Background: an optimization exercise with open tools, aiming at small area, a short achievable clock period and few clock cycles per item. Do not read the settings as production practice. In this exercise RTL edits were held to simulation tests only and were not proved equivalent to the original. Not every run is shown, and edits may drop behaviour that the tests do not exercise.

Run 1, floorplan with the power grid:
Pins as bars on the die edge.
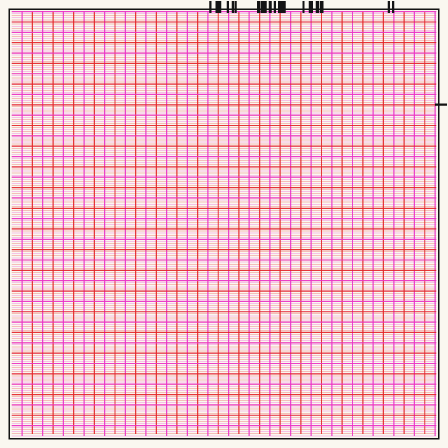
Run 1, placed cells, one colour a class:
The bar under the picture is 200 um long. Fill, decap, tap and diode cells in grey.
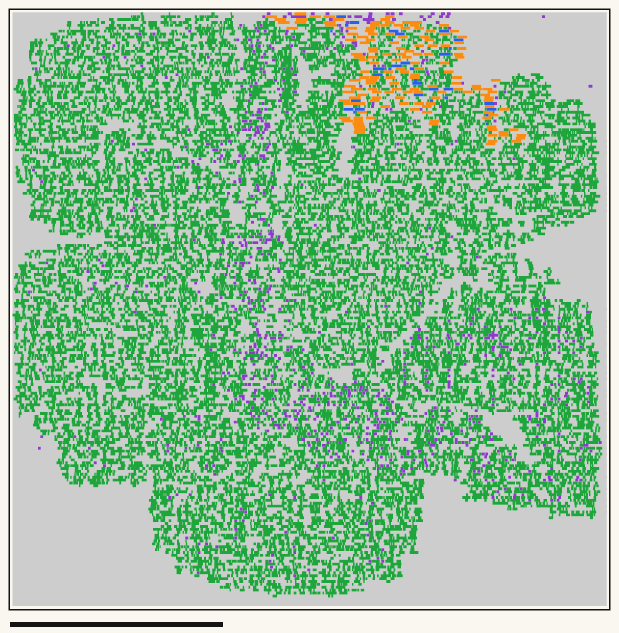
Run 1, clock distribution:
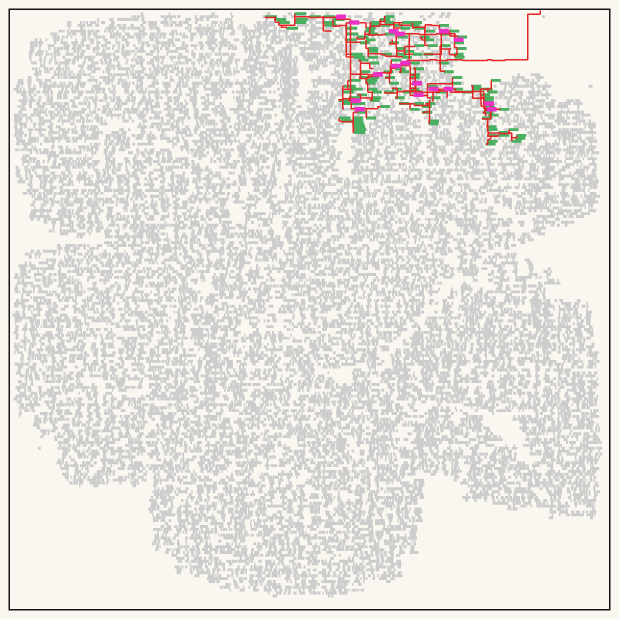
==> flow/design.v <==
module RSA_IP #(parameter WIDTH = 3) (
    IN_P, IN_Q, IN_E,
    OUT_N, OUT_D
);
input  [WIDTH-1:0]   IN_P, IN_Q;
input  [WIDTH*2-1:0] IN_E;
output [WIDTH*2-1:0] OUT_N;
output signed[WIDTH*2-1:0] OUT_D;
wire signed[WIDTH*2-1:0]   x[0:WIDTH*2-2];
wire signed[WIDTH*2-1:0]   y[0:WIDTH*2-2];
wire [WIDTH*2-1:0]   a[0:WIDTH*2-2];
wire [WIDTH*2-1:0]   b[0:WIDTH*2-2];
wire [WIDTH*2-1:0] phi;
assign phi = (IN_P-1)* (IN_Q-1);
assign OUT_N = IN_P* IN_Q;
wire [WIDTH*2-1:0] tmp_result[0:WIDTH*2-1];
genvar i;
generate
assign OUT_D = (y[0][WIDTH*2-1])? y[0] + phi: y[0] ;
for ( i=0; i<WIDTH*2-1; i=i+1) begin: loop_l
    if(i==0)begin
        assign a[i] = IN_E;
        assign b[i] = phi % IN_E;
        assign x[i] = y[1];
        assign y[i] = x[1] - (phi/IN_E)*y[1];
    end
    else begin
        assign a[i] = b[i-1];
        assign b[i] = a[i-1] % b[i-1];
        assign x[i] = (b[i-1]==1)? 'd0 : y[i+1];
        assign y[i] = (b[i-1]==1)? 'd1 : x[i+1] - (a[i-1]/b[i-1])*y[i+1];
    end    
end
endgenerate
endmodule
module RSA_TOP (
    clk, rst_n, in_valid,
    in_p, in_q, in_e, in_c,
    out_valid, out_m
);
input clk, rst_n, in_valid;
input [3:0] in_p, in_q;
input [7:0] in_e, in_c;
output reg out_valid;
output reg [7:0] out_m;
parameter IDLE = 2'b00;
parameter LOAD = 2'b01;
parameter CAL  = 2'b11;
parameter OUT  = 2'b10;
integer i;
reg [1:0] current_state, next_state;
wire [7:0] out_n, out_d;
reg [3:0] in_q_reg;
reg [3:0] in_p_reg;
reg [7:0] in_e_reg;
reg ld_flag;
wire out_flag;
reg [7:0] private_key;
reg [15:0] res;
reg [15:0] base;
reg [7:0] exp;
reg [7:0] mod;
reg [7:0] message [0:7];
reg [2:0] counter;
RSA_IP #(4) I_RSA_IP ( .IN_P(in_p_reg), .IN_Q(in_q_reg), .IN_E(in_e_reg), .OUT_N(out_n), .OUT_D(out_d) );
assign out_flag = (counter == 'd7 && ld_flag)?1:0;
always @(posedge clk or negedge rst_n)begin
	if(!rst_n) res <= 'd1;
	else if(ld_flag) res <= 'd1;
	else if(exp[0] == 1'b1) res <= (res * base) % mod;
end
always @(posedge clk or negedge rst_n)begin
	if(!rst_n) exp <= 8'b0;
	else if(in_valid) exp <= 8'b0;
	else if(ld_flag) exp <= private_key;
	else exp <= exp >> 1;
end
always @(posedge clk or negedge rst_n)begin
	if(!rst_n) base <= 'd0;
	else if(ld_flag) begin
		case(counter)
		0: base <= message[1];
		1: base <= message[2];
		2: base <= message[3];
		3: base <= message[4];
		4: base <= message[5];
		5: base <= message[6];
		6: base <= message[7];
		7: base <= message[0];
		endcase
	end 
	else base <= (base * base) % mod;
end
always @(*)begin
	if(!rst_n) ld_flag = 0;
	else if(exp == 8'b0) ld_flag = 1;
	else ld_flag = 0;
end
always @(posedge clk) begin
	if(in_valid && counter == 0)begin
		in_q_reg <= in_q;
		in_p_reg <= in_p;
		in_e_reg <= in_e;	
	end			
end
always @(posedge clk) begin
	if(in_valid && counter == 1)
		mod <= out_n;			
end
always @(posedge clk) begin
	if(in_valid && counter == 1)
		private_key <= out_d;			
end
always @(posedge clk or negedge rst_n) begin
	if (!rst_n) counter <= 0;
	else if(in_valid)
		counter <= (counter==7)?counter: counter + 1;			
	else if(current_state[0] && ld_flag)
		counter <= counter + 1;
	else if(current_state == OUT)
		counter <= counter + 1;
	else if(current_state == IDLE)
		counter <= 0;
end
always @(posedge clk or negedge rst_n)begin
	if(!rst_n)begin
		for(i=0; i<8; i=i+1) message[i] <= 'd0;
	end 
	else if(in_valid) begin
		message[counter] <= in_c;
	end
	else if(current_state==CAL && ld_flag)begin
		message[counter] <= res;
	end
end
always @(posedge clk or negedge rst_n) begin
    if (!rst_n) current_state <= IDLE;
    else        current_state <= next_state;
end 
always @(*) begin
    if (!rst_n) next_state = IDLE;
    else begin
        case (current_state)
        IDLE : next_state = (in_valid)? LOAD: IDLE;
        LOAD : next_state = (!in_valid)? CAL: LOAD;
        CAL  : next_state = (out_flag)? OUT: CAL;
		OUT  : next_state = (counter == 'd7)? IDLE: OUT;
        default: next_state = IDLE;
        endcase
    end
end
always@(posedge clk or negedge rst_n) begin
	if(!rst_n) begin
		out_valid   <= 'd0 ;
        out_m <= 'd0;
	end
	else if(current_state == OUT) begin 
		out_valid   <= 'd1 ;
        out_m <= message[counter];
	end 
	else begin
		out_valid   <= 'd0 ;
        out_m <= 'd0;
	end
end
endmodule
==> flow/run.sh <==
#!/bin/bash
# synth_recipe.tcl (not shown) runs the flow's synth.tcl, then flattens the netlist and writes it again
# the make line also repeats each setting of config.mk as NAME=value (left out here)
make -C /OpenROAD-flow-scripts/flow DESIGN_CONFIG=/design/flow/config.mk WORK_HOME=/design/flow/orfs CLKGATE_MAP_FILE= SYNTH_SCRIPT=/design/flow/synth_recipe.tcl finish
==> flow/config.mk <==
export PLATFORM = sky130hd
export DESIGN_NAME = RSA_TOP
export DESIGN_NICKNAME = RSA_TOP
export VERILOG_FILES = /design/flow/design.v
export SDC_FILE = /design/flow/constraint.sdc
export NUM_CORES = 4
export LEC_CHECK = 0
export CAP_MARGIN = 20
export CORE_MARGIN = 2
export CORE_UTILIZATION = 40
export SLEW_MARGIN = 20
==> flow/constraint.sdc <==
create_clock -name core_clock -period 160.0 [get_ports {clk}]
set_input_delay 32.0000 -clock core_clock [delete_from_list [all_inputs] [get_ports {clk}]]
set_output_delay 32.0000 -clock core_clock [all_outputs]
set_load 0.01 [all_outputs]
==> summary.txt, run 1 <==
- The flow ran to the end and the layout has no timing, DRC or antenna violations.
- Part of the Yosys area used for sequential elements: ~3.1%
- The critical path runs through a total of approximately 900 cells.
- The H-tree was split into 4 levels.
- DIE AREA: roughly 320000 um2
- Die boundary width: ~560 um
- Number of max-cap violations: 0
* Share of the clock period used by the worst path after layout: 94.69%
- Hold Path Origin: private_key[6]
- In the routed layout, each cell is associated on average with a via count of about 6.0.
- Across all register-to-register paths, the minimum setup slack is approximately 8.5 ns.
* Total GRT Usage: 24.46%
- The worst setup path is captured at a flip-flop.
- Buffer depth of the longest clock path: 2
- Placed Area: ~130000 um2
* Library cell with the largest summed area after synthesis: ha_1
* Share of post-route cells with drive strength above 1: 10.89%
* Routed via count: between 100k and 150k
* Die boundary height: between 500 and 600 um
* Number of hold violations in the final report: 0
* Finish-stage setup viols: 0
- The worst register-to-register path begins at in_q_reg[0].
- The number of global-route vias before repair is around 120k.
- Worst-margin pin slew: between 1 and 1.5 ns
- Clock slew seen by the registers of the worst setup and hold paths: around 0.070 ns
- Async set-or-reset flop fraction in the synthesized netlist: 78.67%
* Number of nets in the final layout: approximately 20000
* Cell family with the largest share of critical-path delay: compound AO/OA/AOI/OAI gates
* Clock tree from TritonCTS: yes
- Relative max-transition margin: a little under an eighth
- Pin count of the biggest net entering global routing: 51
- First-pass GRT wire length: between 600000 and 700000 um
* DRT iter0 DRCs: 9307
- Maximum clock frequency: around 6.6 MHz
- Setup Crit Path Kind: flip-flop to flip-flop
- Path class of the lowest-slack min-delay path: flip-flop to flip-flop
* Top Registers: message x64, res x16, base x15
* Overall overflow remaining after global route: 0
* Dominant register cell in the synthesized netlist: dfrtp_1
* Max stage delay on crit path: ~0.64 ns
- Final hold analysis gives a worst-case slack of 0.4869 ns.
* Area taken by multi-input logic gates: 118300 um2
- Dividing the detail-routed wire length by the instance count gives 18.39 um.
- Number of flip-flops in the largest register: 64
* R2R Path End: private_key[5]
* Residual DRC count: 0
* Area added between synthesis and finish: 9.764%
- Initial antenna violation count: 6
- Register with the most flip-flops: message
* Kind of start point of the critical path: flip-flop
- 36 I/O pins were placed.
* Top cell type's share of synthesized area: between 15 and 20%
* Post-Route WL: about 400000 um
- The worst path in the final design needs a cycle of roughly 150 ns, including I/O delays and setup.
- Critical-path top delay cell: or4b_2
- Placeable core region: roughly 310000 um2
- Most used cell along the critical path: o21a_1
- Averaged over all synthesized cells, the footprint is roughly 7 um2.
- Total half-perimeter wirelength after legalization and detailed placement: approximately 330000 um
- In this run, CTS created clock tree buffers numbering 17.
* Start point of the critical path: in_q_reg[0]
* Fill cells: 32370
- Data required time at the worst endpoint: ~160 ns
- In this run the remaining antenna-violating nets after routing total 0.
- Source-to-sink clock delay at the later pin of the worst-skew pair: 0.44 ns
* Worst-case clock skew: between 0.007 and 0.008 ns
* Starting utilization of the core area: approximately two fifths
* Capturing element of the worst setup path: private_key[5]
- Number of cell instances on the worst register-to-register path: roughly 800
- Number of optimization iterations in the first detailed-route pass: 8
- After synthesis the cells add up to 124800 um2.
* Port-buffer cells: 35
* Number of synthesis warnings: 3
- In this run, synthesis inferred 32 flip-flops with an integrated enable.
* Hold buffer count at cts: 0
- Final-layout setup total negative slack: 0 ns
- Floorplan row count: 205
- Crit-path max FO: 13
- Synthesis handed over a netlist of approximately 18000 instances.
- Most area-consuming cells after synthesis: ha_1 17%, o21a_1 5.8%, nor2_1 5.4%
- Commonest cells after routing, fill and taps aside: 1757 x nor2_1, 1728 x ha_1, 1560 x nand2_1
- With fillers left out, the area of the finished cells amounts to between 100000 and 150000 um2.
* Number of distinct library cell variants in the gate-level netlist after synthesis: between 150 and 200
- TritonCTS Sinks: 150
- Routability cong.: 0.9950
- The final number of max-transition violations is 0.
- The worst hold path passes through 2 cells.
- Number of flip-flops and latches in the synthesized netlist: 150
- Critical path buffers and inverters: 82
* Most frequent standard cell in the layout excluding fill and tap cells: nor2_1
* CTS root buffer: clkbuf_16
- End point of the most critical hold path: exp[6]
- Seq. cell area: just under 4000 um2
* Critical Path AT: ~150 ns
Testbench counts for the RTL of run 1, summed over its fixed seeds: cycles 27,528, items 480.
About 'floorplan with the power grid':
VSS -> magenta
VDD -> red
met1 rails = 206
signal pins = 36
rows = 205
met4 straps = 41

About 'placed cells, one colour a class':
remaining logic cells -> green  # cells 17135
remaining buffers and delay cells -> purple  # cells 768
clock drivers and dummy loads -> blue  # cells 32
sequential cells -> orange  # cells 150

About 'clock distribution':
flip-flops -> green  # count 150
clock wires -> red  # length 2090 um
clock-net drivers -> magenta  # count 17
routed clock nets = 18

==> run 1: metrics by stage <==
stage	worst slack (ns)	std cells	util, %
2_1_floorplan	0.1013	17750	-
3_3_place_gp	-2.045	21990	42.76
3_5_place_dp	-4.013	21990	42.77
4_1_cts	0.09406	22030	43.01
5_1_grt	-0.8351	22230	44.02
6_report	8.494	22230	44.02
==> run 1: metal layers <==
| layer | up-vias | wire [um] | track usage (%) |
|---|---|---|---|
| met5 | - | 31 | 0 |
| met4 | 4 | 9968 | 5.351 |
| met3 | 545 | 16960 | 1.273 |
| met2 | 3075 | 188500 | 41.89 |
| met1 | 62730 | 193200 | 33.61 |
| li1 | 67000 | - | - |
==> run 1: cells in the mapped netlist (196+ instances only) <==
cell type  count
nor2_1      1810
ha_1        1741
nand2_1     1566
nor3_1      1198
a21oi_1     1036
o21a_1       965
inv_1        789
o21ai_0      766
xnor2_1      694
o31ai_1      473
nand3_1      429
xor2_1       377
mux2_2       360
a21o_1       335
clkbuf_1     319
and2_1       313
nand2b_1     255
fa_1         251
nand4_1      230
nor2b_1      224
mux2i_1      204
or2_2        196
==> run 1: final cells by class <==
cell class	instances	area share, %
Timing Repair Buffer	768	4.313
Inverter	813	2.248
Clock buffer	20	0.3344
Antenna cell	1	0.001827
Sequential cell	150	2.859
Clock inverter	12	0.1042
Multi-Input combinational cell	16320	86.35
Timing Repair inverter	1	0.002741
Tap cell	4140	3.782
==> run 1: kinds of logic (layout without fill, tap and decap cells) <==
logic type / count (synthesis) / in the layout / share of synthesized area, %
AO/OA/AOI/OAI: 5277 / 5277 / 29.30
XOR/XNOR: 1076 / 1076 / 7.607
adder cells (fa/ha/maj): 2004 / 2004 / 21.58
buffers and inverters: 1285 / 1614 / 4.090
flip-flops: 150 / 150 / 3.138
multiplexers: 576 / 576 / 5.022
other: 1 / 101 / 0.003006
AND/OR/NAND/NOR: 7281 / 7288 / 29.26
==> run 1: repair_timing <==
action | 4_1_cts | 5_1_grt
setup buffers | 8 | 182
pin swaps | 6 | 126
gates cloned | 1 | 9
resized for setup | 30 | 382
setup endpoints to repair | 8 | 8
--- run 2 (changed files replaced; the others as in run 1) ---
==> flow/design.v <==
module RSA_MOD8 (input [7:0] X, input [3:0] M, output [3:0] R);
  wire [8:0] r3 = {1'b0, X};
  wire [8:0] d3 = r3 - {2'b0, M, 3'b0};
  wire [7:0] x3 = d3[8] ? r3[7:0] : d3[7:0];
  wire [7:0] d2 = {1'b0, x3[6:0]} - {2'b0, M, 2'b0};
  wire [6:0] x2 = d2[7] ? x3[6:0] : d2[6:0];
  wire [6:0] d1 = {1'b0, x2[5:0]} - {2'b0, M, 1'b0};
  wire [5:0] x1 = d1[6] ? x2[5:0] : d1[5:0];
  wire [5:0] d0 = {1'b0, x1[4:0]} - {2'b0, M};
  wire [4:0] x0 = d0[5] ? x1[4:0] : d0[4:0];
  assign R = x0[3:0];
endmodule
module RSA_POW (input [3:0] P, input [6:0] E, input [3:0] R, output reg [3:0] Y);
  always @(*) begin
    Y = R;
    case (P)
      4'd5: if (E[1]) case (R) 4'd2: Y = 4'd3; 4'd3: Y = 4'd2; default: Y = R; endcase
      4'd7: if ((E % 3) == 2) case (R)
              4'd2: Y = 4'd4; 4'd4: Y = 4'd2; 4'd3: Y = 4'd5; 4'd5: Y = 4'd3; default: Y = R; endcase
      4'd11: case (E % 10)
              7'd3: case (R) 4'd2: Y=4'd7; 4'd3: Y=4'd9; 4'd4: Y=4'd5; 4'd5: Y=4'd3; 4'd6: Y=4'd8;
                              4'd7: Y=4'd6; 4'd8: Y=4'd2; 4'd9: Y=4'd4; default: Y=R; endcase
              7'd7: case (R) 4'd2: Y=4'd8; 4'd3: Y=4'd5; 4'd4: Y=4'd9; 4'd5: Y=4'd4; 4'd6: Y=4'd7;
                              4'd7: Y=4'd2; 4'd8: Y=4'd6; 4'd9: Y=4'd3; default: Y=R; endcase
              7'd9: case (R) 4'd2: Y=4'd6; 4'd3: Y=4'd4; 4'd4: Y=4'd3; 4'd5: Y=4'd9; 4'd6: Y=4'd2;
                              4'd7: Y=4'd8; 4'd8: Y=4'd7; 4'd9: Y=4'd5; default: Y=R; endcase
              default: Y = R;
            endcase
      4'd13: case (E % 12)
              7'd5: case (R) 4'd2: Y=4'd6; 4'd3: Y=4'd9; 4'd4: Y=4'd10; 4'd5: Y=4'd5; 4'd6: Y=4'd2;
                              4'd7: Y=4'd11; 4'd8: Y=4'd8; 4'd9: Y=4'd3; 4'd10: Y=4'd4; 4'd11: Y=4'd7; 4'd12: Y=4'd12; default: Y=R; endcase
              7'd7: case (R) 4'd2: Y=4'd11; 4'd3: Y=4'd3; 4'd4: Y=4'd4; 4'd5: Y=4'd8; 4'd6: Y=4'd7;
                              4'd7: Y=4'd6; 4'd8: Y=4'd5; 4'd9: Y=4'd9; 4'd10: Y=4'd10; 4'd11: Y=4'd2; 4'd12: Y=4'd12; default: Y=R; endcase
              7'd11: case (R) 4'd2: Y=4'd7; 4'd3: Y=4'd9; 4'd4: Y=4'd10; 4'd5: Y=4'd8; 4'd6: Y=4'd11;
                              4'd7: Y=4'd2; 4'd8: Y=4'd5; 4'd9: Y=4'd3; 4'd10: Y=4'd4; 4'd11: Y=4'd6; 4'd12: Y=4'd12; default: Y=R; endcase
              default: Y = R;
            endcase
      default: Y = R;
    endcase
  end
endmodule
module RSA_IP (
    input  [3:0] IN_P, IN_Q,
    input  [6:0] IN_E,
    input  [7:0] IN_C,
    output [7:0] OUT_M
);
  wire       swp = IN_Q > IN_P;
  wire [3:0] s = swp ? IN_P : IN_Q;    
  wire [3:0] b = swp ? IN_Q : IN_P;    
  wire [3:0] rs, rb, ms, mb;
  RSA_MOD8 u_ms (.X(IN_C), .M(s), .R(rs));
  RSA_MOD8 u_mb (.X(IN_C), .M(b), .R(rb));
  RSA_POW  u_ps (.P(s), .E(IN_E), .R(rs), .Y(ms));
  RSA_POW  u_pb (.P(b), .E(IN_E), .R(rb), .Y(mb));
  reg [3:0] sinv;
  always @(*) begin
    case ({s, b})
      {4'd2, 4'd5}: sinv = 4'd3;  {4'd2, 4'd7}: sinv = 4'd4;  {4'd2, 4'd11}: sinv = 4'd6;  {4'd2, 4'd13}: sinv = 4'd7;
      {4'd3, 4'd5}: sinv = 4'd2;  {4'd3, 4'd7}: sinv = 4'd5;  {4'd3, 4'd11}: sinv = 4'd4;  {4'd3, 4'd13}: sinv = 4'd9;
      {4'd5, 4'd7}: sinv = 4'd3;  {4'd5, 4'd11}: sinv = 4'd9; {4'd5, 4'd13}: sinv = 4'd8;
      {4'd7, 4'd11}: sinv = 4'd8; {4'd7, 4'd13}: sinv = 4'd2; {4'd11, 4'd13}: sinv = 4'd6;
      default: sinv = 4'd1;
    endcase
  end
  wire [4:0] w0 = {1'b0, mb} - {1'b0, ms};
  wire [3:0] w  = w0[4] ? w0[3:0] + b : w0[3:0];
  wire [7:0] wk = w * sinv;
  wire [3:0] t;
  RSA_MOD8 u_mt (.X(wk), .M(b), .R(t));
  assign OUT_M = ms + s * t;
endmodule
module RSA_TOP (
    clk, rst_n, in_valid,
    in_p, in_q, in_e, in_c,
    out_valid, out_m
);
input clk, rst_n, in_valid;
input [3:0] in_p, in_q;
input [7:0] in_e, in_c;
output out_valid;
output [7:0] out_m;
reg [3:0] st;
always @(posedge clk or negedge rst_n) begin
  if (!rst_n) st <= 4'd0;
  else if (st[3]) st <= (st[2:0] == 3'd7) ? {3'd0, in_valid} : st + 4'd1;
  else if (in_valid) st <= 4'd1;
  else st <= {st[0], 3'd0};
end
wire first = in_valid & (st[3] | ~st[0]);
reg [3:0] kp, kq;
reg [6:0] ke;
always @(posedge clk) if (first) begin
  kp <= in_p; kq <= in_q; ke <= in_e[6:0];
end
reg [7:0] dl [0:7];
reg [7:0] mo;
integer i;
wire [7:0] m_w;
always @(posedge clk) begin
  dl[0] <= in_c;
  for (i = 1; i < 8; i = i + 1) dl[i] <= dl[i-1];
  mo <= m_w;
end
RSA_IP I_RSA_IP (.IN_P(kp), .IN_Q(kq), .IN_E(ke), .IN_C(dl[7]), .OUT_M(m_w));
assign out_valid = st[3];
assign out_m = mo & {8{st[3]}};
endmodule
==> flow/config.mk <==
export PLATFORM = sky130hd
export DESIGN_NAME = RSA_TOP
export DESIGN_NICKNAME = RSA_TOP
export VERILOG_FILES = /design/flow/design.v
export SDC_FILE = /design/flow/constraint.sdc
export NUM_CORES = 4
export LEC_CHECK = 0
export ABC_AREA = 1
export CAP_MARGIN = 20
export CORE_MARGIN = 2
export CORE_UTILIZATION = 60
export SLEW_MARGIN = 20
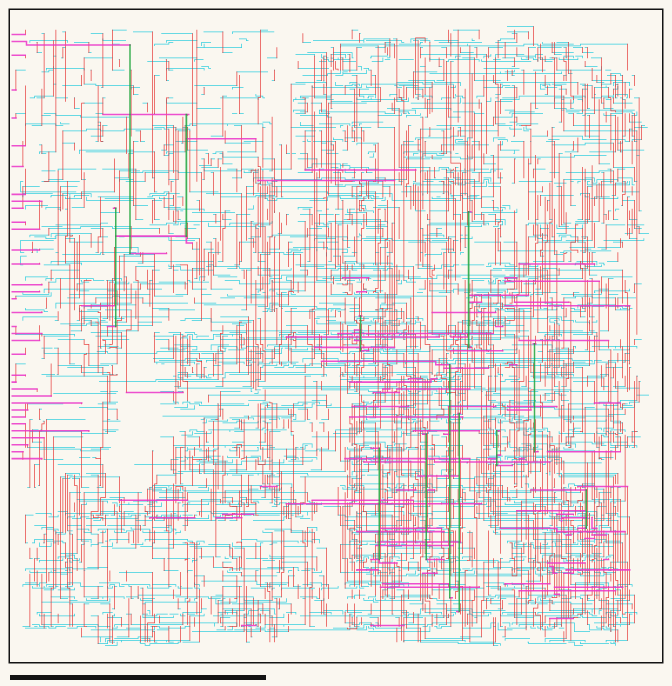
Run 2: routed metal, one colour a layer
The bar under the picture is 50 um long.
M3 -> magenta  # wire length 1110 um
M1 -> cyan  # wire length 9900 um
M2 -> red  # wire length 9430 um
M4 -> green  # wire length 287 um

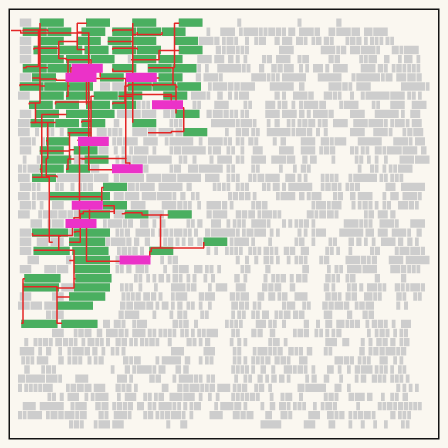
Run 2: clock distribution
clock wires -> red  # length 896 um
flip-flops -> green  # count 91
clock-net drivers -> magenta  # count 9
routed clock nets = 10

==> summary.txt, run 2 <==
- Result of the run: finished clean (unchanged).
* Top Registers: dl x64, mo x8, ke x7 (was message x64, res x16, base x15)
- The number of buffers inserted by port buffering was 34 (was 35).
- The post-CTS setup repair buffer count is 0 (was 8).
- Critical path buffers and inverters: 2 (was 82)
- Cell family with the largest share of critical-path delay: buffers and inverters (was compound AO/OA/AOI/OAI gates)
- The fraction of registers with async set or reset after synthesis was 4.396% (was 78.67%).
* Relative max-transition margin: 43.30% (was 11.89%)
- Top cells by count, synth: 336 x nand2_1, 203 x inv_1, 123 x nor2_1, 107 x nand3_1, 95 x ha_1 (was 1810 x nor2_1, 1741 x ha_1, 1566 x nand2_1, 1198 x nor3_1, 1036 x a21oi_1)
* DIE AREA: 16260 um2 (was 316400 um2)
- Maximum clock frequency: 29.81 MHz (was 6.600 MHz)
- The start-to-end type of the worst setup path was flip-flop to output pin (was flip-flop to flip-flop).
- Worst-case clock skew: 0.003722 ns (was 0.007887 ns)
- Die boundary height: 127.5 um (was 562.5 um)
- Layout Cells excl Fill: 1569 (was 22230)
- Synthesized netlist cell count: 1343 (was 17650)
- Share of post-route cells with drive strength above 1: 8.327% (was 10.89%)
- Finish-stage setup viols: 0 (unchanged)
- The total number of yosys warnings was 5 (was 3).
- Post-synthesis cell area: 9155 um2 (was 124800 um2)
- The CTS clock-pin slew for the worst setup and hold paths is 0.06 ns (was 0.07 ns).
- Number of hold violations in the final report: 0 (unchanged)
- The number of enable-type register cells in the synthesized netlist came to 15 (was 32).
- The type of the most critical hold path was flip-flop to flip-flop (unchanged).
- Overall overflow remaining after global route: 0 (unchanged)
* Post-Syn Area per Cell: 6.817 um2 (was 7.069 um2)
* Placed Area: 9649 um2 (was 133100 um2)
- Pin count of the biggest net entering global routing: 17 (was 51)
- The aggregate global-route resource usage is 26.01% (was 24.46%).
- Core occupancy in the finished layout: 66.18% (was 44.02%)
- Fill cells: 1384 (was 32370)
- The initial standard-cell utilization of the core was 60.90% (was 40.10%).
- Count of pins on the block boundary: 36 (unchanged)
* Total half-perimeter wirelength after legalization and detailed placement: 16220 um (was 330800 um)
* Final-layout setup total negative slack: 0 ns (unchanged)
- Max stage delay on crit path: 0.53 ns (was 0.64 ns)
- The count of routing violations after the opening detailed-route iteration is 718 (was 9307).
* Top cell type's share of synthesized area: 15.74% (was 17.46%)
* Number of global-route vias before repair: 7738 (was 124100)
- The most area-hungry cell type in the Yosys netlist is dfxtp_1 (was ha_1).
- TritonCTS Sinks: 91 (was 150)
- The final worst-path cycle share was 20.97% (was 94.69%).
- The flip-flop cell with the highest count after synthesis is dfxtp_1 (was dfrtp_1).
* Critical-path top delay cell: dfrtp_1 (was or4b_2)
- Cells resized by post-CTS repair: 0 (was 30)
- The leading cell type in the layout, fill and taps excluded was nand2_1 (was nor2_1).
- Die boundary width: 127.5 um (was 562.5 um)
* Least setup slack across all paths after layout: 126.45 ns (was 8.494 ns)
* Antenna-violating nets left: 0 (unchanged)
- Kind of start point of the critical path: flip-flop (unchanged)
- RSZ-0062 raised after global routing: no
* Critical Path End Type: output pin (was flip-flop)
- Initial antenna violation count: 0 (was 6)
- The count of hold buffers inserted by post-cts repair came to 0 (unchanged).
- Part of the Yosys area used for sequential elements: 21.76% (was 3.138%)
- Commonest cells after routing, fill and taps aside: 336 x nand2_1, 203 x inv_1, 123 x nor2_1 (was 1757 x nor2_1, 1728 x ha_1, 1560 x nand2_1).
- The worst-case clock buffer depth came to 2 (unchanged).
* Worst-margin pin slew: 0.8417 ns (was 1.310 ns)
- The number of placed cells counting well taps was 1553 (was 21990).
* Crit-path max FO: 11 (was 13)
* Max H-tree Level: 3 (was 4)
- Number of distinct library cell variants in the gate-level netlist after synthesis: 59 (was 168)
- Residual DRC count: 0 (unchanged)
- Number of max-cap violations: 0 (unchanged)
- The TritonCTS clock tree was yes (unchanged).
- Data required time at the worst endpoint: 128.00 ns (was 160.18 ns)
* Floorplan row count: 45 (was 205)
* Non-Filler Cell Area, Final: 9950 um2 (was 136900 um2)
- The flip-flop count of the largest register after layout is 64 (unchanged).
- Critical Path AT: 1.55 ns (was 151.69 ns)
- Routed vias/inst: 5.425 (was 6.000)
* Most area-consuming cells after synthesis: dfxtp_1 16%, nand2_1 14%, ha_1 13% (was ha_1 17%, o21a_1 5.8%, nor2_1 5.4%)
* Routed via count: 8512 (was 133400)
* Routability cong.: 0.9560 (was 0.9950)
* Source-to-sink clock delay at the later pin of the worst-skew pair: 0.33 ns (was 0.44 ns)
- Critical-path cell list: nand2_1 -> inv_1 -> clkdlybuf4s50_1
- Number of flip-flops and latches in the synthesized netlist: 91 (was 150)
* Most instantiated library cell after synthesis: nand2_1 (was nor2_1)
- The worst setup timing slack at the placement stage is 126.81 ns (was -4.013 ns).
- First-pass GRT wire length: 35580 um (was 655200 um)
- Placeable core region: 15030 um2 (was 311100 um2)
- The time the worst path needs with I/O delays and setup was 33.55 ns (was 151.51 ns).
- Area added between synthesis and finish: 8.678% (was 9.764%)
* Worst hold-check slack: 0.3253 ns (was 0.4869 ns)
- The top register by number of flip-flops is dl (was message).
* CTS root buffer: clkbuf_16 (unchanged)
- The first-pass iteration count of the detailed router was 5 (was 8).
- The number of buffers inserted during clock tree synthesis came to 9 (was 17).
- Final number of max-transition violations: 0 (unchanged)
- The diode insertion count for antenna repair is 0 (was 1).
- Number of nets in the final layout: 1523 (was 20090)
Testbench counts for the RTL of run 2, summed over its fixed seeds: cycles 8,160, items 480.
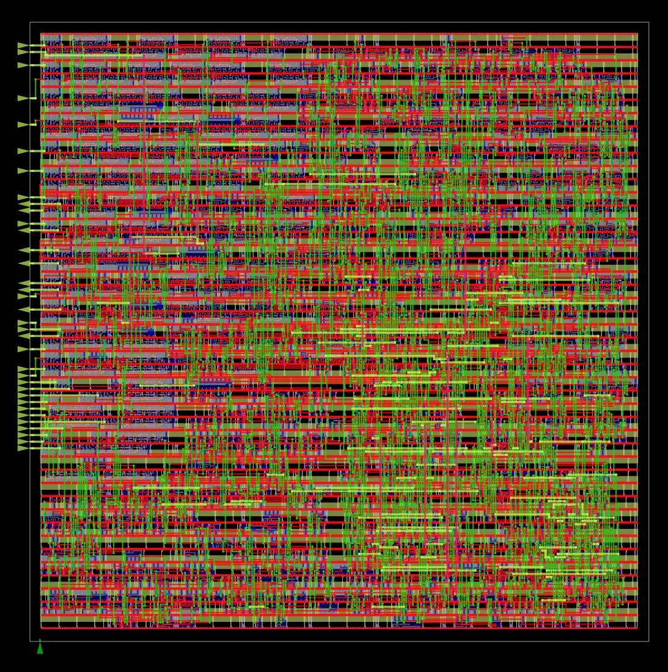
Run 2: signal routing as the flow saved it
Max Used Layer: met4
WL met1: 9901 um
average wire per cell in the routed design: 13.21 um
Post-Route WL: 20730 um
total met3 wirelength after detailed routing: 1113 um

## run 2: layer usage
metal,up-vias,global-route usage (%),share of wire [%]
li1,4445,-,-
met1,3797,37.42,48
met2,243,42.91,45
met3,27,2.010,5.4
met4,0,5.688,1.4
met5,-,0,0
## run 2: final timing paths
path / startpoint / end / slack [ns] / depth (start not counted)
max reg2reg: kq[3] / mo[6] / 137.76 / 111
min: dl[2][5] / dl[3][5] / 0.33 / 0
min reg2reg: dl[2][5] / dl[3][5] / 0.33 / 0
max in group asynchronous: rst_n / st[1] / 127.95 / 1
max: st[3] / out_m[6] / 126.45 / 3
min in group asynchronous: rst_n / st[0] / 31.87 / 1
## run 2: area by class of cell
cell class | instances | area [um2] | area share (%)
Clock buffer | 10 | 229.0 | 2.301
Inverter | 219 | 825.8 | 8.300
Sequential cell | 91 | 1992 | 20.02
Timing Repair Buffer | 38 | 370.4 | 3.722
Multi-Input combinational cell | 1017 | 6226 | 62.58
Clock inverter | 6 | 71.32 | 0.7168
Tap cell | 188 | 235.2 | 2.364
## run 2: logic make-up (layout without fill, tap and decap cells)
kind of cell,count (synthesis),after routing,synth area share (%)
and+or+nand+nor,680,680,34.43
DFF,91,91,21.76
AOI/OAI and AO/OA,181,181,11.64
muxes,2,2,0.2323
adders and majority gates,120,120,18.45
buffers and inverters,235,273,10.24
xor gates and xnor gates,34,34,3.253
## run 2: worst register-to-register path, delay by kind of cell (launching register included)
kind	cells	cell delay [ns]
multiplexers	1	0.32
XOR/XNOR	4	0.62
flip-flops	1	0.44
adder cells (fa/ha/maj)	19	6.89
AND/OR/NAND/NOR	45	5.46
buffers and inverters	12	1.52
AO/OA/AOI/OAI	30	6.83
--- run 3 (changed files replaced; the others as in run 2) ---
removed: flow/run.sh
==> flow/design.v <==
module RSA_CS #(parameter W = 5) (input [W-1:0] X, input [W-1:0] M, output [W-1:0] Y);
  wire [W:0] br;
  wire [W-1:0] d;
  assign br[0] = 1'b0;
  genvar i;
  generate for (i = 0; i < W; i = i + 1) begin : g
    assign d[i] = X[i] ^ M[i] ^ br[i];
    assign br[i+1] = (~X[i] & M[i]) | (~(X[i] ^ M[i]) & br[i]);
  end endgenerate
  assign Y = br[W] ? X : d;
endmodule
module RSA_MOD (input [7:0] X, input [3:0] M, output [3:0] R);
  wire [4:0] y3, y2, y1, y0;
  RSA_CS #(5) s3 (.X(X[7:3]),            .M({1'b0, M}), .Y(y3));
  RSA_CS #(5) s2 (.X({y3[3:0], X[2]}),   .M({1'b0, M}), .Y(y2));
  RSA_CS #(5) s1 (.X({y2[3:0], X[1]}),   .M({1'b0, M}), .Y(y1));
  RSA_CS #(5) s0 (.X({y1[3:0], X[0]}),   .M({1'b0, M}), .Y(y0));
  assign R = y0[3:0];
endmodule
module RSA_ADD #(parameter W = 8) (input [W-1:0] A, input [W-1:0] B, output [W-1:0] S);
  wire [W:0] c;
  assign c[0] = 1'b0;
  genvar i;
  generate for (i = 0; i < W; i = i + 1) begin : g
    assign S[i] = A[i] ^ B[i] ^ c[i];
    assign c[i+1] = (A[i] & B[i]) | ((A[i] ^ B[i]) & c[i]);
  end endgenerate
endmodule
module RSA_IP (
    input  [3:0] IN_P, IN_Q,
    input  [6:0] IN_E,
    input  [7:0] IN_C,
    output [7:0] OUT_M
);
  wire [5:0] ph = {IN_P == 4'd13, IN_P == 4'd11, IN_P == 4'd7, IN_P == 4'd5, IN_P == 4'd3, IN_P == 4'd2};
  wire [5:0] qh = {IN_Q == 4'd13, IN_Q == 4'd11, IN_Q == 4'd7, IN_Q == 4'd5, IN_Q == 4'd3, IN_Q == 4'd2};
  wire plt = ~|(qh & ~(ph | (ph << 1) | (ph << 2) | (ph << 3) | (ph << 4) | (ph << 5)));
  wire [5:0] sh = plt ? ph : qh;    
  wire [5:0] bh = plt ? qh : ph;    
  wire [3:0] s  = plt ? IN_P : IN_Q;
  wire [3:0] b  = plt ? IN_Q : IN_P;
  wire [4:0] ef = {2'b0, IN_E[6:4]} + {1'b0, IN_E[3:0]};
  reg x3;             
  reg [1:0] k11;      
  always @(*) begin
    case (ef)
      5'd2, 5'd5, 5'd8, 5'd11, 5'd14, 5'd17, 5'd20: x3 = 1'b1;
      default: x3 = 1'b0;
    endcase
    case (ef)
      5'd2, 5'd7, 5'd12, 5'd17, 5'd22: k11 = 2'd1;
      5'd3, 5'd8, 5'd13, 5'd18:        k11 = 2'd2;
      5'd4, 5'd9, 5'd14, 5'd19:        k11 = 2'd3;
      default: k11 = 2'd0;
    endcase
  end
  wire x4 = IN_E[1];                        
  wire [3:0] rs, rb;
  RSA_MOD u_rs (.X(IN_C), .M(s), .R(rs));
  RSA_MOD u_rb (.X(IN_C), .M(b), .R(rb));
  wire [3:0] r5  = sh[2] ? rs : rb;
  wire [3:0] r7  = sh[3] ? rs : rb;
  wire [3:0] r11 = sh[4] ? rs : rb;
  wire [3:0] y5, y7, y11, y13;
  RSA_POW5  u_p5  (.K(x4),        .R(r5),  .Y(y5));
  RSA_POW7  u_p7  (.K(x3),        .R(r7),  .Y(y7));
  RSA_POW11 u_p11 (.K(k11),       .R(r11), .Y(y11));
  RSA_POW13 u_p13 (.K({x4, x3}),  .R(rb),  .Y(y13));
  wire [3:0] ms = ({4{sh[0] | sh[1]}} & rs) | ({4{sh[2]}} & y5) | ({4{sh[3]}} & y7) | ({4{sh[4]}} & y11);
  wire [3:0] mb = ({4{bh[1]}} & rb) | ({4{bh[2]}} & y5) | ({4{bh[3]}} & y7) | ({4{bh[4]}} & y11) | ({4{bh[5]}} & y13);
  wire [4:0] wd;
  RSA_ADD #(5) u_wd (.A({1'b0, mb}), .B({1'b1, ~ms}), .S(wd));    
  wire [3:0] wn;
  RSA_ADD #(4) u_wn (.A(wd[3:0]), .B(4'd1), .S(wn));
  wire [3:0] wb;
  RSA_ADD #(4) u_wb (.A(wd[3:0]), .B(b + 4'd1), .S(wb));
  wire [3:0] w = wd[4] ? wb : wn;
  wire [13:0] pr = {sh[4] & bh[5], sh[3] & bh[5], sh[3] & bh[4], sh[2] & bh[5], sh[2] & bh[4], sh[2] & bh[3],
                    sh[1] & bh[5], sh[1] & bh[4], sh[1] & bh[3], sh[1] & bh[2],
                    sh[0] & bh[5], sh[0] & bh[4], sh[0] & bh[3], sh[0] & bh[2]};
  wire [3:0] t;
  RSA_TINV u_t (.PR(pr), .W(w), .T(t));
  wire [7:0] e48 = s[2] ? {2'd0, t, 2'd0} : s[3] ? {1'd0, t, 3'd0} : 8'd0;
  wire [7:0] e2  = {3'd0, t & {4{s[1]}}, 1'b0};
  wire [7:0] e1  = {4'd0, t & {4{s[0]}}};
  wire [7:0] a0, a1;
  RSA_ADD #(8) u_a0 (.A(e1), .B({4'd0, ms}), .S(a0));
  RSA_ADD #(8) u_a1 (.A(a0), .B(e2), .S(a1));
  RSA_ADD #(8) u_a2 (.A(a1), .B(e48), .S(OUT_M));
endmodule
module RSA_POW5 (input [0:0] K, input [3:0] R, output reg [3:0] Y);
  always @(*) begin
    case ({K, R})
      {1'd0, 4'd0}: Y = 4'd0;
      {1'd0, 4'd1}: Y = 4'd1;
      {1'd0, 4'd2}: Y = 4'd2;
      {1'd0, 4'd3}: Y = 4'd3;
      {1'd0, 4'd4}: Y = 4'd4;
      {1'd1, 4'd0}: Y = 4'd0;
      {1'd1, 4'd1}: Y = 4'd1;
      {1'd1, 4'd2}: Y = 4'd3;
      {1'd1, 4'd3}: Y = 4'd2;
      {1'd1, 4'd4}: Y = 4'd4;
      default: Y = 4'd0;
    endcase
  end
endmodule
module RSA_POW7 (input [0:0] K, input [3:0] R, output reg [3:0] Y);
  always @(*) begin
    case ({K, R})
      {1'd0, 4'd0}: Y = 4'd0;
      {1'd0, 4'd1}: Y = 4'd1;
      {1'd0, 4'd2}: Y = 4'd2;
      {1'd0, 4'd3}: Y = 4'd3;
      {1'd0, 4'd4}: Y = 4'd4;
      {1'd0, 4'd5}: Y = 4'd5;
      {1'd0, 4'd6}: Y = 4'd6;
      {1'd1, 4'd0}: Y = 4'd0;
      {1'd1, 4'd1}: Y = 4'd1;
      {1'd1, 4'd2}: Y = 4'd4;
      {1'd1, 4'd3}: Y = 4'd5;
      {1'd1, 4'd4}: Y = 4'd2;
      {1'd1, 4'd5}: Y = 4'd3;
      {1'd1, 4'd6}: Y = 4'd6;
      default: Y = 4'd0;
    endcase
  end
endmodule
module RSA_POW11 (input [1:0] K, input [3:0] R, output reg [3:0] Y);
  always @(*) begin
    case ({K, R})
      {2'd0, 4'd0}: Y = 4'd0;
      {2'd0, 4'd1}: Y = 4'd1;
      {2'd0, 4'd2}: Y = 4'd2;
      {2'd0, 4'd3}: Y = 4'd3;
      {2'd0, 4'd4}: Y = 4'd4;
      {2'd0, 4'd5}: Y = 4'd5;
      {2'd0, 4'd6}: Y = 4'd6;
      {2'd0, 4'd7}: Y = 4'd7;
      {2'd0, 4'd8}: Y = 4'd8;
      {2'd0, 4'd9}: Y = 4'd9;
      {2'd0, 4'd10}: Y = 4'd10;
      {2'd1, 4'd0}: Y = 4'd0;
      {2'd1, 4'd1}: Y = 4'd1;
      {2'd1, 4'd2}: Y = 4'd8;
      {2'd1, 4'd3}: Y = 4'd5;
      {2'd1, 4'd4}: Y = 4'd9;
      {2'd1, 4'd5}: Y = 4'd4;
      {2'd1, 4'd6}: Y = 4'd7;
      {2'd1, 4'd7}: Y = 4'd2;
      {2'd1, 4'd8}: Y = 4'd6;
      {2'd1, 4'd9}: Y = 4'd3;
      {2'd1, 4'd10}: Y = 4'd10;
      {2'd2, 4'd0}: Y = 4'd0;
      {2'd2, 4'd1}: Y = 4'd1;
      {2'd2, 4'd2}: Y = 4'd7;
      {2'd2, 4'd3}: Y = 4'd9;
      {2'd2, 4'd4}: Y = 4'd5;
      {2'd2, 4'd5}: Y = 4'd3;
      {2'd2, 4'd6}: Y = 4'd8;
      {2'd2, 4'd7}: Y = 4'd6;
      {2'd2, 4'd8}: Y = 4'd2;
      {2'd2, 4'd9}: Y = 4'd4;
      {2'd2, 4'd10}: Y = 4'd10;
      {2'd3, 4'd0}: Y = 4'd0;
      {2'd3, 4'd1}: Y = 4'd1;
      {2'd3, 4'd2}: Y = 4'd6;
      {2'd3, 4'd3}: Y = 4'd4;
      {2'd3, 4'd4}: Y = 4'd3;
      {2'd3, 4'd5}: Y = 4'd9;
      {2'd3, 4'd6}: Y = 4'd2;
      {2'd3, 4'd7}: Y = 4'd8;
      {2'd3, 4'd8}: Y = 4'd7;
      {2'd3, 4'd9}: Y = 4'd5;
      {2'd3, 4'd10}: Y = 4'd10;
      default: Y = 4'd0;
    endcase
  end
endmodule
module RSA_POW13 (input [1:0] K, input [3:0] R, output reg [3:0] Y);
  always @(*) begin
    case ({K, R})
      {2'd0, 4'd0}: Y = 4'd0;
      {2'd0, 4'd1}: Y = 4'd1;
      {2'd0, 4'd2}: Y = 4'd2;
      {2'd0, 4'd3}: Y = 4'd3;
      {2'd0, 4'd4}: Y = 4'd4;
      {2'd0, 4'd5}: Y = 4'd5;
      {2'd0, 4'd6}: Y = 4'd6;
      {2'd0, 4'd7}: Y = 4'd7;
      {2'd0, 4'd8}: Y = 4'd8;
      {2'd0, 4'd9}: Y = 4'd9;
      {2'd0, 4'd10}: Y = 4'd10;
      {2'd0, 4'd11}: Y = 4'd11;
      {2'd0, 4'd12}: Y = 4'd12;
      {2'd1, 4'd0}: Y = 4'd0;
      {2'd1, 4'd1}: Y = 4'd1;
      {2'd1, 4'd2}: Y = 4'd6;
      {2'd1, 4'd3}: Y = 4'd9;
      {2'd1, 4'd4}: Y = 4'd10;
      {2'd1, 4'd5}: Y = 4'd5;
      {2'd1, 4'd6}: Y = 4'd2;
      {2'd1, 4'd7}: Y = 4'd11;
      {2'd1, 4'd8}: Y = 4'd8;
      {2'd1, 4'd9}: Y = 4'd3;
      {2'd1, 4'd10}: Y = 4'd4;
      {2'd1, 4'd11}: Y = 4'd7;
      {2'd1, 4'd12}: Y = 4'd12;
      {2'd2, 4'd0}: Y = 4'd0;
      {2'd2, 4'd1}: Y = 4'd1;
      {2'd2, 4'd2}: Y = 4'd11;
      {2'd2, 4'd3}: Y = 4'd3;
      {2'd2, 4'd4}: Y = 4'd4;
      {2'd2, 4'd5}: Y = 4'd8;
      {2'd2, 4'd6}: Y = 4'd7;
      {2'd2, 4'd7}: Y = 4'd6;
      {2'd2, 4'd8}: Y = 4'd5;
      {2'd2, 4'd9}: Y = 4'd9;
      {2'd2, 4'd10}: Y = 4'd10;
      {2'd2, 4'd11}: Y = 4'd2;
      {2'd2, 4'd12}: Y = 4'd12;
      {2'd3, 4'd0}: Y = 4'd0;
      {2'd3, 4'd1}: Y = 4'd1;
      {2'd3, 4'd2}: Y = 4'd7;
      {2'd3, 4'd3}: Y = 4'd9;
      {2'd3, 4'd4}: Y = 4'd10;
      {2'd3, 4'd5}: Y = 4'd8;
      {2'd3, 4'd6}: Y = 4'd11;
      {2'd3, 4'd7}: Y = 4'd2;
      {2'd3, 4'd8}: Y = 4'd5;
      {2'd3, 4'd9}: Y = 4'd3;
      {2'd3, 4'd10}: Y = 4'd4;
      {2'd3, 4'd11}: Y = 4'd6;
      {2'd3, 4'd12}: Y = 4'd12;
      default: Y = 4'd0;
    endcase
  end
endmodule
module RSA_TINV (input [13:0] PR, input [3:0] W, output [3:0] T);
  reg [3:0] t0;
  always @(*) case (W) 4'd0: t0 = 4'd0; 4'd1: t0 = 4'd3; 4'd2: t0 = 4'd1; 4'd3: t0 = 4'd4; 4'd4: t0 = 4'd2; default: t0 = 4'd0; endcase
  reg [3:0] t1;
  always @(*) case (W) 4'd0: t1 = 4'd0; 4'd1: t1 = 4'd4; 4'd2: t1 = 4'd1; 4'd3: t1 = 4'd5; 4'd4: t1 = 4'd2; 4'd5: t1 = 4'd6; 4'd6: t1 = 4'd3; default: t1 = 4'd0; endcase
  reg [3:0] t2;
  always @(*) case (W) 4'd0: t2 = 4'd0; 4'd1: t2 = 4'd6; 4'd2: t2 = 4'd1; 4'd3: t2 = 4'd7; 4'd4: t2 = 4'd2; 4'd5: t2 = 4'd8; 4'd6: t2 = 4'd3; 4'd7: t2 = 4'd9; 4'd8: t2 = 4'd4; 4'd9: t2 = 4'd10; 4'd10: t2 = 4'd5; default: t2 = 4'd0; endcase
  reg [3:0] t3;
  always @(*) case (W) 4'd0: t3 = 4'd0; 4'd1: t3 = 4'd7; 4'd2: t3 = 4'd1; 4'd3: t3 = 4'd8; 4'd4: t3 = 4'd2; 4'd5: t3 = 4'd9; 4'd6: t3 = 4'd3; 4'd7: t3 = 4'd10; 4'd8: t3 = 4'd4; 4'd9: t3 = 4'd11; 4'd10: t3 = 4'd5; 4'd11: t3 = 4'd12; 4'd12: t3 = 4'd6; default: t3 = 4'd0; endcase
  reg [3:0] t4;
  always @(*) case (W) 4'd0: t4 = 4'd0; 4'd1: t4 = 4'd2; 4'd2: t4 = 4'd4; 4'd3: t4 = 4'd1; 4'd4: t4 = 4'd3; default: t4 = 4'd0; endcase
  reg [3:0] t5;
  always @(*) case (W) 4'd0: t5 = 4'd0; 4'd1: t5 = 4'd5; 4'd2: t5 = 4'd3; 4'd3: t5 = 4'd1; 4'd4: t5 = 4'd6; 4'd5: t5 = 4'd4; 4'd6: t5 = 4'd2; default: t5 = 4'd0; endcase
  reg [3:0] t6;
  always @(*) case (W) 4'd0: t6 = 4'd0; 4'd1: t6 = 4'd4; 4'd2: t6 = 4'd8; 4'd3: t6 = 4'd1; 4'd4: t6 = 4'd5; 4'd5: t6 = 4'd9; 4'd6: t6 = 4'd2; 4'd7: t6 = 4'd6; 4'd8: t6 = 4'd10; 4'd9: t6 = 4'd3; 4'd10: t6 = 4'd7; default: t6 = 4'd0; endcase
  reg [3:0] t7;
  always @(*) case (W) 4'd0: t7 = 4'd0; 4'd1: t7 = 4'd9; 4'd2: t7 = 4'd5; 4'd3: t7 = 4'd1; 4'd4: t7 = 4'd10; 4'd5: t7 = 4'd6; 4'd6: t7 = 4'd2; 4'd7: t7 = 4'd11; 4'd8: t7 = 4'd7; 4'd9: t7 = 4'd3; 4'd10: t7 = 4'd12; 4'd11: t7 = 4'd8; 4'd12: t7 = 4'd4; default: t7 = 4'd0; endcase
  reg [3:0] t8;
  always @(*) case (W) 4'd0: t8 = 4'd0; 4'd1: t8 = 4'd3; 4'd2: t8 = 4'd6; 4'd3: t8 = 4'd2; 4'd4: t8 = 4'd5; 4'd5: t8 = 4'd1; 4'd6: t8 = 4'd4; default: t8 = 4'd0; endcase
  reg [3:0] t9;
  always @(*) case (W) 4'd0: t9 = 4'd0; 4'd1: t9 = 4'd9; 4'd2: t9 = 4'd7; 4'd3: t9 = 4'd5; 4'd4: t9 = 4'd3; 4'd5: t9 = 4'd1; 4'd6: t9 = 4'd10; 4'd7: t9 = 4'd8; 4'd8: t9 = 4'd6; 4'd9: t9 = 4'd4; 4'd10: t9 = 4'd2; default: t9 = 4'd0; endcase
  reg [3:0] t10;
  always @(*) case (W) 4'd0: t10 = 4'd0; 4'd1: t10 = 4'd8; 4'd2: t10 = 4'd3; 4'd3: t10 = 4'd11; 4'd4: t10 = 4'd6; 4'd5: t10 = 4'd1; 4'd6: t10 = 4'd9; 4'd7: t10 = 4'd4; 4'd8: t10 = 4'd12; 4'd9: t10 = 4'd7; 4'd10: t10 = 4'd2; 4'd11: t10 = 4'd10; 4'd12: t10 = 4'd5; default: t10 = 4'd0; endcase
  reg [3:0] t11;
  always @(*) case (W) 4'd0: t11 = 4'd0; 4'd1: t11 = 4'd8; 4'd2: t11 = 4'd5; 4'd3: t11 = 4'd2; 4'd4: t11 = 4'd10; 4'd5: t11 = 4'd7; 4'd6: t11 = 4'd4; 4'd7: t11 = 4'd1; 4'd8: t11 = 4'd9; 4'd9: t11 = 4'd6; 4'd10: t11 = 4'd3; default: t11 = 4'd0; endcase
  reg [3:0] t12;
  always @(*) case (W) 4'd0: t12 = 4'd0; 4'd1: t12 = 4'd2; 4'd2: t12 = 4'd4; 4'd3: t12 = 4'd6; 4'd4: t12 = 4'd8; 4'd5: t12 = 4'd10; 4'd6: t12 = 4'd12; 4'd7: t12 = 4'd1; 4'd8: t12 = 4'd3; 4'd9: t12 = 4'd5; 4'd10: t12 = 4'd7; 4'd11: t12 = 4'd9; 4'd12: t12 = 4'd11; default: t12 = 4'd0; endcase
  reg [3:0] t13;
  always @(*) case (W) 4'd0: t13 = 4'd0; 4'd1: t13 = 4'd6; 4'd2: t13 = 4'd12; 4'd3: t13 = 4'd5; 4'd4: t13 = 4'd11; 4'd5: t13 = 4'd4; 4'd6: t13 = 4'd10; 4'd7: t13 = 4'd3; 4'd8: t13 = 4'd9; 4'd9: t13 = 4'd2; 4'd10: t13 = 4'd8; 4'd11: t13 = 4'd1; 4'd12: t13 = 4'd7; default: t13 = 4'd0; endcase
  assign T = ({4{PR[0]}} & t0) | ({4{PR[1]}} & t1) | ({4{PR[2]}} & t2) | ({4{PR[3]}} & t3) | ({4{PR[4]}} & t4) | ({4{PR[5]}} & t5) | ({4{PR[6]}} & t6) | ({4{PR[7]}} & t7) | ({4{PR[8]}} & t8) | ({4{PR[9]}} & t9) | ({4{PR[10]}} & t10) | ({4{PR[11]}} & t11) | ({4{PR[12]}} & t12) | ({4{PR[13]}} & t13);
endmodule
module RSA_TOP (
    clk, rst_n, in_valid,
    in_p, in_q, in_e, in_c,
    out_valid, out_m
);
input clk, rst_n, in_valid;
input [3:0] in_p, in_q;
input [7:0] in_e, in_c;
output out_valid;
output [7:0] out_m;
reg [3:0] st;
always @(posedge clk or negedge rst_n) begin
  if (!rst_n) st <= 4'd0;
  else if (st[3]) st <= (st[2:0] == 3'd7) ? {3'd0, in_valid} : st + 4'd1;
  else if (in_valid) st <= 4'd1;
  else st <= {st[0], 3'd0};
end
wire first = in_valid & (st[3] | ~st[0]);
reg [3:0] kp, kq;
reg [6:0] ke;
always @(posedge clk) if (first) begin
  kp <= in_p; kq <= in_q; ke <= in_e[6:0];
end
reg [7:0] dl [0:7];
reg [7:0] mo;
integer i;
wire [7:0] m_w;
always @(posedge clk) begin
  dl[0] <= in_c;
  for (i = 1; i < 8; i = i + 1) dl[i] <= dl[i-1];
  mo <= m_w;
end
RSA_IP I_RSA_IP (.IN_P(kp), .IN_Q(kq), .IN_E(ke), .IN_C(dl[7]), .OUT_M(m_w));
assign out_valid = st[3];
assign out_m = mo & {8{st[3]}};
endmodule
==> flow/flow/run.sh <==
#!/bin/bash
# Standard ORFS layout with two changes to how it is made:
#  - synthesis is the standard flow's own script, but ABC maps for minimum area (deepsyn +
#    area mapping, flow/abc_min.script) instead of minimum delay, and full
#    adders are left to ABC instead of being extracted first;
#  - the port buffers are the smallest buffer cell.
# Each tool's output goes to its own log in this folder (synth.log, layout.log)
# besides ORFS's logs under orfs/logs.
set -euo pipefail
W=$PWD
{
  head -n 1 synth_recipe.tcl
  cat <<TCL
proc abc {args} {
  set i [lsearch -exact \$args -script]
  if { \$i >= 0 } { set args [lreplace \$args [expr {\$i + 1}] [expr {\$i + 1}] $W/flow/abc_min.script] }
  yosys abc {*}\$args
}
proc extract_fa {args} {}
TCL
  tail -n +2 synth_recipe.tcl
} > my_synth.tcl
sed "s#SYNTH_SCRIPT=[^ ]*#SYNTH_SCRIPT=$W/my_synth.tcl#" standard.sh > my_standard.sh
bash my_standard.sh synth > synth.log 2>&1
bash standard.sh "BUFFER_PORTS_ARGS=-buffer_cell sky130_fd_sc_hd__buf_1" finish > layout.log 2>&1
==> flow/flow/abc_min.script <==
strash
&get -n
&deepsyn -T 300
&put
dch
amap
topo
==> flow/standard.sh <==
#!/bin/bash
# synth_recipe.tcl (not shown) runs the flow's synth.tcl, then flattens the netlist and writes it again
# the make line also repeats each setting of config.mk as NAME=value (left out here)
make -C /OpenROAD-flow-scripts/flow DESIGN_CONFIG=/design/flow/config.mk WORK_HOME=/design/flow/orfs CLKGATE_MAP_FILE= SYNTH_SCRIPT=/design/flow/synth_recipe.tcl "${@:-finish}"
==> flow/config.mk <==
export PLATFORM = sky130hd
export DESIGN_NAME = RSA_TOP
export DESIGN_NICKNAME = RSA_TOP
export VERILOG_FILES = /design/flow/design.v
export SDC_FILE = /design/flow/constraint.sdc
export NUM_CORES = 4
export LEC_CHECK = 0
export CAP_MARGIN = 20
export CORE_MARGIN = 2
export CORE_UTILIZATION = 60
export CTS_BUF_LIST = sky130_fd_sc_hd__clkbuf_8
export SLEW_MARGIN = 20
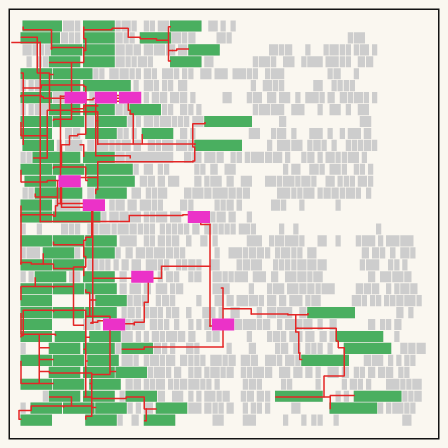
Run 3: clock distribution
source-to-sink clock delay at the later pin of the worst-skew pair: 0.37 ns
worst-case clock skew: 0.01539 ns

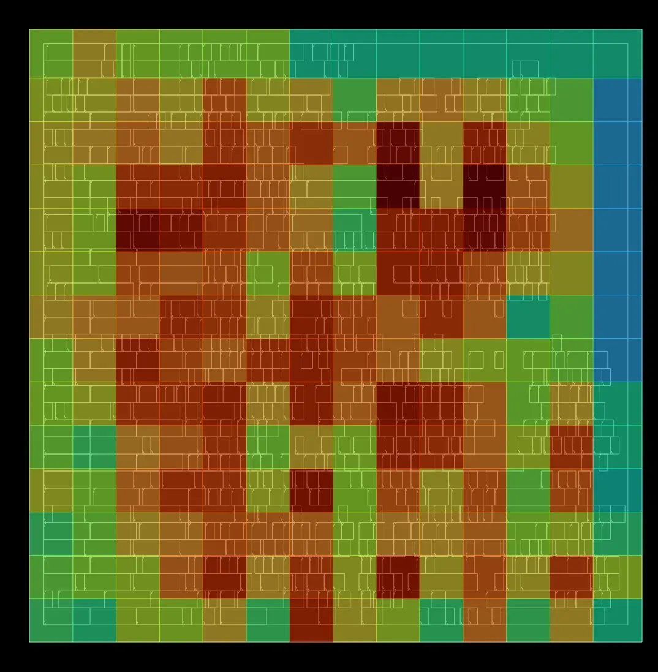
Run 3: track usage over the die
Total GRT Usage: 33.37%
GR peak layer: met2
met3 Use GR: 5.899%

==> summary.txt, run 3 <==
- Result of the run: finished clean (unchanged).
- The average instance area after synthesis is 7.046 um2 (was 6.817 um2).
- The fraction of registers with async set or reset after synthesis is 4.396% (unchanged).
- Routability cong.: 0.9692 (was 0.9560)
* Crit-path max FO: 10 (was 11)
- The relative slew slack is 26.39% (was 43.30%).
- Post-layout minimum cycle time: 33.48 ns (was 33.55 ns)
- Clock tree from TritonCTS: yes (unchanged)
- Antenna diodes: 0 (unchanged)
- The clock root buffer master is clkbuf_8 (was clkbuf_16).
* DRT iter0 DRCs: 504 (was 718)
* Share of the clock period used by the worst path after layout: 20.92% (was 20.97%)
- The slew of the pin with the lowest slew margin came to 1.104 ns (was 0.8417 ns).
- The post-route setup TNS is 0 ns (unchanged).
- Register with the most flip-flops: dl (unchanged)
- Post-Route WL: 15870 um (was 20730 um)
* Kind of start point of the critical path: flip-flop (unchanged)
- Routed vias/inst: 6.471 (was 5.425)
* EDFF count, synth: 15 (unchanged)
- The worst-case clock buffer depth was 2 (unchanged).
* Critical Path End Type: output pin (unchanged)
- Number of synthesis warnings: 9 (was 5)
- Setup Crit Path Kind: flip-flop to output pin (unchanged)
- The wire length per cell after detailed routing was 17.47 um (was 13.21 um).
- The share of the synthesized area in the top cell type was 27.49% (was 15.74%).
- Total half-perimeter wirelength after legalization and detailed placement: 11360 um (was 16220 um)
- Max H-tree Level: 3 (unchanged)
- DIE AREA: 9501 um2 (was 16260 um2)
- Port-buffer cells: 34 (unchanged)
* Top cells by count, synth: 201 x nor2_1, 78 x clkinv_1, 72 x dfxtp_1, 58 x o21ai_0, 55 x nand2_1 (was 336 x nand2_1, 203 x inv_1, 123 x nor2_1, 107 x nand3_1, 95 x ha_1)
* Fill cells: 704 (was 1384)
- Met2 Use GR: 55.38% (was 42.91%)
* Number of optimization iterations in the first detailed-route pass: 5 (unchanged)
- The number of maximum-capacitance violations was 0 (unchanged).
- Number of distinct library cell variants in the gate-level netlist after synthesis: 44 (was 59)
* Path class of the lowest-slack min-delay path: flip-flop to flip-flop (unchanged)
* Maximum clock frequency: 29.87 MHz (was 29.81 MHz)
- Area added between synthesis and finish: 10.02% (was 8.678%)
- The hold violation total from the final report came to 0 (unchanged).
- Commonest cells after routing, fill and taps aside: 201 x nor2_1, 78 x clkinv_1, 72 x dfxtp_1 (was 336 x nand2_1, 203 x inv_1, 123 x nor2_1).
* Final number of max-transition violations: 0 (unchanged)
* Most instantiated library cell after synthesis: nor2_1 (was nand2_1)
- The remaining antenna violation count was 0 (unchanged).
* Synthesized netlist cell count: 744 (was 1343)
- The number of global-route vias before repair came to 5526 (was 7738).
* Routed via count: 5876 (was 8512)
* Hold buffer count at cts: 0 (unchanged)
- The data arrival at the endpoint of the critical path came to 1.48 ns (was 1.55 ns).
- Die boundary height: 97.48 um (was 127.5 um)
- The post-synthesis register bit count came to 91 (unchanged).
* CTS Buf Count: 9 (unchanged)
* Global Route met1 Usage: 42.09% (was 37.42%)
* Count of pins on the block boundary: 36 (unchanged)
* Cells resized by post-CTS repair: 0 (unchanged)
* Number of flip-flops in the largest register: 64 (unchanged)
- Floorplan row count: 34 (was 45)
- The total number of nets in the final design is 822 (was 1523).
- The number of antenna violations at the first check in global routing came to 0 (unchanged).
- Share of post-route cells with drive strength above 1: 2.750% (was 8.327%)
* Data required time at the worst endpoint: 128.00 ns (about the same)
- The global-route wire length before repair came to 25960 um (was 35580 um).
- Postcts setup bufs: 0 (unchanged)
- Clock slew seen by the registers of the worst setup and hold paths: 0.11 ns (was 0.06 ns)
- The clock sink total is 91 (unchanged).
* Part of the Yosys area used for sequential elements: 38.00% (was 21.76%)
- RSZ-0062 raised after global routing: no (unchanged).
- Die boundary width: 97.48 um (was 127.5 um)
- The flip-flop cell with the highest count after synthesis was dfxtp_1 (unchanged).
- Most frequent standard cell in the layout excluding fill and tap cells: nor2_1 (was nand2_1)
- The number of remaining DRC errors came to 0 (unchanged).
* Post-synthesis cell area: 5243 um2 (was 9155 um2)
- The number of failing setup endpoints in the final timing report was 0 (unchanged).
* Overall overflow remaining after global route: 0 (unchanged)
- Most area-consuming cells after synthesis: dfxtp_1 27%, nor2_1 14%, edfxtp_1 8.6% (was dfxtp_1 16%, nand2_1 14%, ha_1 13%).
- Library cell with the largest summed area after synthesis: dfxtp_1 (unchanged)
- The maximum number of pins on one net before global-route repair is 19 (was 17).
- Top Registers: dl x64, mo x8, ke x7 (unchanged).
- The initial standard-cell utilization of the core is 61.01% (was 60.90%).
- Placeable core region: 8593 um2 (was 15030 um2)
Testbench counts for the RTL of run 3, summed over its fixed seeds: cycles 8,160, items 480.
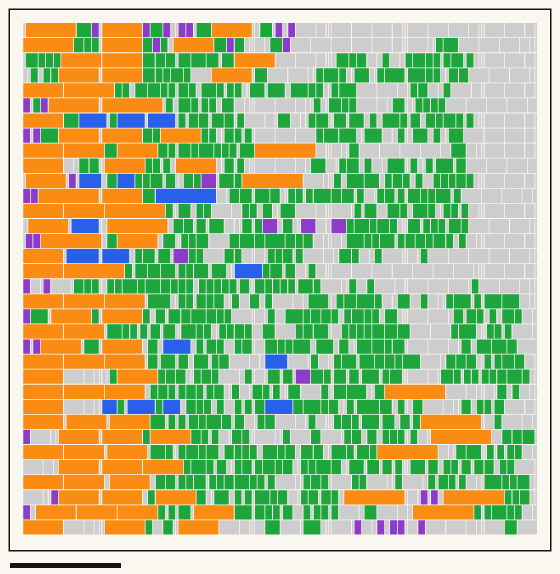
Run 3: placed cells, one colour a class
The bar under the picture is 20 um long. Fill, decap, tap and diode cells in grey.
core occupancy in the finished layout: 67.12%
Non-Filler Cell Area, Final: 5768 um2

[run 3: changes by cell type after synthesis, moves of 24 or more]
cell,delta
nand2_1,-281
inv_1,-203
nand3_1,-105
ha_1,-95
nor2_1,+78
clkinv_1,+76
o22ai_1,+34
fa_1,-25
nand4_1,-24
xor2_1,-24
[run 3: final cells by class]
type                       count  area (um2)  share of cell area, %
clock inverter                 7       93.84                  1.627
inverter                      78       292.8                  5.076
timing repair buffer          40       172.7                  2.994
multi-input combinational    575        2958                  51.28
tap                          108       135.1                  2.343
sequential                    91        1992                  34.53
clock buffer                   9       123.9                  2.148
[run 3: final timing paths]
kind | start | to | slack (ns) | cells after the start
min reg2reg | dl[2][0] | dl[3][0] | 0.32 | 0
max | st[3] | out_m[0] | 126.52 | 3
max reg2reg | kq[1] | mo[6] | 140.59 | 79
min in group asynchronous | rst_n | st[3] | 31.44 | 1
min | dl[2][0] | dl[3][0] | 0.32 | 0
max in group asynchronous | rst_n | st[1] | 128.36 | 1
[run 3: layer usage]
layer | share of wire (%) | vias to the layer above
met2 | 47 | 405
met3 | 9.6 | 93
met5 | 0 | -
met1 | 39 | 2633
li1 | - | 2745
met4 | 4.7 | 0
[run 3: logic make-up (layout without fill, tap and decap cells)]
| kind of cell | count (synthesis) | in the layout | share of synthesized area, % |
|---|---|---|---|
| compound gates | 234 | 234 | 28.57 |
| simple gates | 341 | 341 | 27.85 |
| buf+inv | 78 | 134 | 5.585 |
| flops | 91 | 91 | 38.00 |
[run 3: worst max-delay path, stage by stage (launching register included)]
cell and delay [ns]:
dfrtp_1 0.46, clkinv_1 0.29, nor2b_1 0.19, buf_1 0.16
[run 3: stage by stage]
| step | cells | hold slack [ns] | utilization [%] | instance area (um2) | setup slack [ns] |
|---|---|---|---|---|---|
| finish | 908 | 0.3202 | 67.12 | 5768 | 126.52 |
| global route | 908 | 0.3322 | 67.12 | 5768 | 126.39 |
| CTS | 908 | 0.3236 | 67.12 | 5768 | 126.52 |
| detailed placement | 892 | 0.3121 | 64.59 | 5550 | 126.82 |
| global placement | 892 | 0.3108 | 64.59 | 5550 | 126.87 |
| floorplan | 744 | 0.3096 | - | 5243 | 127.10 |
==> run 4: a larger rewrite; changed files in full <==
==> flow/design.v <==
module RSA_CS #(parameter W = 5) (input [W-1:0] X, input [W-1:0] M, output [W-1:0] Y);
  wire [W:0] br;
  wire [W-1:0] d;
  assign br[0] = 1'b0;
  genvar i;
  generate for (i = 0; i < W; i = i + 1) begin : g
    assign d[i] = X[i] ^ M[i] ^ br[i];
    assign br[i+1] = (~X[i] & M[i]) | (~(X[i] ^ M[i]) & br[i]);
  end endgenerate
  assign Y = br[W] ? X : d;
endmodule
module RSA_MOD (input [7:0] X, input [3:0] M, output [3:0] R);
  wire [4:0] y3, y2, y1, y0;
  RSA_CS #(5) s3 (.X(X[7:3]),            .M({1'b0, M}), .Y(y3));
  RSA_CS #(5) s2 (.X({y3[3:0], X[2]}),   .M({1'b0, M}), .Y(y2));
  RSA_CS #(5) s1 (.X({y2[3:0], X[1]}),   .M({1'b0, M}), .Y(y1));
  RSA_CS #(5) s0 (.X({y1[3:0], X[0]}),   .M({1'b0, M}), .Y(y0));
  assign R = y0[3:0];
endmodule
module RSA_ADD #(parameter W = 8) (input [W-1:0] A, input [W-1:0] B, output [W-1:0] S);
  wire [W:0] c;
  assign c[0] = 1'b0;
  genvar i;
  generate for (i = 0; i < W; i = i + 1) begin : g
    assign S[i] = A[i] ^ B[i] ^ c[i];
    assign c[i+1] = (A[i] & B[i]) | ((A[i] ^ B[i]) & c[i]);
  end endgenerate
endmodule
module RSA_IP (
    input  [3:0] IN_P, IN_Q,
    input  [6:0] IN_E,
    input  [7:0] IN_C,
    output [7:0] OUT_M
);
  wire [5:0] ph = {IN_P == 4'd13, IN_P == 4'd11, IN_P == 4'd7, IN_P == 4'd5, IN_P == 4'd3, IN_P == 4'd2};
  wire [5:0] qh = {IN_Q == 4'd13, IN_Q == 4'd11, IN_Q == 4'd7, IN_Q == 4'd5, IN_Q == 4'd3, IN_Q == 4'd2};
  wire plt = ~|(qh & ~(ph | (ph << 1) | (ph << 2) | (ph << 3) | (ph << 4) | (ph << 5)));
  wire [5:0] sh = plt ? ph : qh;    
  wire [5:0] bh = plt ? qh : ph;    
  wire [3:0] s  = plt ? IN_P : IN_Q;
  wire [3:0] b  = plt ? IN_Q : IN_P;
  wire [4:0] ef = {2'b0, IN_E[6:4]} + {1'b0, IN_E[3:0]};
  reg x3;             
  reg [1:0] k11;      
  always @(*) begin
    case (ef)
      5'd2, 5'd5, 5'd8, 5'd11, 5'd14, 5'd17, 5'd20: x3 = 1'b1;
      default: x3 = 1'b0;
    endcase
    case (ef)
      5'd2, 5'd7, 5'd12, 5'd17, 5'd22: k11 = 2'd1;
      5'd3, 5'd8, 5'd13, 5'd18:        k11 = 2'd2;
      5'd4, 5'd9, 5'd14, 5'd19:        k11 = 2'd3;
      default: k11 = 2'd0;
    endcase
  end
  wire x4 = IN_E[1];                        
  wire [3:0] rs, rb;
  RSA_MOD u_rs (.X(IN_C), .M(s), .R(rs));
  RSA_MOD u_rb (.X(IN_C), .M(b), .R(rb));
  wire [3:0] r11 = sh[4] ? rs : rb;
  wire [3:0] ys5, ys7, yb5, yb7, y11, y13;
  RSA_POW5  u_ps5 (.K(x4),       .R(rs),  .Y(ys5));
  RSA_POW7  u_ps7 (.K(x3),       .R(rs),  .Y(ys7));
  RSA_POW5  u_pb5 (.K(x4),       .R(rb),  .Y(yb5));
  RSA_POW7  u_pb7 (.K(x3),       .R(rb),  .Y(yb7));
  RSA_POW11 u_p11 (.K(k11),      .R(r11), .Y(y11));
  RSA_POW13 u_p13 (.K({x4, x3}), .R(rb),  .Y(y13));
  wire [3:0] ms = ({4{sh[0] | sh[1]}} & rs) | ({4{sh[2]}} & ys5) | ({4{sh[3]}} & ys7) | ({4{sh[4]}} & y11);
  wire [3:0] mb = ({4{bh[1]}} & rb) | ({4{bh[2]}} & yb5) | ({4{bh[3]}} & yb7) | ({4{bh[4]}} & y11) | ({4{bh[5]}} & y13);
  wire [3:0] mbs;
  RSA_MODS u_mbs (.SH(sh[4:0]), .M(mb), .R(mbs));
  wire [4:0] vd;
  RSA_ADD #(5) u_vd (.A({1'b0, ms}), .B({1'b1, ~mbs}), .S(vd));    
  wire [3:0] vn, vs;
  RSA_ADD #(4) u_vn (.A(vd[3:0]), .B(4'd1), .S(vn));
  RSA_ADD #(4) u_vs (.A(vd[3:0]), .B(s + 4'd1), .S(vs));
  wire [3:0] v = vd[4] ? vs : vn;
  wire [13:0] pr = {sh[4] & bh[5], sh[3] & bh[5], sh[3] & bh[4], sh[2] & bh[5], sh[2] & bh[4], sh[2] & bh[3],
                    sh[1] & bh[5], sh[1] & bh[4], sh[1] & bh[3], sh[1] & bh[2],
                    sh[0] & bh[5], sh[0] & bh[4], sh[0] & bh[3], sh[0] & bh[2]};
  wire [3:0] u;
  RSA_UINV u_u (.PR(pr), .V(v), .U(u));
  wire [7:0] a0, a1, a2;
  RSA_ADD #(8) u_a0 (.A({4'd0, u}), .B({4'd0, mb}), .S(a0));
  RSA_ADD #(8) u_a1 (.A(a0), .B({3'd0, u & {4{b[1]}}, 1'b0}), .S(a1));
  RSA_ADD #(8) u_a2 (.A(a1), .B({2'd0, u & {4{b[2]}}, 2'b0}), .S(a2));
  RSA_ADD #(8) u_a3 (.A(a2), .B({1'd0, u & {4{b[3]}}, 3'b0}), .S(OUT_M));
endmodule
module RSA_POW5 (input [0:0] K, input [3:0] R, output reg [3:0] Y);
  always @(*) begin
    case ({K, R})
      {1'd0, 4'd0}: Y = 4'd0;
      {1'd0, 4'd1}: Y = 4'd1;
      {1'd0, 4'd2}: Y = 4'd2;
      {1'd0, 4'd3}: Y = 4'd3;
      {1'd0, 4'd4}: Y = 4'd4;
      {1'd1, 4'd0}: Y = 4'd0;
      {1'd1, 4'd1}: Y = 4'd1;
      {1'd1, 4'd2}: Y = 4'd3;
      {1'd1, 4'd3}: Y = 4'd2;
      {1'd1, 4'd4}: Y = 4'd4;
      default: Y = 4'd0;
    endcase
  end
endmodule
module RSA_POW7 (input [0:0] K, input [3:0] R, output reg [3:0] Y);
  always @(*) begin
    case ({K, R})
      {1'd0, 4'd0}: Y = 4'd0;
      {1'd0, 4'd1}: Y = 4'd1;
      {1'd0, 4'd2}: Y = 4'd2;
      {1'd0, 4'd3}: Y = 4'd3;
      {1'd0, 4'd4}: Y = 4'd4;
      {1'd0, 4'd5}: Y = 4'd5;
      {1'd0, 4'd6}: Y = 4'd6;
      {1'd1, 4'd0}: Y = 4'd0;
      {1'd1, 4'd1}: Y = 4'd1;
      {1'd1, 4'd2}: Y = 4'd4;
      {1'd1, 4'd3}: Y = 4'd5;
      {1'd1, 4'd4}: Y = 4'd2;
      {1'd1, 4'd5}: Y = 4'd3;
      {1'd1, 4'd6}: Y = 4'd6;
      default: Y = 4'd0;
    endcase
  end
endmodule
module RSA_POW11 (input [1:0] K, input [3:0] R, output reg [3:0] Y);
  always @(*) begin
    case ({K, R})
      {2'd0, 4'd0}: Y = 4'd0;
      {2'd0, 4'd1}: Y = 4'd1;
      {2'd0, 4'd2}: Y = 4'd2;
      {2'd0, 4'd3}: Y = 4'd3;
      {2'd0, 4'd4}: Y = 4'd4;
      {2'd0, 4'd5}: Y = 4'd5;
      {2'd0, 4'd6}: Y = 4'd6;
      {2'd0, 4'd7}: Y = 4'd7;
      {2'd0, 4'd8}: Y = 4'd8;
      {2'd0, 4'd9}: Y = 4'd9;
      {2'd0, 4'd10}: Y = 4'd10;
      {2'd1, 4'd0}: Y = 4'd0;
      {2'd1, 4'd1}: Y = 4'd1;
      {2'd1, 4'd2}: Y = 4'd8;
      {2'd1, 4'd3}: Y = 4'd5;
      {2'd1, 4'd4}: Y = 4'd9;
      {2'd1, 4'd5}: Y = 4'd4;
      {2'd1, 4'd6}: Y = 4'd7;
      {2'd1, 4'd7}: Y = 4'd2;
      {2'd1, 4'd8}: Y = 4'd6;
      {2'd1, 4'd9}: Y = 4'd3;
      {2'd1, 4'd10}: Y = 4'd10;
      {2'd2, 4'd0}: Y = 4'd0;
      {2'd2, 4'd1}: Y = 4'd1;
      {2'd2, 4'd2}: Y = 4'd7;
      {2'd2, 4'd3}: Y = 4'd9;
      {2'd2, 4'd4}: Y = 4'd5;
      {2'd2, 4'd5}: Y = 4'd3;
      {2'd2, 4'd6}: Y = 4'd8;
      {2'd2, 4'd7}: Y = 4'd6;
      {2'd2, 4'd8}: Y = 4'd2;
      {2'd2, 4'd9}: Y = 4'd4;
      {2'd2, 4'd10}: Y = 4'd10;
      {2'd3, 4'd0}: Y = 4'd0;
      {2'd3, 4'd1}: Y = 4'd1;
      {2'd3, 4'd2}: Y = 4'd6;
      {2'd3, 4'd3}: Y = 4'd4;
      {2'd3, 4'd4}: Y = 4'd3;
      {2'd3, 4'd5}: Y = 4'd9;
      {2'd3, 4'd6}: Y = 4'd2;
      {2'd3, 4'd7}: Y = 4'd8;
      {2'd3, 4'd8}: Y = 4'd7;
      {2'd3, 4'd9}: Y = 4'd5;
      {2'd3, 4'd10}: Y = 4'd10;
      default: Y = 4'd0;
    endcase
  end
endmodule
module RSA_POW13 (input [1:0] K, input [3:0] R, output reg [3:0] Y);
  always @(*) begin
    case ({K, R})
      {2'd0, 4'd0}: Y = 4'd0;
      {2'd0, 4'd1}: Y = 4'd1;
      {2'd0, 4'd2}: Y = 4'd2;
      {2'd0, 4'd3}: Y = 4'd3;
      {2'd0, 4'd4}: Y = 4'd4;
      {2'd0, 4'd5}: Y = 4'd5;
      {2'd0, 4'd6}: Y = 4'd6;
      {2'd0, 4'd7}: Y = 4'd7;
      {2'd0, 4'd8}: Y = 4'd8;
      {2'd0, 4'd9}: Y = 4'd9;
      {2'd0, 4'd10}: Y = 4'd10;
      {2'd0, 4'd11}: Y = 4'd11;
      {2'd0, 4'd12}: Y = 4'd12;
      {2'd1, 4'd0}: Y = 4'd0;
      {2'd1, 4'd1}: Y = 4'd1;
      {2'd1, 4'd2}: Y = 4'd6;
      {2'd1, 4'd3}: Y = 4'd9;
      {2'd1, 4'd4}: Y = 4'd10;
      {2'd1, 4'd5}: Y = 4'd5;
      {2'd1, 4'd6}: Y = 4'd2;
      {2'd1, 4'd7}: Y = 4'd11;
      {2'd1, 4'd8}: Y = 4'd8;
      {2'd1, 4'd9}: Y = 4'd3;
      {2'd1, 4'd10}: Y = 4'd4;
      {2'd1, 4'd11}: Y = 4'd7;
      {2'd1, 4'd12}: Y = 4'd12;
      {2'd2, 4'd0}: Y = 4'd0;
      {2'd2, 4'd1}: Y = 4'd1;
      {2'd2, 4'd2}: Y = 4'd11;
      {2'd2, 4'd3}: Y = 4'd3;
      {2'd2, 4'd4}: Y = 4'd4;
      {2'd2, 4'd5}: Y = 4'd8;
      {2'd2, 4'd6}: Y = 4'd7;
      {2'd2, 4'd7}: Y = 4'd6;
      {2'd2, 4'd8}: Y = 4'd5;
      {2'd2, 4'd9}: Y = 4'd9;
      {2'd2, 4'd10}: Y = 4'd10;
      {2'd2, 4'd11}: Y = 4'd2;
      {2'd2, 4'd12}: Y = 4'd12;
      {2'd3, 4'd0}: Y = 4'd0;
      {2'd3, 4'd1}: Y = 4'd1;
      {2'd3, 4'd2}: Y = 4'd7;
      {2'd3, 4'd3}: Y = 4'd9;
      {2'd3, 4'd4}: Y = 4'd10;
      {2'd3, 4'd5}: Y = 4'd8;
      {2'd3, 4'd6}: Y = 4'd11;
      {2'd3, 4'd7}: Y = 4'd2;
      {2'd3, 4'd8}: Y = 4'd5;
      {2'd3, 4'd9}: Y = 4'd3;
      {2'd3, 4'd10}: Y = 4'd4;
      {2'd3, 4'd11}: Y = 4'd6;
      {2'd3, 4'd12}: Y = 4'd12;
      default: Y = 4'd0;
    endcase
  end
endmodule
module RSA_MODS (input [4:0] SH, input [3:0] M, output [3:0] R);
  reg [3:0] r0;
  always @(*) case (M) 4'd0: r0 = 4'd0; 4'd1: r0 = 4'd1; 4'd2: r0 = 4'd0; 4'd3: r0 = 4'd1; 4'd4: r0 = 4'd0; 4'd5: r0 = 4'd1; 4'd6: r0 = 4'd0; 4'd7: r0 = 4'd1; 4'd8: r0 = 4'd0; 4'd9: r0 = 4'd1; 4'd10: r0 = 4'd0; 4'd11: r0 = 4'd1; 4'd12: r0 = 4'd0; default: r0 = 4'd0; endcase
  reg [3:0] r1;
  always @(*) case (M) 4'd0: r1 = 4'd0; 4'd1: r1 = 4'd1; 4'd2: r1 = 4'd2; 4'd3: r1 = 4'd0; 4'd4: r1 = 4'd1; 4'd5: r1 = 4'd2; 4'd6: r1 = 4'd0; 4'd7: r1 = 4'd1; 4'd8: r1 = 4'd2; 4'd9: r1 = 4'd0; 4'd10: r1 = 4'd1; 4'd11: r1 = 4'd2; 4'd12: r1 = 4'd0; default: r1 = 4'd0; endcase
  reg [3:0] r2;
  always @(*) case (M) 4'd0: r2 = 4'd0; 4'd1: r2 = 4'd1; 4'd2: r2 = 4'd2; 4'd3: r2 = 4'd3; 4'd4: r2 = 4'd4; 4'd5: r2 = 4'd0; 4'd6: r2 = 4'd1; 4'd7: r2 = 4'd2; 4'd8: r2 = 4'd3; 4'd9: r2 = 4'd4; 4'd10: r2 = 4'd0; 4'd11: r2 = 4'd1; 4'd12: r2 = 4'd2; default: r2 = 4'd0; endcase
  reg [3:0] r3;
  always @(*) case (M) 4'd0: r3 = 4'd0; 4'd1: r3 = 4'd1; 4'd2: r3 = 4'd2; 4'd3: r3 = 4'd3; 4'd4: r3 = 4'd4; 4'd5: r3 = 4'd5; 4'd6: r3 = 4'd6; 4'd7: r3 = 4'd0; 4'd8: r3 = 4'd1; 4'd9: r3 = 4'd2; 4'd10: r3 = 4'd3; 4'd11: r3 = 4'd4; 4'd12: r3 = 4'd5; default: r3 = 4'd0; endcase
  reg [3:0] r4;
  always @(*) case (M) 4'd0: r4 = 4'd0; 4'd1: r4 = 4'd1; 4'd2: r4 = 4'd2; 4'd3: r4 = 4'd3; 4'd4: r4 = 4'd4; 4'd5: r4 = 4'd5; 4'd6: r4 = 4'd6; 4'd7: r4 = 4'd7; 4'd8: r4 = 4'd8; 4'd9: r4 = 4'd9; 4'd10: r4 = 4'd10; 4'd11: r4 = 4'd0; 4'd12: r4 = 4'd1; default: r4 = 4'd0; endcase
  assign R = ({4{SH[0]}} & r0) | ({4{SH[1]}} & r1) | ({4{SH[2]}} & r2) | ({4{SH[3]}} & r3) | ({4{SH[4]}} & r4);
endmodule
module RSA_UINV (input [13:0] PR, input [3:0] V, output [3:0] U);
  reg [3:0] u0;
  always @(*) case (V) 4'd0: u0 = 4'd0; 4'd1: u0 = 4'd1; default: u0 = 4'd0; endcase
  reg [3:0] u1;
  always @(*) case (V) 4'd0: u1 = 4'd0; 4'd1: u1 = 4'd1; default: u1 = 4'd0; endcase
  reg [3:0] u2;
  always @(*) case (V) 4'd0: u2 = 4'd0; 4'd1: u2 = 4'd1; default: u2 = 4'd0; endcase
  reg [3:0] u3;
  always @(*) case (V) 4'd0: u3 = 4'd0; 4'd1: u3 = 4'd1; default: u3 = 4'd0; endcase
  reg [3:0] u4;
  always @(*) case (V) 4'd0: u4 = 4'd0; 4'd1: u4 = 4'd2; 4'd2: u4 = 4'd1; default: u4 = 4'd0; endcase
  reg [3:0] u5;
  always @(*) case (V) 4'd0: u5 = 4'd0; 4'd1: u5 = 4'd1; 4'd2: u5 = 4'd2; default: u5 = 4'd0; endcase
  reg [3:0] u6;
  always @(*) case (V) 4'd0: u6 = 4'd0; 4'd1: u6 = 4'd2; 4'd2: u6 = 4'd1; default: u6 = 4'd0; endcase
  reg [3:0] u7;
  always @(*) case (V) 4'd0: u7 = 4'd0; 4'd1: u7 = 4'd1; 4'd2: u7 = 4'd2; default: u7 = 4'd0; endcase
  reg [3:0] u8;
  always @(*) case (V) 4'd0: u8 = 4'd0; 4'd1: u8 = 4'd3; 4'd2: u8 = 4'd1; 4'd3: u8 = 4'd4; 4'd4: u8 = 4'd2; default: u8 = 4'd0; endcase
  reg [3:0] u9;
  always @(*) case (V) 4'd0: u9 = 4'd0; 4'd1: u9 = 4'd1; 4'd2: u9 = 4'd2; 4'd3: u9 = 4'd3; 4'd4: u9 = 4'd4; default: u9 = 4'd0; endcase
  reg [3:0] u10;
  always @(*) case (V) 4'd0: u10 = 4'd0; 4'd1: u10 = 4'd2; 4'd2: u10 = 4'd4; 4'd3: u10 = 4'd1; 4'd4: u10 = 4'd3; default: u10 = 4'd0; endcase
  reg [3:0] u11;
  always @(*) case (V) 4'd0: u11 = 4'd0; 4'd1: u11 = 4'd2; 4'd2: u11 = 4'd4; 4'd3: u11 = 4'd6; 4'd4: u11 = 4'd1; 4'd5: u11 = 4'd3; 4'd6: u11 = 4'd5; default: u11 = 4'd0; endcase
  reg [3:0] u12;
  always @(*) case (V) 4'd0: u12 = 4'd0; 4'd1: u12 = 4'd6; 4'd2: u12 = 4'd5; 4'd3: u12 = 4'd4; 4'd4: u12 = 4'd3; 4'd5: u12 = 4'd2; 4'd6: u12 = 4'd1; default: u12 = 4'd0; endcase
  reg [3:0] u13;
  always @(*) case (V) 4'd0: u13 = 4'd0; 4'd1: u13 = 4'd6; 4'd2: u13 = 4'd1; 4'd3: u13 = 4'd7; 4'd4: u13 = 4'd2; 4'd5: u13 = 4'd8; 4'd6: u13 = 4'd3; 4'd7: u13 = 4'd9; 4'd8: u13 = 4'd4; 4'd9: u13 = 4'd10; 4'd10: u13 = 4'd5; default: u13 = 4'd0; endcase
  assign U = ({4{PR[0]}} & u0) | ({4{PR[1]}} & u1) | ({4{PR[2]}} & u2) | ({4{PR[3]}} & u3) | ({4{PR[4]}} & u4) | ({4{PR[5]}} & u5) | ({4{PR[6]}} & u6) | ({4{PR[7]}} & u7) | ({4{PR[8]}} & u8) | ({4{PR[9]}} & u9) | ({4{PR[10]}} & u10) | ({4{PR[11]}} & u11) | ({4{PR[12]}} & u12) | ({4{PR[13]}} & u13);
endmodule
module RSA_TOP (
    clk, rst_n, in_valid,
    in_p, in_q, in_e, in_c,
    out_valid, out_m
);
input clk, rst_n, in_valid;
input [3:0] in_p, in_q;
input [7:0] in_e, in_c;
output out_valid;
output reg [7:0] out_m;
reg [3:0] st;
wire [3:0] st_nx = st[3]     ? ((st[2:0] == 3'd7) ? {3'd0, in_valid} : st + 4'd1) :
                   in_valid  ? 4'd1 : {st[0], 3'd0};
always @(posedge clk or negedge rst_n) begin
  if (!rst_n) st <= 4'd0;
  else st <= st_nx;
end
wire first = in_valid & (st[3] | ~st[0]);
reg [3:0] kp, kq;
reg [6:0] ke;    
always @(posedge clk) if (first) begin
  kp <= in_p; kq <= in_q; ke <= in_e[6:0];
end
reg [7:0] dl [0:7];
integer i;
always @(posedge clk) begin
  dl[0] <= in_c;
  for (i = 1; i < 8; i = i + 1) dl[i] <= dl[i-1];
end
wire [7:0] m_w;
RSA_IP I_RSA_IP (.IN_P(kp), .IN_Q(kq), .IN_E(ke), .IN_C(dl[7]), .OUT_M(m_w));
always @(posedge clk or negedge rst_n) begin
  if (!rst_n) out_m <= 8'd0;
  else out_m <= m_w & {8{st_nx[3]}};
end
assign out_valid = st[3];
endmodule
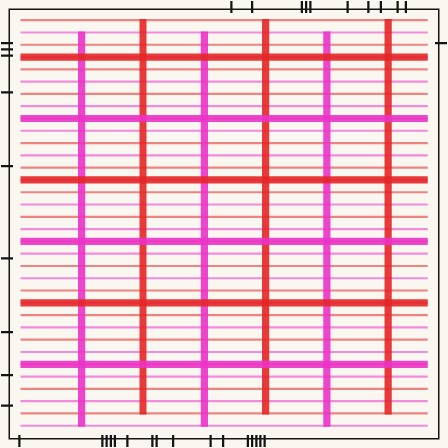
Run 4: floorplan with the power grid
Pins as bars on the die edge.
VDD -> red
VSS -> magenta
signal pins = 36
met5 straps = 6
met4 straps = 6
met1 rails = 34
rows = 33

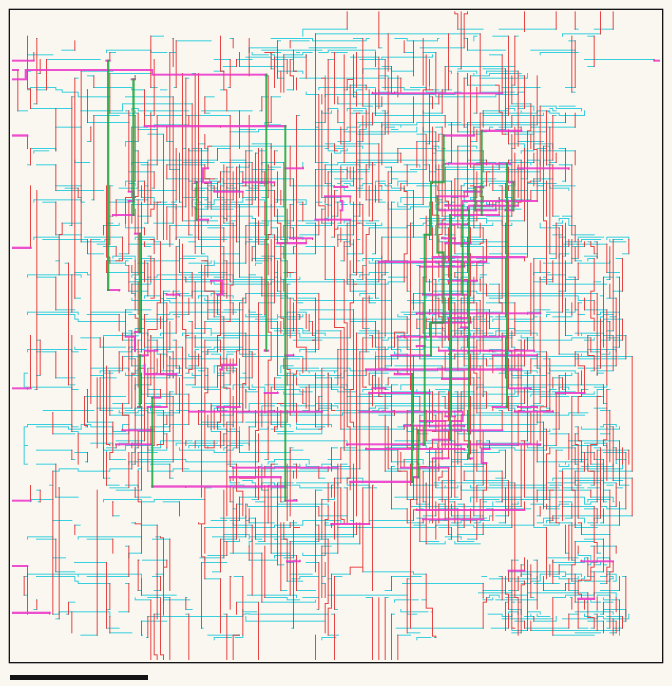
Run 4: routed metal, one colour a layer
The bar under the picture is 20 um long.
M4 -> green  # wire length 420 um
M3 -> magenta  # wire length 656 um
M1 -> cyan  # wire length 5370 um
M2 -> red  # wire length 5980 um

==> summary.txt, run 4 <==
* EDFF count, synth: 15 (unchanged)
* Finish-stage setup viols: 0 (unchanged)
* Setup Crit Path Kind: input port to flip-flop (was flip-flop to output pin)
- Number of synthesis warnings: 10 (was 9)
- Top Registers: dl x64, out_m x8, ke x7 (was dl x64, mo x8, ke x7)
- The floorplan die area is 8975 um2 (was 9501 um2).
- Library cell with the largest summed area after synthesis: dfxtp_1 (unchanged)
* Worst hold-check slack: 0.3323 ns (was 0.3202 ns)
- The post-synthesis register bit count was 91 (unchanged).
- The flip-flop count of the largest register after layout was 64 (unchanged).
- Postcts setup bufs: 0 (unchanged)
- The highest clock frequency the design can meet was 30.40 MHz (was 29.87 MHz).
- Port-buffer cells: 34 (unchanged)
* Dominant register cell in the synthesized netlist: dfxtp_1 (unchanged)
- Clock tree from TritonCTS: yes (unchanged)
- TritonCTS Sinks: 91 (unchanged)
- Clock slew seen by the registers of the worst setup and hold paths: 0.09 ns (was 0.11 ns)
- Antenna-violating nets left: 0 (unchanged)
* Routability cong.: 0.9991 (was 0.9692)
* Synthesized netlist cell count: 686 (was 744)
* Fill cells: 682 (was 704)
- Part of the Yosys area used for sequential elements: 41.13% (was 38.00%)
* Number of hold violations in the final report: 0 (unchanged)
* Cells resized by post-CTS repair: 0 (unchanged)
* Top cell type's share of synthesized area: 25.94% (was 27.49%)
- The number of antenna violations at the first check in global routing is 0 (unchanged).
* Number of global-route vias before repair: 4789 (was 5526)
- The post-layout instance count excluding filler cells was 847 (was 908).
* Final number of max-transition violations: 0 (unchanged)
* Overall overflow remaining after global route: 0 (unchanged)
- Post-Syn Area per Cell: 7.201 um2 (was 7.046 um2)
- Post-synthesis cell area: 4940 um2 (was 5243 um2)
* Number of optimization iterations in the first detailed-route pass: 5 (unchanged)
- Register with the most flip-flops: dl (unchanged)
- The type of the most critical hold path is flip-flop to flip-flop (unchanged).
- Crit-path max FO: 5 (was 10)
- Share of post-route cells with drive strength above 1: 2.965% (was 2.750%)
- The maximum number of pins on one net before global-route repair was 18 (was 19).
- Residual DRC count: 0 (unchanged)
* First-pass GRT wire length: 20780 um (was 25960 um)
* Kind of start point of the critical path: input port (was flip-flop)
* Post-layout minimum cycle time: 32.90 ns (was 33.48 ns)
- The initial standard-cell utilization of the core is 61.04% (was 61.01%).
* Number of distinct library cell variants in the gate-level netlist after synthesis: 38 (was 44)
- The worst-case clock buffer depth was 2 (unchanged).
* Placeable core region: 8093 um2 (was 8593 um2)
- Routed vias/inst: 5.982 (was 6.471)
* Core occupancy in the finished layout: 67.04% (was 67.12%)
- Top cells by count, synth: 158 x nor2_1, 85 x clkinv_1, 65 x o21ai_0, 64 x dfxtp_1, 64 x nand2_1 (was 201 x nor2_1, 78 x clkinv_1, 72 x dfxtp_1, 58 x o21ai_0, 55 x nand2_1)
* Placed Area: 5244 um2 (was 5550 um2)
- The die outline width was 94.74 um (was 97.48 um).
- Non-Filler Cell Area, Final: 5425 um2 (was 5768 um2)
* CTS Buf Count: 9 (unchanged)
* Most area-consuming cells after synthesis: dfxtp_1 26%, nor2_1 12%, edfxtp_1 9.1% (was dfxtp_1 27%, nor2_1 14%, edfxtp_1 8.6%)
* Most instantiated library cell after synthesis: nor2_1 (unchanged)
- The vias after detailed routing came to 5067 (was 5876).
- Count of pins on the block boundary: 36 (unchanged)
- Post-Route WL: 12430 um (was 15870 um)
- DRT iter0 DRCs: 290 (was 504)
- RSZ-0062 raised after global routing: no (unchanged)
- The die height was 94.74 um (was 97.48 um).
* Worst-margin pin slew: 1.095 ns (was 1.104 ns)
- Critical Path AT: 33.17 ns (was 1.48 ns)
- Least setup slack across all paths after layout: 127.10 ns (was 126.52 ns)
- Floorplan row count: 33 (was 34)
* Most frequent standard cell in the layout excluding fill and tap cells: nor2_1 (unchanged)
- The number of placed cells counting well taps came to 831 (was 892).
- The count of hold buffers inserted by post-cts repair is 0 (unchanged).
- The kind of end point of the critical path is a flip-flop (was output pin).
* Relative max-transition margin: 27.03% (was 26.39%)
* Max H-tree Level: 3 (unchanged)
* CTS root buffer: clkbuf_8 (unchanged)
- Total half-perimeter wirelength after legalization and detailed placement: 9489 um (was 11360 um)
* Source-to-sink clock delay at the later pin of the worst-skew pair: 0.35 ns (was 0.37 ns)
- The area growth from synthesis to layout was 9.828% (was 10.02%).
* Async set-or-reset flop fraction in the synthesized netlist: 13.19% (was 4.396%)
- Number of max-cap violations: 0 (unchanged)
* Share of the clock period used by the worst path after layout: 20.56% (was 20.92%)
- Number of nets in the final layout: 764 (was 822)
* Result of the run: finished clean (unchanged)
- The required arrival time at the worst endpoint is 160.27 ns (was 128.00 ns).
* Final-layout setup total negative slack: 0 ns (unchanged)
* Worst-case clock skew: 0.01327 ns (was 0.01539 ns)
- Commonest cells after routing, fill and taps aside: 158 x nor2_1, 85 x clkinv_1, 65 x o21ai_0 (was 201 x nor2_1, 78 x clkinv_1, 72 x dfxtp_1).
* Pre-CTS WS: 126.75 ns (was 126.82 ns)
- The reg-to-reg setup timing slack came to 141.00 ns (was 140.59 ns).
* Antenna diodes: 0 (unchanged)
Testbench counts for the RTL of run 4, summed over its fixed seeds: cycles 8,160, items 480.
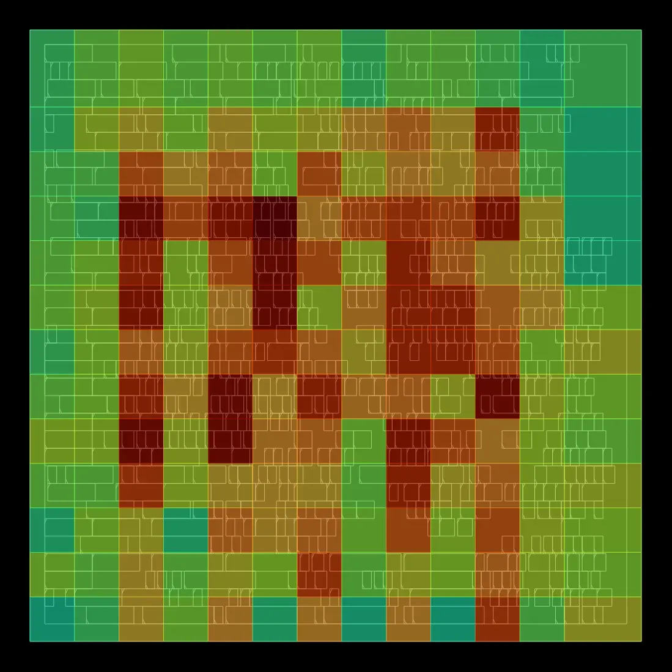
Run 4: track usage over the die
Total GRT Usage: 29.07%
met2 Use GR: 50.71%
Global Route met1 Usage: 35.23%
average wire per cell in the routed design: 14.67 um
met3 Use GR: 3.911%

-- run 4: changes by cell type in the layout (fill, tap and decap cells not counted), sizes merged, moves of 7 or more --
cell / change
dfxtp: -8
o21ai: +7
a22oi: -7
nand2: +9
o22ai: -11
nor2: -43
a31oi: +10
a21oi: +11
nor3: -11
or3: -8
dfrtp: +8
-- run 4: final cells by class --
| class | instances | area (um2) | area share [%] |
|---|---|---|---|
| clock buffers | 9 | 123.9 | 2.283 |
| inverters | 85 | 319.1 | 5.881 |
| clock inverters | 7 | 57.56 | 1.061 |
| well taps | 105 | 131.4 | 2.422 |
| repair buffers | 40 | 172.7 | 3.183 |
| flip-flops and latches | 91 | 2032 | 37.45 |
| multi-input cells | 510 | 2589 | 47.72 |
-- run 4: metal layers --
layer  wire length (um)  track usage [%]
met5                  0                0
met4                420            14.13
met3                655            3.911
met2               5976            50.71
met1               5373            35.23
-- run 4: final timing paths --
path | start | cells past startpoint | endpoint
hold reg to reg | dl[1][7] | 0 | dl[2][7]
hold / removal | dl[1][7] | 0 | dl[2][7]
min in group asynchronous | rst_n | 1 | out_m[0]
max in group asynchronous | rst_n | 1 | st[0]
setup / recovery | in_valid | 7 | out_m[5]
setup reg to reg | kq[2] | 96 | out_m[6]
-- run 4: logic make-up (layout without fill, tap and decap cells) --
| kind of cell | Yosys count | count (layout) | share of synthesized area, % |
|---|---|---|---|
| xor gates and xnor gates | 1 | 1 | 0.1773 |
| AOI/OAI and AO/OA | 238 | 238 | 29.79 |
| DFF | 91 | 91 | 41.13 |
| and+or+nand+nor | 271 | 271 | 22.44 |
| buffers and inverters | 85 | 141 | 6.459 |
-- run 4: worst max-delay path, cell delays in order --
cell      delay (ns)
buf_1           0.08
clkinv_1        0.08
a31oi_1         0.42
a21oi_1         0.11
o21ai_0         0.17
nand2_1         0.14
o22ai_1         0.17
==> run 4 -> run 5 <==
--- a/flow/design.v
+++ b/flow/design.v
@@ -299,7 +299,7 @@
 wire first = in_valid & (st[3] | ~st[0]);
 reg [3:0] kp, kq;
-reg [6:0] ke;    
+reg [6:1] ke;
 always @(posedge clk) if (first) begin
-  kp <= in_p; kq <= in_q; ke <= in_e[6:0];
+  kp <= in_p; kq <= in_q; ke <= in_e[6:1];
 end
 reg [7:0] dl [0:7];
@@ -310,5 +310,5 @@
 end
 wire [7:0] m_w;
-RSA_IP I_RSA_IP (.IN_P(kp), .IN_Q(kq), .IN_E(ke), .IN_C(dl[7]), .OUT_M(m_w));
+RSA_IP I_RSA_IP (.IN_P(kp), .IN_Q(kq), .IN_E({ke, 1'b1}), .IN_C(dl[7]), .OUT_M(m_w));
 always @(posedge clk or negedge rst_n) begin
   if (!rst_n) out_m <= 8'd0;
--- a/flow/flow/run.sh
+++ b/flow/flow/run.sh
@@ -4,5 +4,6 @@
 #    area mapping, flow/abc_min.script) instead of minimum delay, and full
 #    adders are left to ABC instead of being extracted first;
-#  - the port buffers are the smallest buffer cell.
+#  - the port buffers are the smallest buffer cell;
+#  - clock tree synthesis adds no dummy loads to the clock tree leaves.
 # Each tool's output goes to its own log in this folder (synth.log, layout.log)
 # besides ORFS's logs under orfs/logs.
@@ -23,3 +24,5 @@
 sed "s#SYNTH_SCRIPT=[^ ]*#SYNTH_SCRIPT=$W/my_synth.tcl#" standard.sh > my_standard.sh
 bash my_standard.sh synth > synth.log 2>&1
-bash standard.sh "BUFFER_PORTS_ARGS=-buffer_cell sky130_fd_sc_hd__buf_1" finish > layout.log 2>&1
+bash standard.sh "BUFFER_PORTS_ARGS=-buffer_cell sky130_fd_sc_hd__buf_1" \
+  "CTS_ARGS=-sink_clustering_enable -repair_clock_nets -dont_use_dummy_load -buf_list sky130_fd_sc_hd__clkbuf_8" \
+  finish > layout.log 2>&1
==> flow/flow/abc_min.script (replaced) <==
strash
&get -n
&deepsyn -T 90
&put
dch
amap
topo
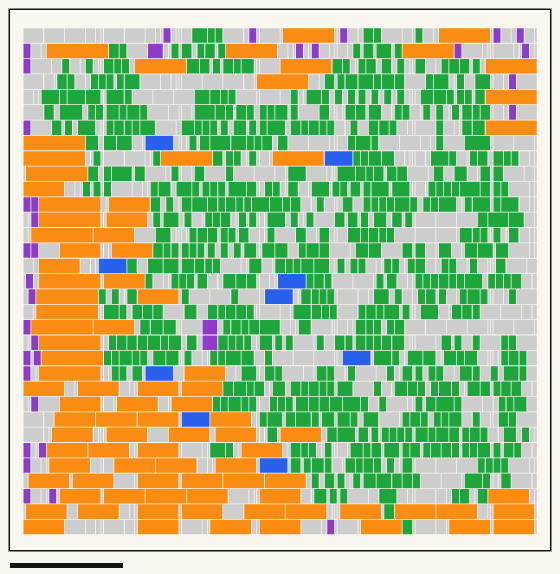
Run 5: placed cells, one colour a class
The bar under the picture is 20 um long. Fill, decap, tap and diode cells in grey.
clock-net drivers -> blue  # cells 9
sequential cells -> orange  # cells 90
remaining buffers and delay cells -> purple  # cells 36
remaining logic cells -> green  # cells 624

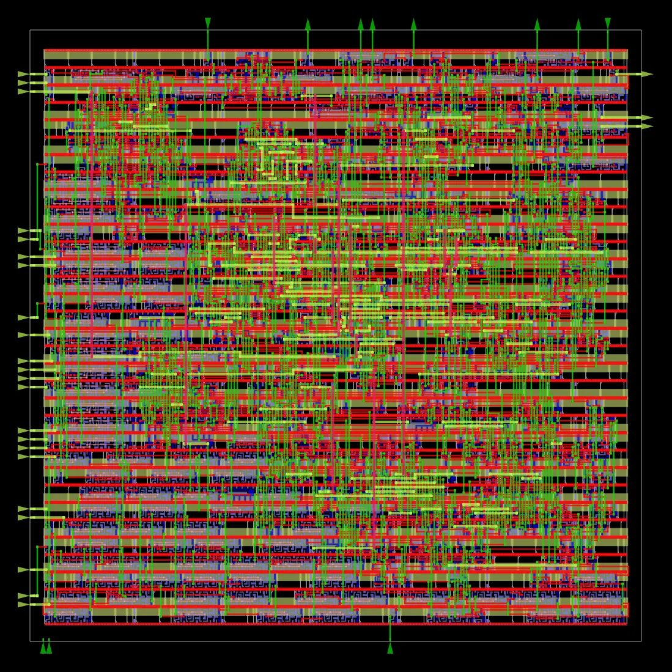
Run 5: signal routing as the flow saved it
total met3 wirelength after detailed routing: 976 um
routed via count: 5202
met2 WL post-DR: 5535 um
Total GRT Usage: 28.66%
average wire per cell in the routed design: 14.35 um

==> summary.txt, run 5 <==
- Result of the run: finished clean (unchanged)
- The adder and majority cell fraction of the synthesized area is 0% (unchanged).
* Data required time at the worst endpoint: 160.26 ns (was 160.27 ns)
* Simple-Gate Fraction of Synth Area: 23.86% (was 22.44%)
* Post-Route WL: 12400 um (was 12430 um)
- The clock tree skew after final layout came to 0.02336 ns (was 0.01327 ns).
* Buffer depth of the longest clock path: 2 (unchanged)
* RSZ-0062 raised after global routing: no (unchanged)
- Critical-path cell list: buf_1 -> clkinv_1 -> a21oi_1 -> a31oi_1 -> clkinv_1 -> a211oi_1 (was buf_1 -> clkinv_1 -> a31oi_1 -> a21oi_1 -> o21ai_0 -> nand2_1 -> o22ai_1)
* Path class of the lowest-slack min-delay path: flip-flop to flip-flop (unchanged)
- The first-pass iteration count of the detailed router was 7 (was 5).
* Async set-or-reset flop fraction in the synthesized netlist: 13.33% (was 13.19%)
- The post-CTS setup repair buffer count is 0 (unchanged).
* Commonest cells after routing, fill and taps aside: 173 x nor2_1, 96 x clkinv_1, 67 x o21ai_0 (was 158 x nor2_1, 85 x clkinv_1, 65 x o21ai_0)
* Relative max-transition margin: 32.41% (was 27.03%)
- Number of cell instances on the worst register-to-register path: 97 (was 96)
- The average instance area after synthesis came to 7.059 um2 (was 7.201 um2).
* Number of synthesis warnings: 10 (unchanged)
- The clock sink total is 90 (was 91).
* Largest family of logic cells by synthesized area: compound AO/OA/AOI/OAI gates (unchanged)
- Total half-perimeter wirelength after legalization and detailed placement: 9551 um (was 9489 um)
* Floorplan row count: 33 (unchanged)
- The number of antenna violations at the first check in global routing is 0 (unchanged).
* Library cell with the largest summed area after synthesis: dfxtp_1 (unchanged)
* Number of flip-flops in the largest register: 64 (unchanged)
- Met3 Use GR: 5.613% (was 3.911%)
- The startpoint of the tightest hold check path is dl[1][7] (unchanged).
- Critical Path AT: 33.26 ns (was 33.17 ns)
- Synthesized-area fraction occupied by ao, oa, aoi and oai cells: 28.92% (was 29.79%)
- Post-layout minimum cycle time: 33.00 ns (was 32.90 ns)
- The post-synthesis register bit count is 90 (was 91).
* Met2 Use GR: 45.86% (was 50.71%)
- Max stage delay on crit path: 0.44 ns (was 0.42 ns)
* Dominant register cell in the synthesized netlist: dfxtp_1 (unchanged)
- The TritonCTS clock tree was yes (unchanged).
- The maximum number of pins on one net before global-route repair was 20 (was 18).
- Clock slew seen by the registers of the worst setup and hold paths: 0.10 ns (was 0.09 ns)
- Share of the clock period used by the worst path after layout: 20.62% (was 20.56%)
* Cells resized by post-CTS repair: 0 (unchanged)
- The number of I/O pins was 36 (unchanged).
- The slew of the pin with the lowest slew margin is 1.014 ns (was 1.095 ns).
- Most area-consuming cells after synthesis: dfxtp_1 25%, nor2_1 13%, edfxtp_1 8.3% (was dfxtp_1 26%, nor2_1 12%, edfxtp_1 9.1%)
* Synthesized netlist cell count: 714 (was 686)
* Residual DRC count: 0 (unchanged)
- First-pass GRT wire length: 20590 um (was 20780 um)
- Part of the Yosys area used for sequential elements: 39.72% (was 41.13%)
* Share of post-route cells with drive strength above 1: 1.713% (was 2.965%)
* Starting utilization of the core area: 61.65% (was 61.04%)
* CTS root buffer: clkbuf_8 (unchanged)
- Top Registers: dl x64, out_m x8, ke x6 (was dl x64, out_m x8, ke x7).
- GR peak layer: met2 (unchanged)
* Number of distinct library cell variants in the gate-level netlist after synthesis: 43 (was 38)
* Critical-path top delay cell: a31oi_1 (unchanged)
* Start point of the critical path: in_valid (unchanged)
- Seq. cell area: 2002 um2 (was 2032 um2)
- Antenna diodes: 0 (unchanged)
- Setup Crit Path Kind: input port to flip-flop (unchanged)
- Kind of start point of the critical path: input port (unchanged)
- Max H-tree Level: 3 (unchanged)
* Source-to-sink clock delay at the later pin of the worst-skew pair: 0.37 ns (was 0.35 ns)
- The count of routing violations after the opening detailed-route iteration is 341 (was 290).
* Layout Cells excl Fill: 864 (was 847)
* Area added between synthesis and finish: 8.093% (was 9.828%)
- The leading cell type in the layout, fill and taps excluded was nor2_1 (unchanged).
- The hold violation total from the final report came to 0 (unchanged).
- The post-route setup TNS is 0 ns (unchanged).
* Global Route met1 Usage: 38.90% (was 35.23%)
- The die height came to 95.65 um (was 94.74 um).
- The number of fill cells in the layout came to 711 (was 682).
* Die boundary width: 95.65 um (was 94.74 um)
- The reg-to-reg setup timing slack came to 139.96 ns (was 141.00 ns).
- Top cells by count, synth: 173 x nor2_1, 96 x clkinv_1, 68 x o21ai_0, 64 x dfxtp_1, 54 x nand2_1 (was 158 x nor2_1, 85 x clkinv_1, 65 x o21ai_0, 64 x dfxtp_1, 64 x nand2_1).
- The final number of max-transition violations came to 0 (unchanged).
- The end of the critical path was out_m[4] (was out_m[5]).
- The remaining antenna violation count is 0 (unchanged).
- The startpoint of the most critical register-to-register path is kp[3] (was kq[2]).
- The post-synthesis share of cell area spent on xor and xnor gates is 0.3476% (was 0.1773%).
* Most instantiated library cell after synthesis: nor2_1 (unchanged)
- The number of buffers inserted during clock tree synthesis was 9 (unchanged).
- The number of maximum-capacitance violations came to 0 (unchanged).
- Hold buffer count at cts: 0 (unchanged)
* Mux share of post-synthesis cell area: 0% (unchanged)
- The top register by number of flip-flops was dl (unchanged).
* Number of nets in the final layout: 788 (was 764)
- The placer's final routability congestion estimate is 1.001 (was 0.9991).
- The via density per instance is 6.021 (was 5.982).
- The number of global-route vias before repair is 4578 (was 4789).
* Port-buffer cells: 33 (was 34)
- The share of the synthesized area in the top cell type was 25.42% (was 25.94%).
- DIE AREA: 9149 um2 (was 8975 um2)
- R2R Path End: out_m[5] (was out_m[6])
- The kind of end point of the critical path is a flip-flop (unchanged).
- Crit-path max FO: 6 (was 5)
* Finish-stage setup viols: 0 (unchanged)
- Post-synthesis cell area: 5040 um2 (was 4940 um2)
- Placeable core region: 8175 um2 (was 8093 um2)
- EDFF count, synth: 14 (was 15)
- Number of placed cells counting well taps: 855 (was 831)
* Area taken by multi-input logic gates: 2684 um2 (was 2589 um2)
- The final global-route overflow total came to 0 (unchanged).
* Maximum clock frequency: 30.31 MHz (was 30.40 MHz)
- Among the stages of the critical path, the cell type that occurs most often is clkinv_1.
Testbench counts for the RTL of run 5, summed over its fixed seeds: cycles 8,160, items 480.
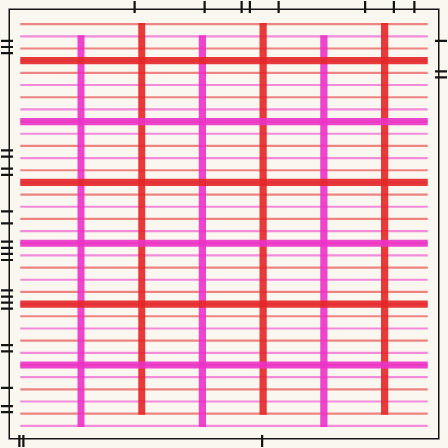
Run 5: floorplan with the power grid
Pins as bars on the die edge.
VDD -> red
VSS -> magenta
met5 straps = 6
met4 straps = 6
met1 rails = 34
rows = 33
signal pins = 36

## run 5: cell families (layout without fill, tap and decap cells)
group,count (synthesis),after routing
AOI/OAI and AO/OA,236,236
xor gates and xnor gates,2,2
buffers and inverters,96,141
DFF,90,90
and+or+nand+nor,290,290
## run 5: worst min-delay path by stage
stage                          end  slack, ns  depth (start not counted)
after global placement    dl[2][2]       0.31                          0
final                     dl[2][7]       0.30                          0
after floorplan           dl[1][0]       0.31                          0
after CTS                 dl[2][0]       0.31                          0
after global routing      dl[2][7]       0.31                          0
after detailed placement  dl[2][3]       0.31                          0
## run 5: area by class of cell
| type | count | share of cell area [%] |
|---|---|---|
| Clock buffer | 9 | 2.274 |
| Tap cell | 105 | 2.412 |
| Multi-Input combinational cell | 528 | 49.27 |
| Sequential cell | 90 | 36.75 |
| Timing Repair Buffer | 36 | 2.687 |
| Inverter | 96 | 6.615 |
## run 5: critical path: cells and delay by family
| kind | cells | cell delay (ns) |
|---|---|---|
| AOI/OAI and AO/OA | 3 | 0.79 |
| buffers and inverters | 3 | 0.47 |
## run 5: metrics by stage
step / utilization [%] / setup slack (ns) / area [um2] / hold slack, ns
floorplan: - / 126.80 / 5040 / 0.3096
global placement: 65.04 / 126.74 / 5318 / 0.3096
detailed placement: 65.04 / 126.68 / 5318 / 0.3121
CTS: 66.56 / 127.03 / 5441 / 0.3103
global route: 66.64 / 126.85 / 5448 / 0.3107
finish: 66.64 / 127.00 / 5448 / 0.3027
## run 5: routing by layer
| layer | wire length [um] | share of wire [%] |
|---|---|---|
| met4 | 283 | 2.3 |
| met5 | 0 | 0 |
| met1 | 5607 | 45 |
| met3 | 976 | 7.9 |
| met2 | 5535 | 45 |
==> run 5 -> run 6 <==
--- a/flow/design.v
+++ b/flow/design.v
@@ -28,16 +28,31 @@
 endmodule
 module RSA_IP (
-    input  [3:0] IN_P, IN_Q,
+    input  [3:0] IN_X,     
+    input        IN_H,     
     input  [6:0] IN_E,
     input  [7:0] IN_C,
     output [7:0] OUT_M
 );
-  wire [5:0] ph = {IN_P == 4'd13, IN_P == 4'd11, IN_P == 4'd7, IN_P == 4'd5, IN_P == 4'd3, IN_P == 4'd2};
-  wire [5:0] qh = {IN_Q == 4'd13, IN_Q == 4'd11, IN_Q == 4'd7, IN_Q == 4'd5, IN_Q == 4'd3, IN_Q == 4'd2};
-  wire plt = ~|(qh & ~(ph | (ph << 1) | (ph << 2) | (ph << 3) | (ph << 4) | (ph << 5)));
-  wire [5:0] sh = plt ? ph : qh;    
-  wire [5:0] bh = plt ? qh : ph;    
-  wire [3:0] s  = plt ? IN_P : IN_Q;
-  wire [3:0] b  = plt ? IN_Q : IN_P;
+  wire [13:0] pr;
+  assign pr[ 0] = (IN_X == 4'd7);    
+  assign pr[ 1] = (IN_X == 4'd5);    
+  assign pr[ 2] = (IN_X == 4'd9);    
+  assign pr[ 3] = (IN_X == 4'd15);    
+  assign pr[ 4] = (IN_X == 4'd6) & IN_H;    
+  assign pr[ 5] = (IN_X == 4'd4);    
+  assign pr[ 6] = (IN_X == 4'd8) & IN_H;    
+  assign pr[ 7] = (IN_X == 4'd14) & IN_H;    
+  assign pr[ 8] = (IN_X == 4'd2);    
+  assign pr[ 9] = (IN_X == 4'd14) & ~IN_H;    
+  assign pr[10] = (IN_X == 4'd8) & ~IN_H;    
+  assign pr[11] = (IN_X == 4'd12);    
+  assign pr[12] = (IN_X == 4'd10);    
+  assign pr[13] = (IN_X == 4'd6) & ~IN_H;    
+  wire [5:0] sh = {1'b0, pr[13], pr[12] | pr[11], pr[10] | pr[9] | pr[8],
+                   pr[7] | pr[6] | pr[5] | pr[4], pr[3] | pr[2] | pr[1] | pr[0]};
+  wire [5:0] bh = {pr[13] | pr[12] | pr[10] | pr[7] | pr[3], pr[11] | pr[9] | pr[6] | pr[2],
+                   pr[8] | pr[5] | pr[1], pr[4] | pr[0], 2'b00};
+  wire [3:0] s = {sh[4], sh[2] | sh[3], sh[0] | sh[1] | sh[3] | sh[4], sh[1] | sh[2] | sh[3] | sh[4]};
+  wire [3:0] b = {bh[4] | bh[5], bh[2] | bh[3] | bh[5], bh[1] | bh[3] | bh[4], 1'b1};
   wire [4:0] ef = {2'b0, IN_E[6:4]} + {1'b0, IN_E[3:0]};
   reg x3;             
@@ -77,7 +92,4 @@
   RSA_ADD #(4) u_vs (.A(vd[3:0]), .B(s + 4'd1), .S(vs));
   wire [3:0] v = vd[4] ? vs : vn;
-  wire [13:0] pr = {sh[4] & bh[5], sh[3] & bh[5], sh[3] & bh[4], sh[2] & bh[5], sh[2] & bh[4], sh[2] & bh[3],
-                    sh[1] & bh[5], sh[1] & bh[4], sh[1] & bh[3], sh[1] & bh[2],
-                    sh[0] & bh[5], sh[0] & bh[4], sh[0] & bh[3], sh[0] & bh[2]};
   wire [3:0] u;
   RSA_UINV u_u (.PR(pr), .V(v), .U(u));
@@ -298,8 +310,11 @@
 end
 wire first = in_valid & (st[3] | ~st[0]);
-reg [3:0] kp, kq;
+reg [3:0] kx;
+reg       kh;
 reg [6:1] ke;
 always @(posedge clk) if (first) begin
-  kp <= in_p; kq <= in_q; ke <= in_e[6:1];
+  kx <= in_p ^ in_q;
+  kh <= (~in_p[3] & ~in_p[2] & in_p[0]) | (~in_q[3] & ~in_q[2] & in_q[0]);
+  ke <= in_e[6:1];
 end
 reg [7:0] dl [0:7];
@@ -310,5 +325,5 @@
 end
 wire [7:0] m_w;
-RSA_IP I_RSA_IP (.IN_P(kp), .IN_Q(kq), .IN_E({ke, 1'b1}), .IN_C(dl[7]), .OUT_M(m_w));
+RSA_IP I_RSA_IP (.IN_X(kx), .IN_H(kh), .IN_E({ke, 1'b1}), .IN_C(dl[7]), .OUT_M(m_w));
 always @(posedge clk or negedge rst_n) begin
   if (!rst_n) out_m <= 8'd0;
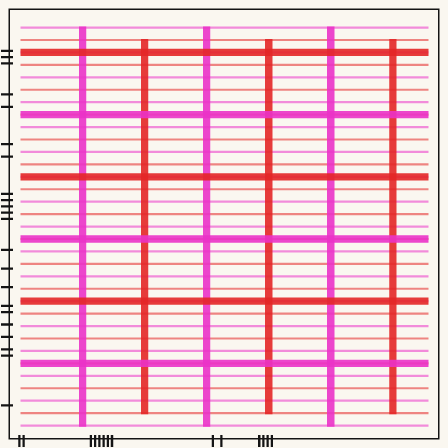
Run 6: floorplan with the power grid
Pins as bars on the die edge.
VDD -> red
VSS -> magenta
met4 straps = 6
signal pins = 36
met1 rails = 33

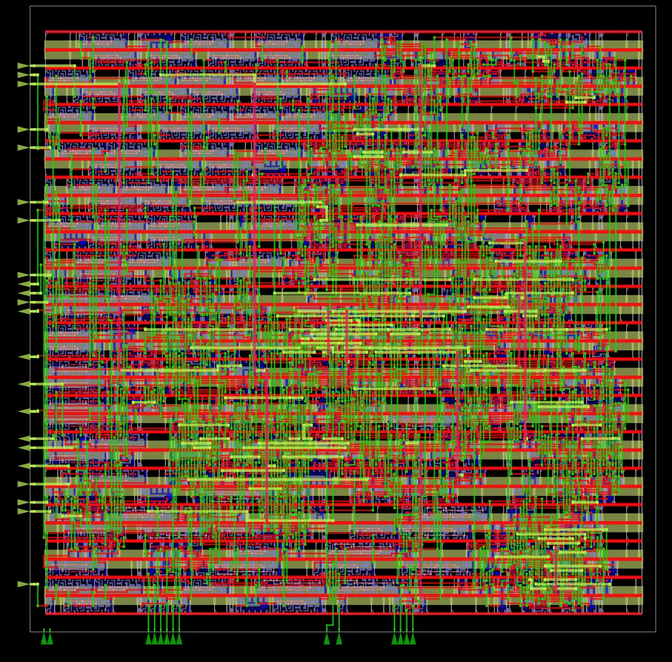
Run 6: signal routing as the flow saved it
Post-Route WL: 11870 um
met2 WL post-DR: 5456 um
total met3 wirelength after detailed routing: 817 um
average wire per cell in the routed design: 14.35 um
Total GRT Usage: 28.45%

==> summary.txt, run 6 <==
- Result of the run: finished clean (unchanged)
- The number of failing setup endpoints in the final timing report is 0 (unchanged).
- The adder and majority cell fraction of the synthesized area came to 0% (unchanged).
* EDFF count, synth: 11 (was 14)
* Max H-tree Level: 3 (unchanged)
- The highest clock frequency the design can meet was 30.27 MHz (was 30.31 MHz).
- The worst-case clock buffer depth was 2 (unchanged).
* Data required time at the worst endpoint: 159.96 ns (was 160.26 ns)
* Port-buffer cells: 33 (unchanged)
- The TritonCTS clock tree was yes (unchanged).
* R2R Path Start: kx[1] (was kp[3])
- Mux share of post-synthesis cell area: 0% (unchanged)
- The post-CTS setup repair buffer count came to 0 (unchanged).
- Non-Filler Cell Area, Final: 5238 um2 (was 5448 um2)
* Register-to-register setup slack: 137.40 ns (was 139.96 ns)
- The CTS clock-pin slew for the worst setup and hold paths is 0.07 ns (was 0.10 ns).
- The number of I/O pins is 36 (unchanged).
* Die boundary height: 93.60 um (was 95.65 um)
- Fill cells: 682 (was 711)
- The diode insertion count for antenna repair was 0 (unchanged).
* Number of placed cells counting well taps: 818 (was 855)
* Part of the Yosys area used for sequential elements: 39.69% (was 39.72%)
- The most numerous cell in the Yosys netlist was nor2_1 (unchanged).
- The die outline width is 93.60 um (was 95.65 um).
* Share of the clock period used by the worst path after layout: 20.65% (was 20.62%)
- Number of optimization iterations in the first detailed-route pass: 6 (was 7)
* Pin count of the biggest net entering global routing: 21 (was 20)
- Number of max-cap violations: 0 (unchanged)
- The vias after detailed routing came to 4929 (was 5202).
- The slew of the pin with the lowest slew margin was 1.078 ns (was 1.014 ns).
- Async set-or-reset flop fraction in the synthesized netlist: 13.79% (was 13.33%)
* Number of distinct library cell variants in the gate-level netlist after synthesis: 42 (was 43)
- The hold violation total from the final report is 0 (unchanged).
- Global Route met1 Usage: 36.33% (was 38.90%)
- Worst-case clock skew: 0.02844 ns (was 0.02336 ns)
* Critical Path AT: 33.00 ns (was 33.26 ns)
- The post-synthesis register bit count was 87 (was 90).
- Synthesized netlist cell count: 677 (was 714)
- Number of cell instances on the worst register-to-register path: 100 (was 97)
- Relative max-transition margin: 28.14% (was 32.41%)
- The start-to-end type of the worst setup path is input port to flip-flop (unchanged).
* Top cell type's share of synthesized area: 26.60% (was 25.42%)
- Commonest cells after routing, fill and taps aside: 153 x nor2_1, 86 x clkinv_1, 66 x o21ai_0 (was 173 x nor2_1, 96 x clkinv_1, 67 x o21ai_0)
* Simple-Gate Fraction of Synth Area: 22.99% (was 23.86%)
* Dominant register cell in the synthesized netlist: dfxtp_1 (unchanged)
* Met2 Use GR: 47.72% (was 45.86%)
* DIE AREA: 8761 um2 (was 9149 um2)
* Number of synthesis warnings: 10 (unchanged)
* DRT iter0 DRCs: 436 (was 341)
- The post-synthesis compound-gate area fraction is 30.62% (was 28.92%).
* Number of flip-flops in the largest register: 64 (unchanged)
- The most area-hungry cell type in the Yosys netlist is dfxtp_1 (unchanged).
- TritonCTS Sinks: 87 (was 90)
- R2R Path End: out_m[6] (was out_m[5])
* Hold buffer count at cts: 0 (unchanged)
- The most used routing layer in global routing is met2 (unchanged).
- Most area-consuming cells after synthesis: dfxtp_1 27%, nor2_1 12%, edfxtp_1 6.9% (was dfxtp_1 25%, nor2_1 13%, edfxtp_1 8.3%).
- The source-to-sink clock delay at the later pin of the worst-skew pair is 0.37 ns (about the same).
- Layout Cells excl Fill: 827 (was 864)
* Most frequent standard cell in the layout excluding fill and tap cells: nor2_1 (unchanged)
* Xor/xnor share of the synthesized area: 0% (was 0.3476%)
* Top Registers: dl x64, out_m x8, ke x6 (unchanged)
- Routed vias/inst: 5.960 (was 6.021)
- Starting utilization of the core area: 62.02% (was 61.65%)
* Initial antenna violation count: 0 (unchanged)
- The met3 usage is 5.318% (was 5.613%).
* Post-Syn Area per Cell: 7.115 um2 (was 7.059 um2)
- The remaining antenna violation count was 0 (unchanged).
* Critical Path End Type: flip-flop (unchanged)
- Top cells by count, synth: 153 x nor2_1, 86 x clkinv_1, 66 x o21ai_0, 64 x dfxtp_1, 64 x nand2_1 (was 173 x nor2_1, 96 x clkinv_1, 68 x o21ai_0, 64 x dfxtp_1, 54 x nand2_1)
* Floorplan row count: 32 (was 33)
- Post-synthesis cell area: 4817 um2 (was 5040 um2)
- Cells resized by post-CTS repair: 0 (unchanged)
* Register with the most flip-flops: dl (unchanged)
* Number of global-route vias before repair: 4479 (was 4578)
- The sum of net half-perimeters after detailed placement was 9126 um (was 9551 um).
- The placed standard-cell area is 5114 um2 (was 5318 um2).
* Number of nets in the final layout: 754 (was 788)
- Path class of the lowest-slack min-delay path: flip-flop to flip-flop (unchanged)
* Placeable core region: 7767 um2 (was 8175 um2)
- Post-layout minimum cycle time: 33.04 ns (was 33.00 ns)
- Share of post-route cells with drive strength above 1: 2.069% (was 1.713%)
- First-pass GRT wire length: 19950 um (was 20590 um)
* Residual DRC count: 0 (unchanged)
* Area added between synthesis and finish: 8.727% (was 8.093%)
- Routability cong.: 0.9981 (was 1.001)
Testbench counts for the RTL of run 6, summed over its fixed seeds: cycles 8,160, items 480.
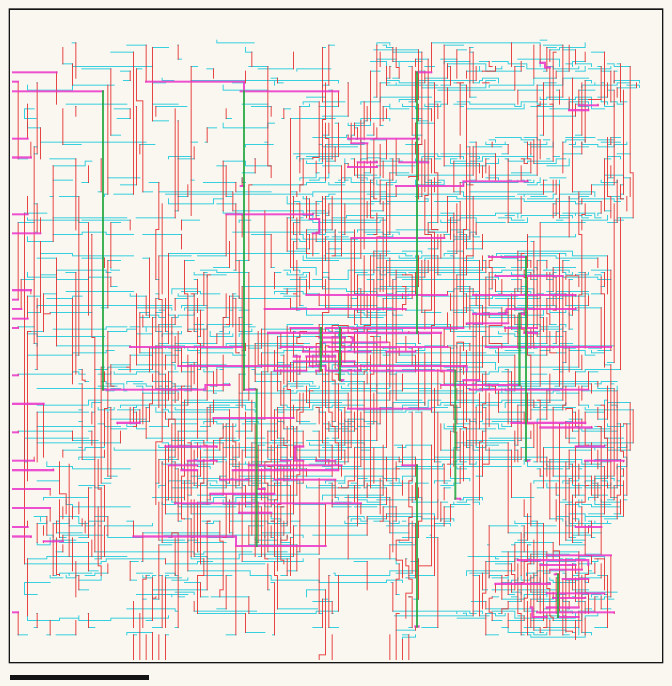
Run 6: routed metal, one colour a layer
The bar under the picture is 20 um long.
M1 -> cyan  # wire length 5350 um
M3 -> magenta  # wire length 818 um
M4 -> green  # wire length 246 um
M2 -> red  # wire length 5460 um

-- run 6: cells by family (layout without fill, tap and decap cells) --
logic type,Yosys count,count (layout)
simple gates,269,269
compound gates,235,235
flops,87,87
buf+inv,86,134
-- run 6: cell type report --
cell class	count	area (um2)	area share, %
repair buffers	39	168.9	3.225
inverters	86	322.8	6.163
flip-flops and latches	87	1912	36.50
multi-input cells	504	2582	49.31
clock buffers	9	123.9	2.365
well taps	102	127.6	2.437
-- run 6: per-layer routing --
metal  routed length [um]  vias to the layer above
li1                     -                     2512
met1                 5351                     2188
met2                 5456                      205
met3                  817                       24
met4                  246                        0
met5                    0                        -
-- run 6: worst min path at each step --
| stage | depth (start not counted) | slack (ns) | from | endpoint |
|---|---|---|---|---|
| finish | 0 | 0.31 | dl[6][2] | dl[7][2] |
| global route | 0 | 0.32 | dl[2][4] | dl[3][4] |
| global placement | 0 | 0.31 | dl[1][5] | dl[2][5] |
| floorplan | 0 | 0.31 | dl[0][0] | dl[1][0] |
| CTS | 0 | 0.31 | dl[2][4] | dl[3][4] |
| detailed placement | 0 | 0.31 | dl[2][5] | dl[3][5] |
-- run 6: critical path: stages --
cell	delay, ns
buf_1	0.09
clkinv_1	0.08
a21oi_1	0.82
-- run 6: metrics by stage --
| stage | worst slack (ns) | hold WS [ns] |
|---|---|---|
| final | 126.96 | 0.3139 |
| after CTS | 126.96 | 0.3127 |
| after global routing | 126.86 | 0.3241 |
| after detailed placement | 126.59 | 0.3121 |
| after floorplan | 126.97 | 0.3096 |
| after global placement | 126.69 | 0.3099 |

==> separate check: timing with driven ports <==
How much do the figures lean on ideal ports? The routed layouts below were timed once more, with nothing changed but the port constraints.
Step 1 sets driving cells, clkbuf_16 on the clock port and buf_2 on the other inputs (assumed; they add their load-dependent delay and slew).
Step 2, shift: input delay + t, output delay - t, t = (earliest + latest rising clock arrival at the registers) / 2. This alone moves slack from input paths to output paths.
Three values: ideal, step 1, step 2; two values: the first two.
| run | t (ns) | setup slack, ns | latest minus earliest clock arrival (ns) | worst register clock-pin slew, ns |
|---|---|---|---|---|
| run 1 | 0.482 | 8.494 / 8.494 / 8.494 | 0.011 / 0.011 | 0.07 / 0.07 |
| run 2 | 0.360 | 126.449 / 126.416 / 126.776 | 0.004 / 0.004 | 0.06 / 0.06 |
| run 3 | 0.394 | 126.521 / 126.488 / 126.756 | 0.015 / 0.015 | 0.11 / 0.11 |
| run 4 | 0.377 | 127.102 / 127.105 / 126.729 | 0.014 / 0.014 | 0.10 / 0.10 |
| run 5 | 0.389 | 127.004 / 126.999 / 126.628 | 0.036 / 0.035 | 0.10 / 0.10 |
| run 6 | 0.386 | 126.961 / 126.967 / 126.582 | 0.030 / 0.031 | 0.09 / 0.09 |
After both steps every run listed still meets setup and hold. For run 6, which loses most, drivers alone change the setup slack by +0.006 ns; drivers and shift together by -0.379 ns.
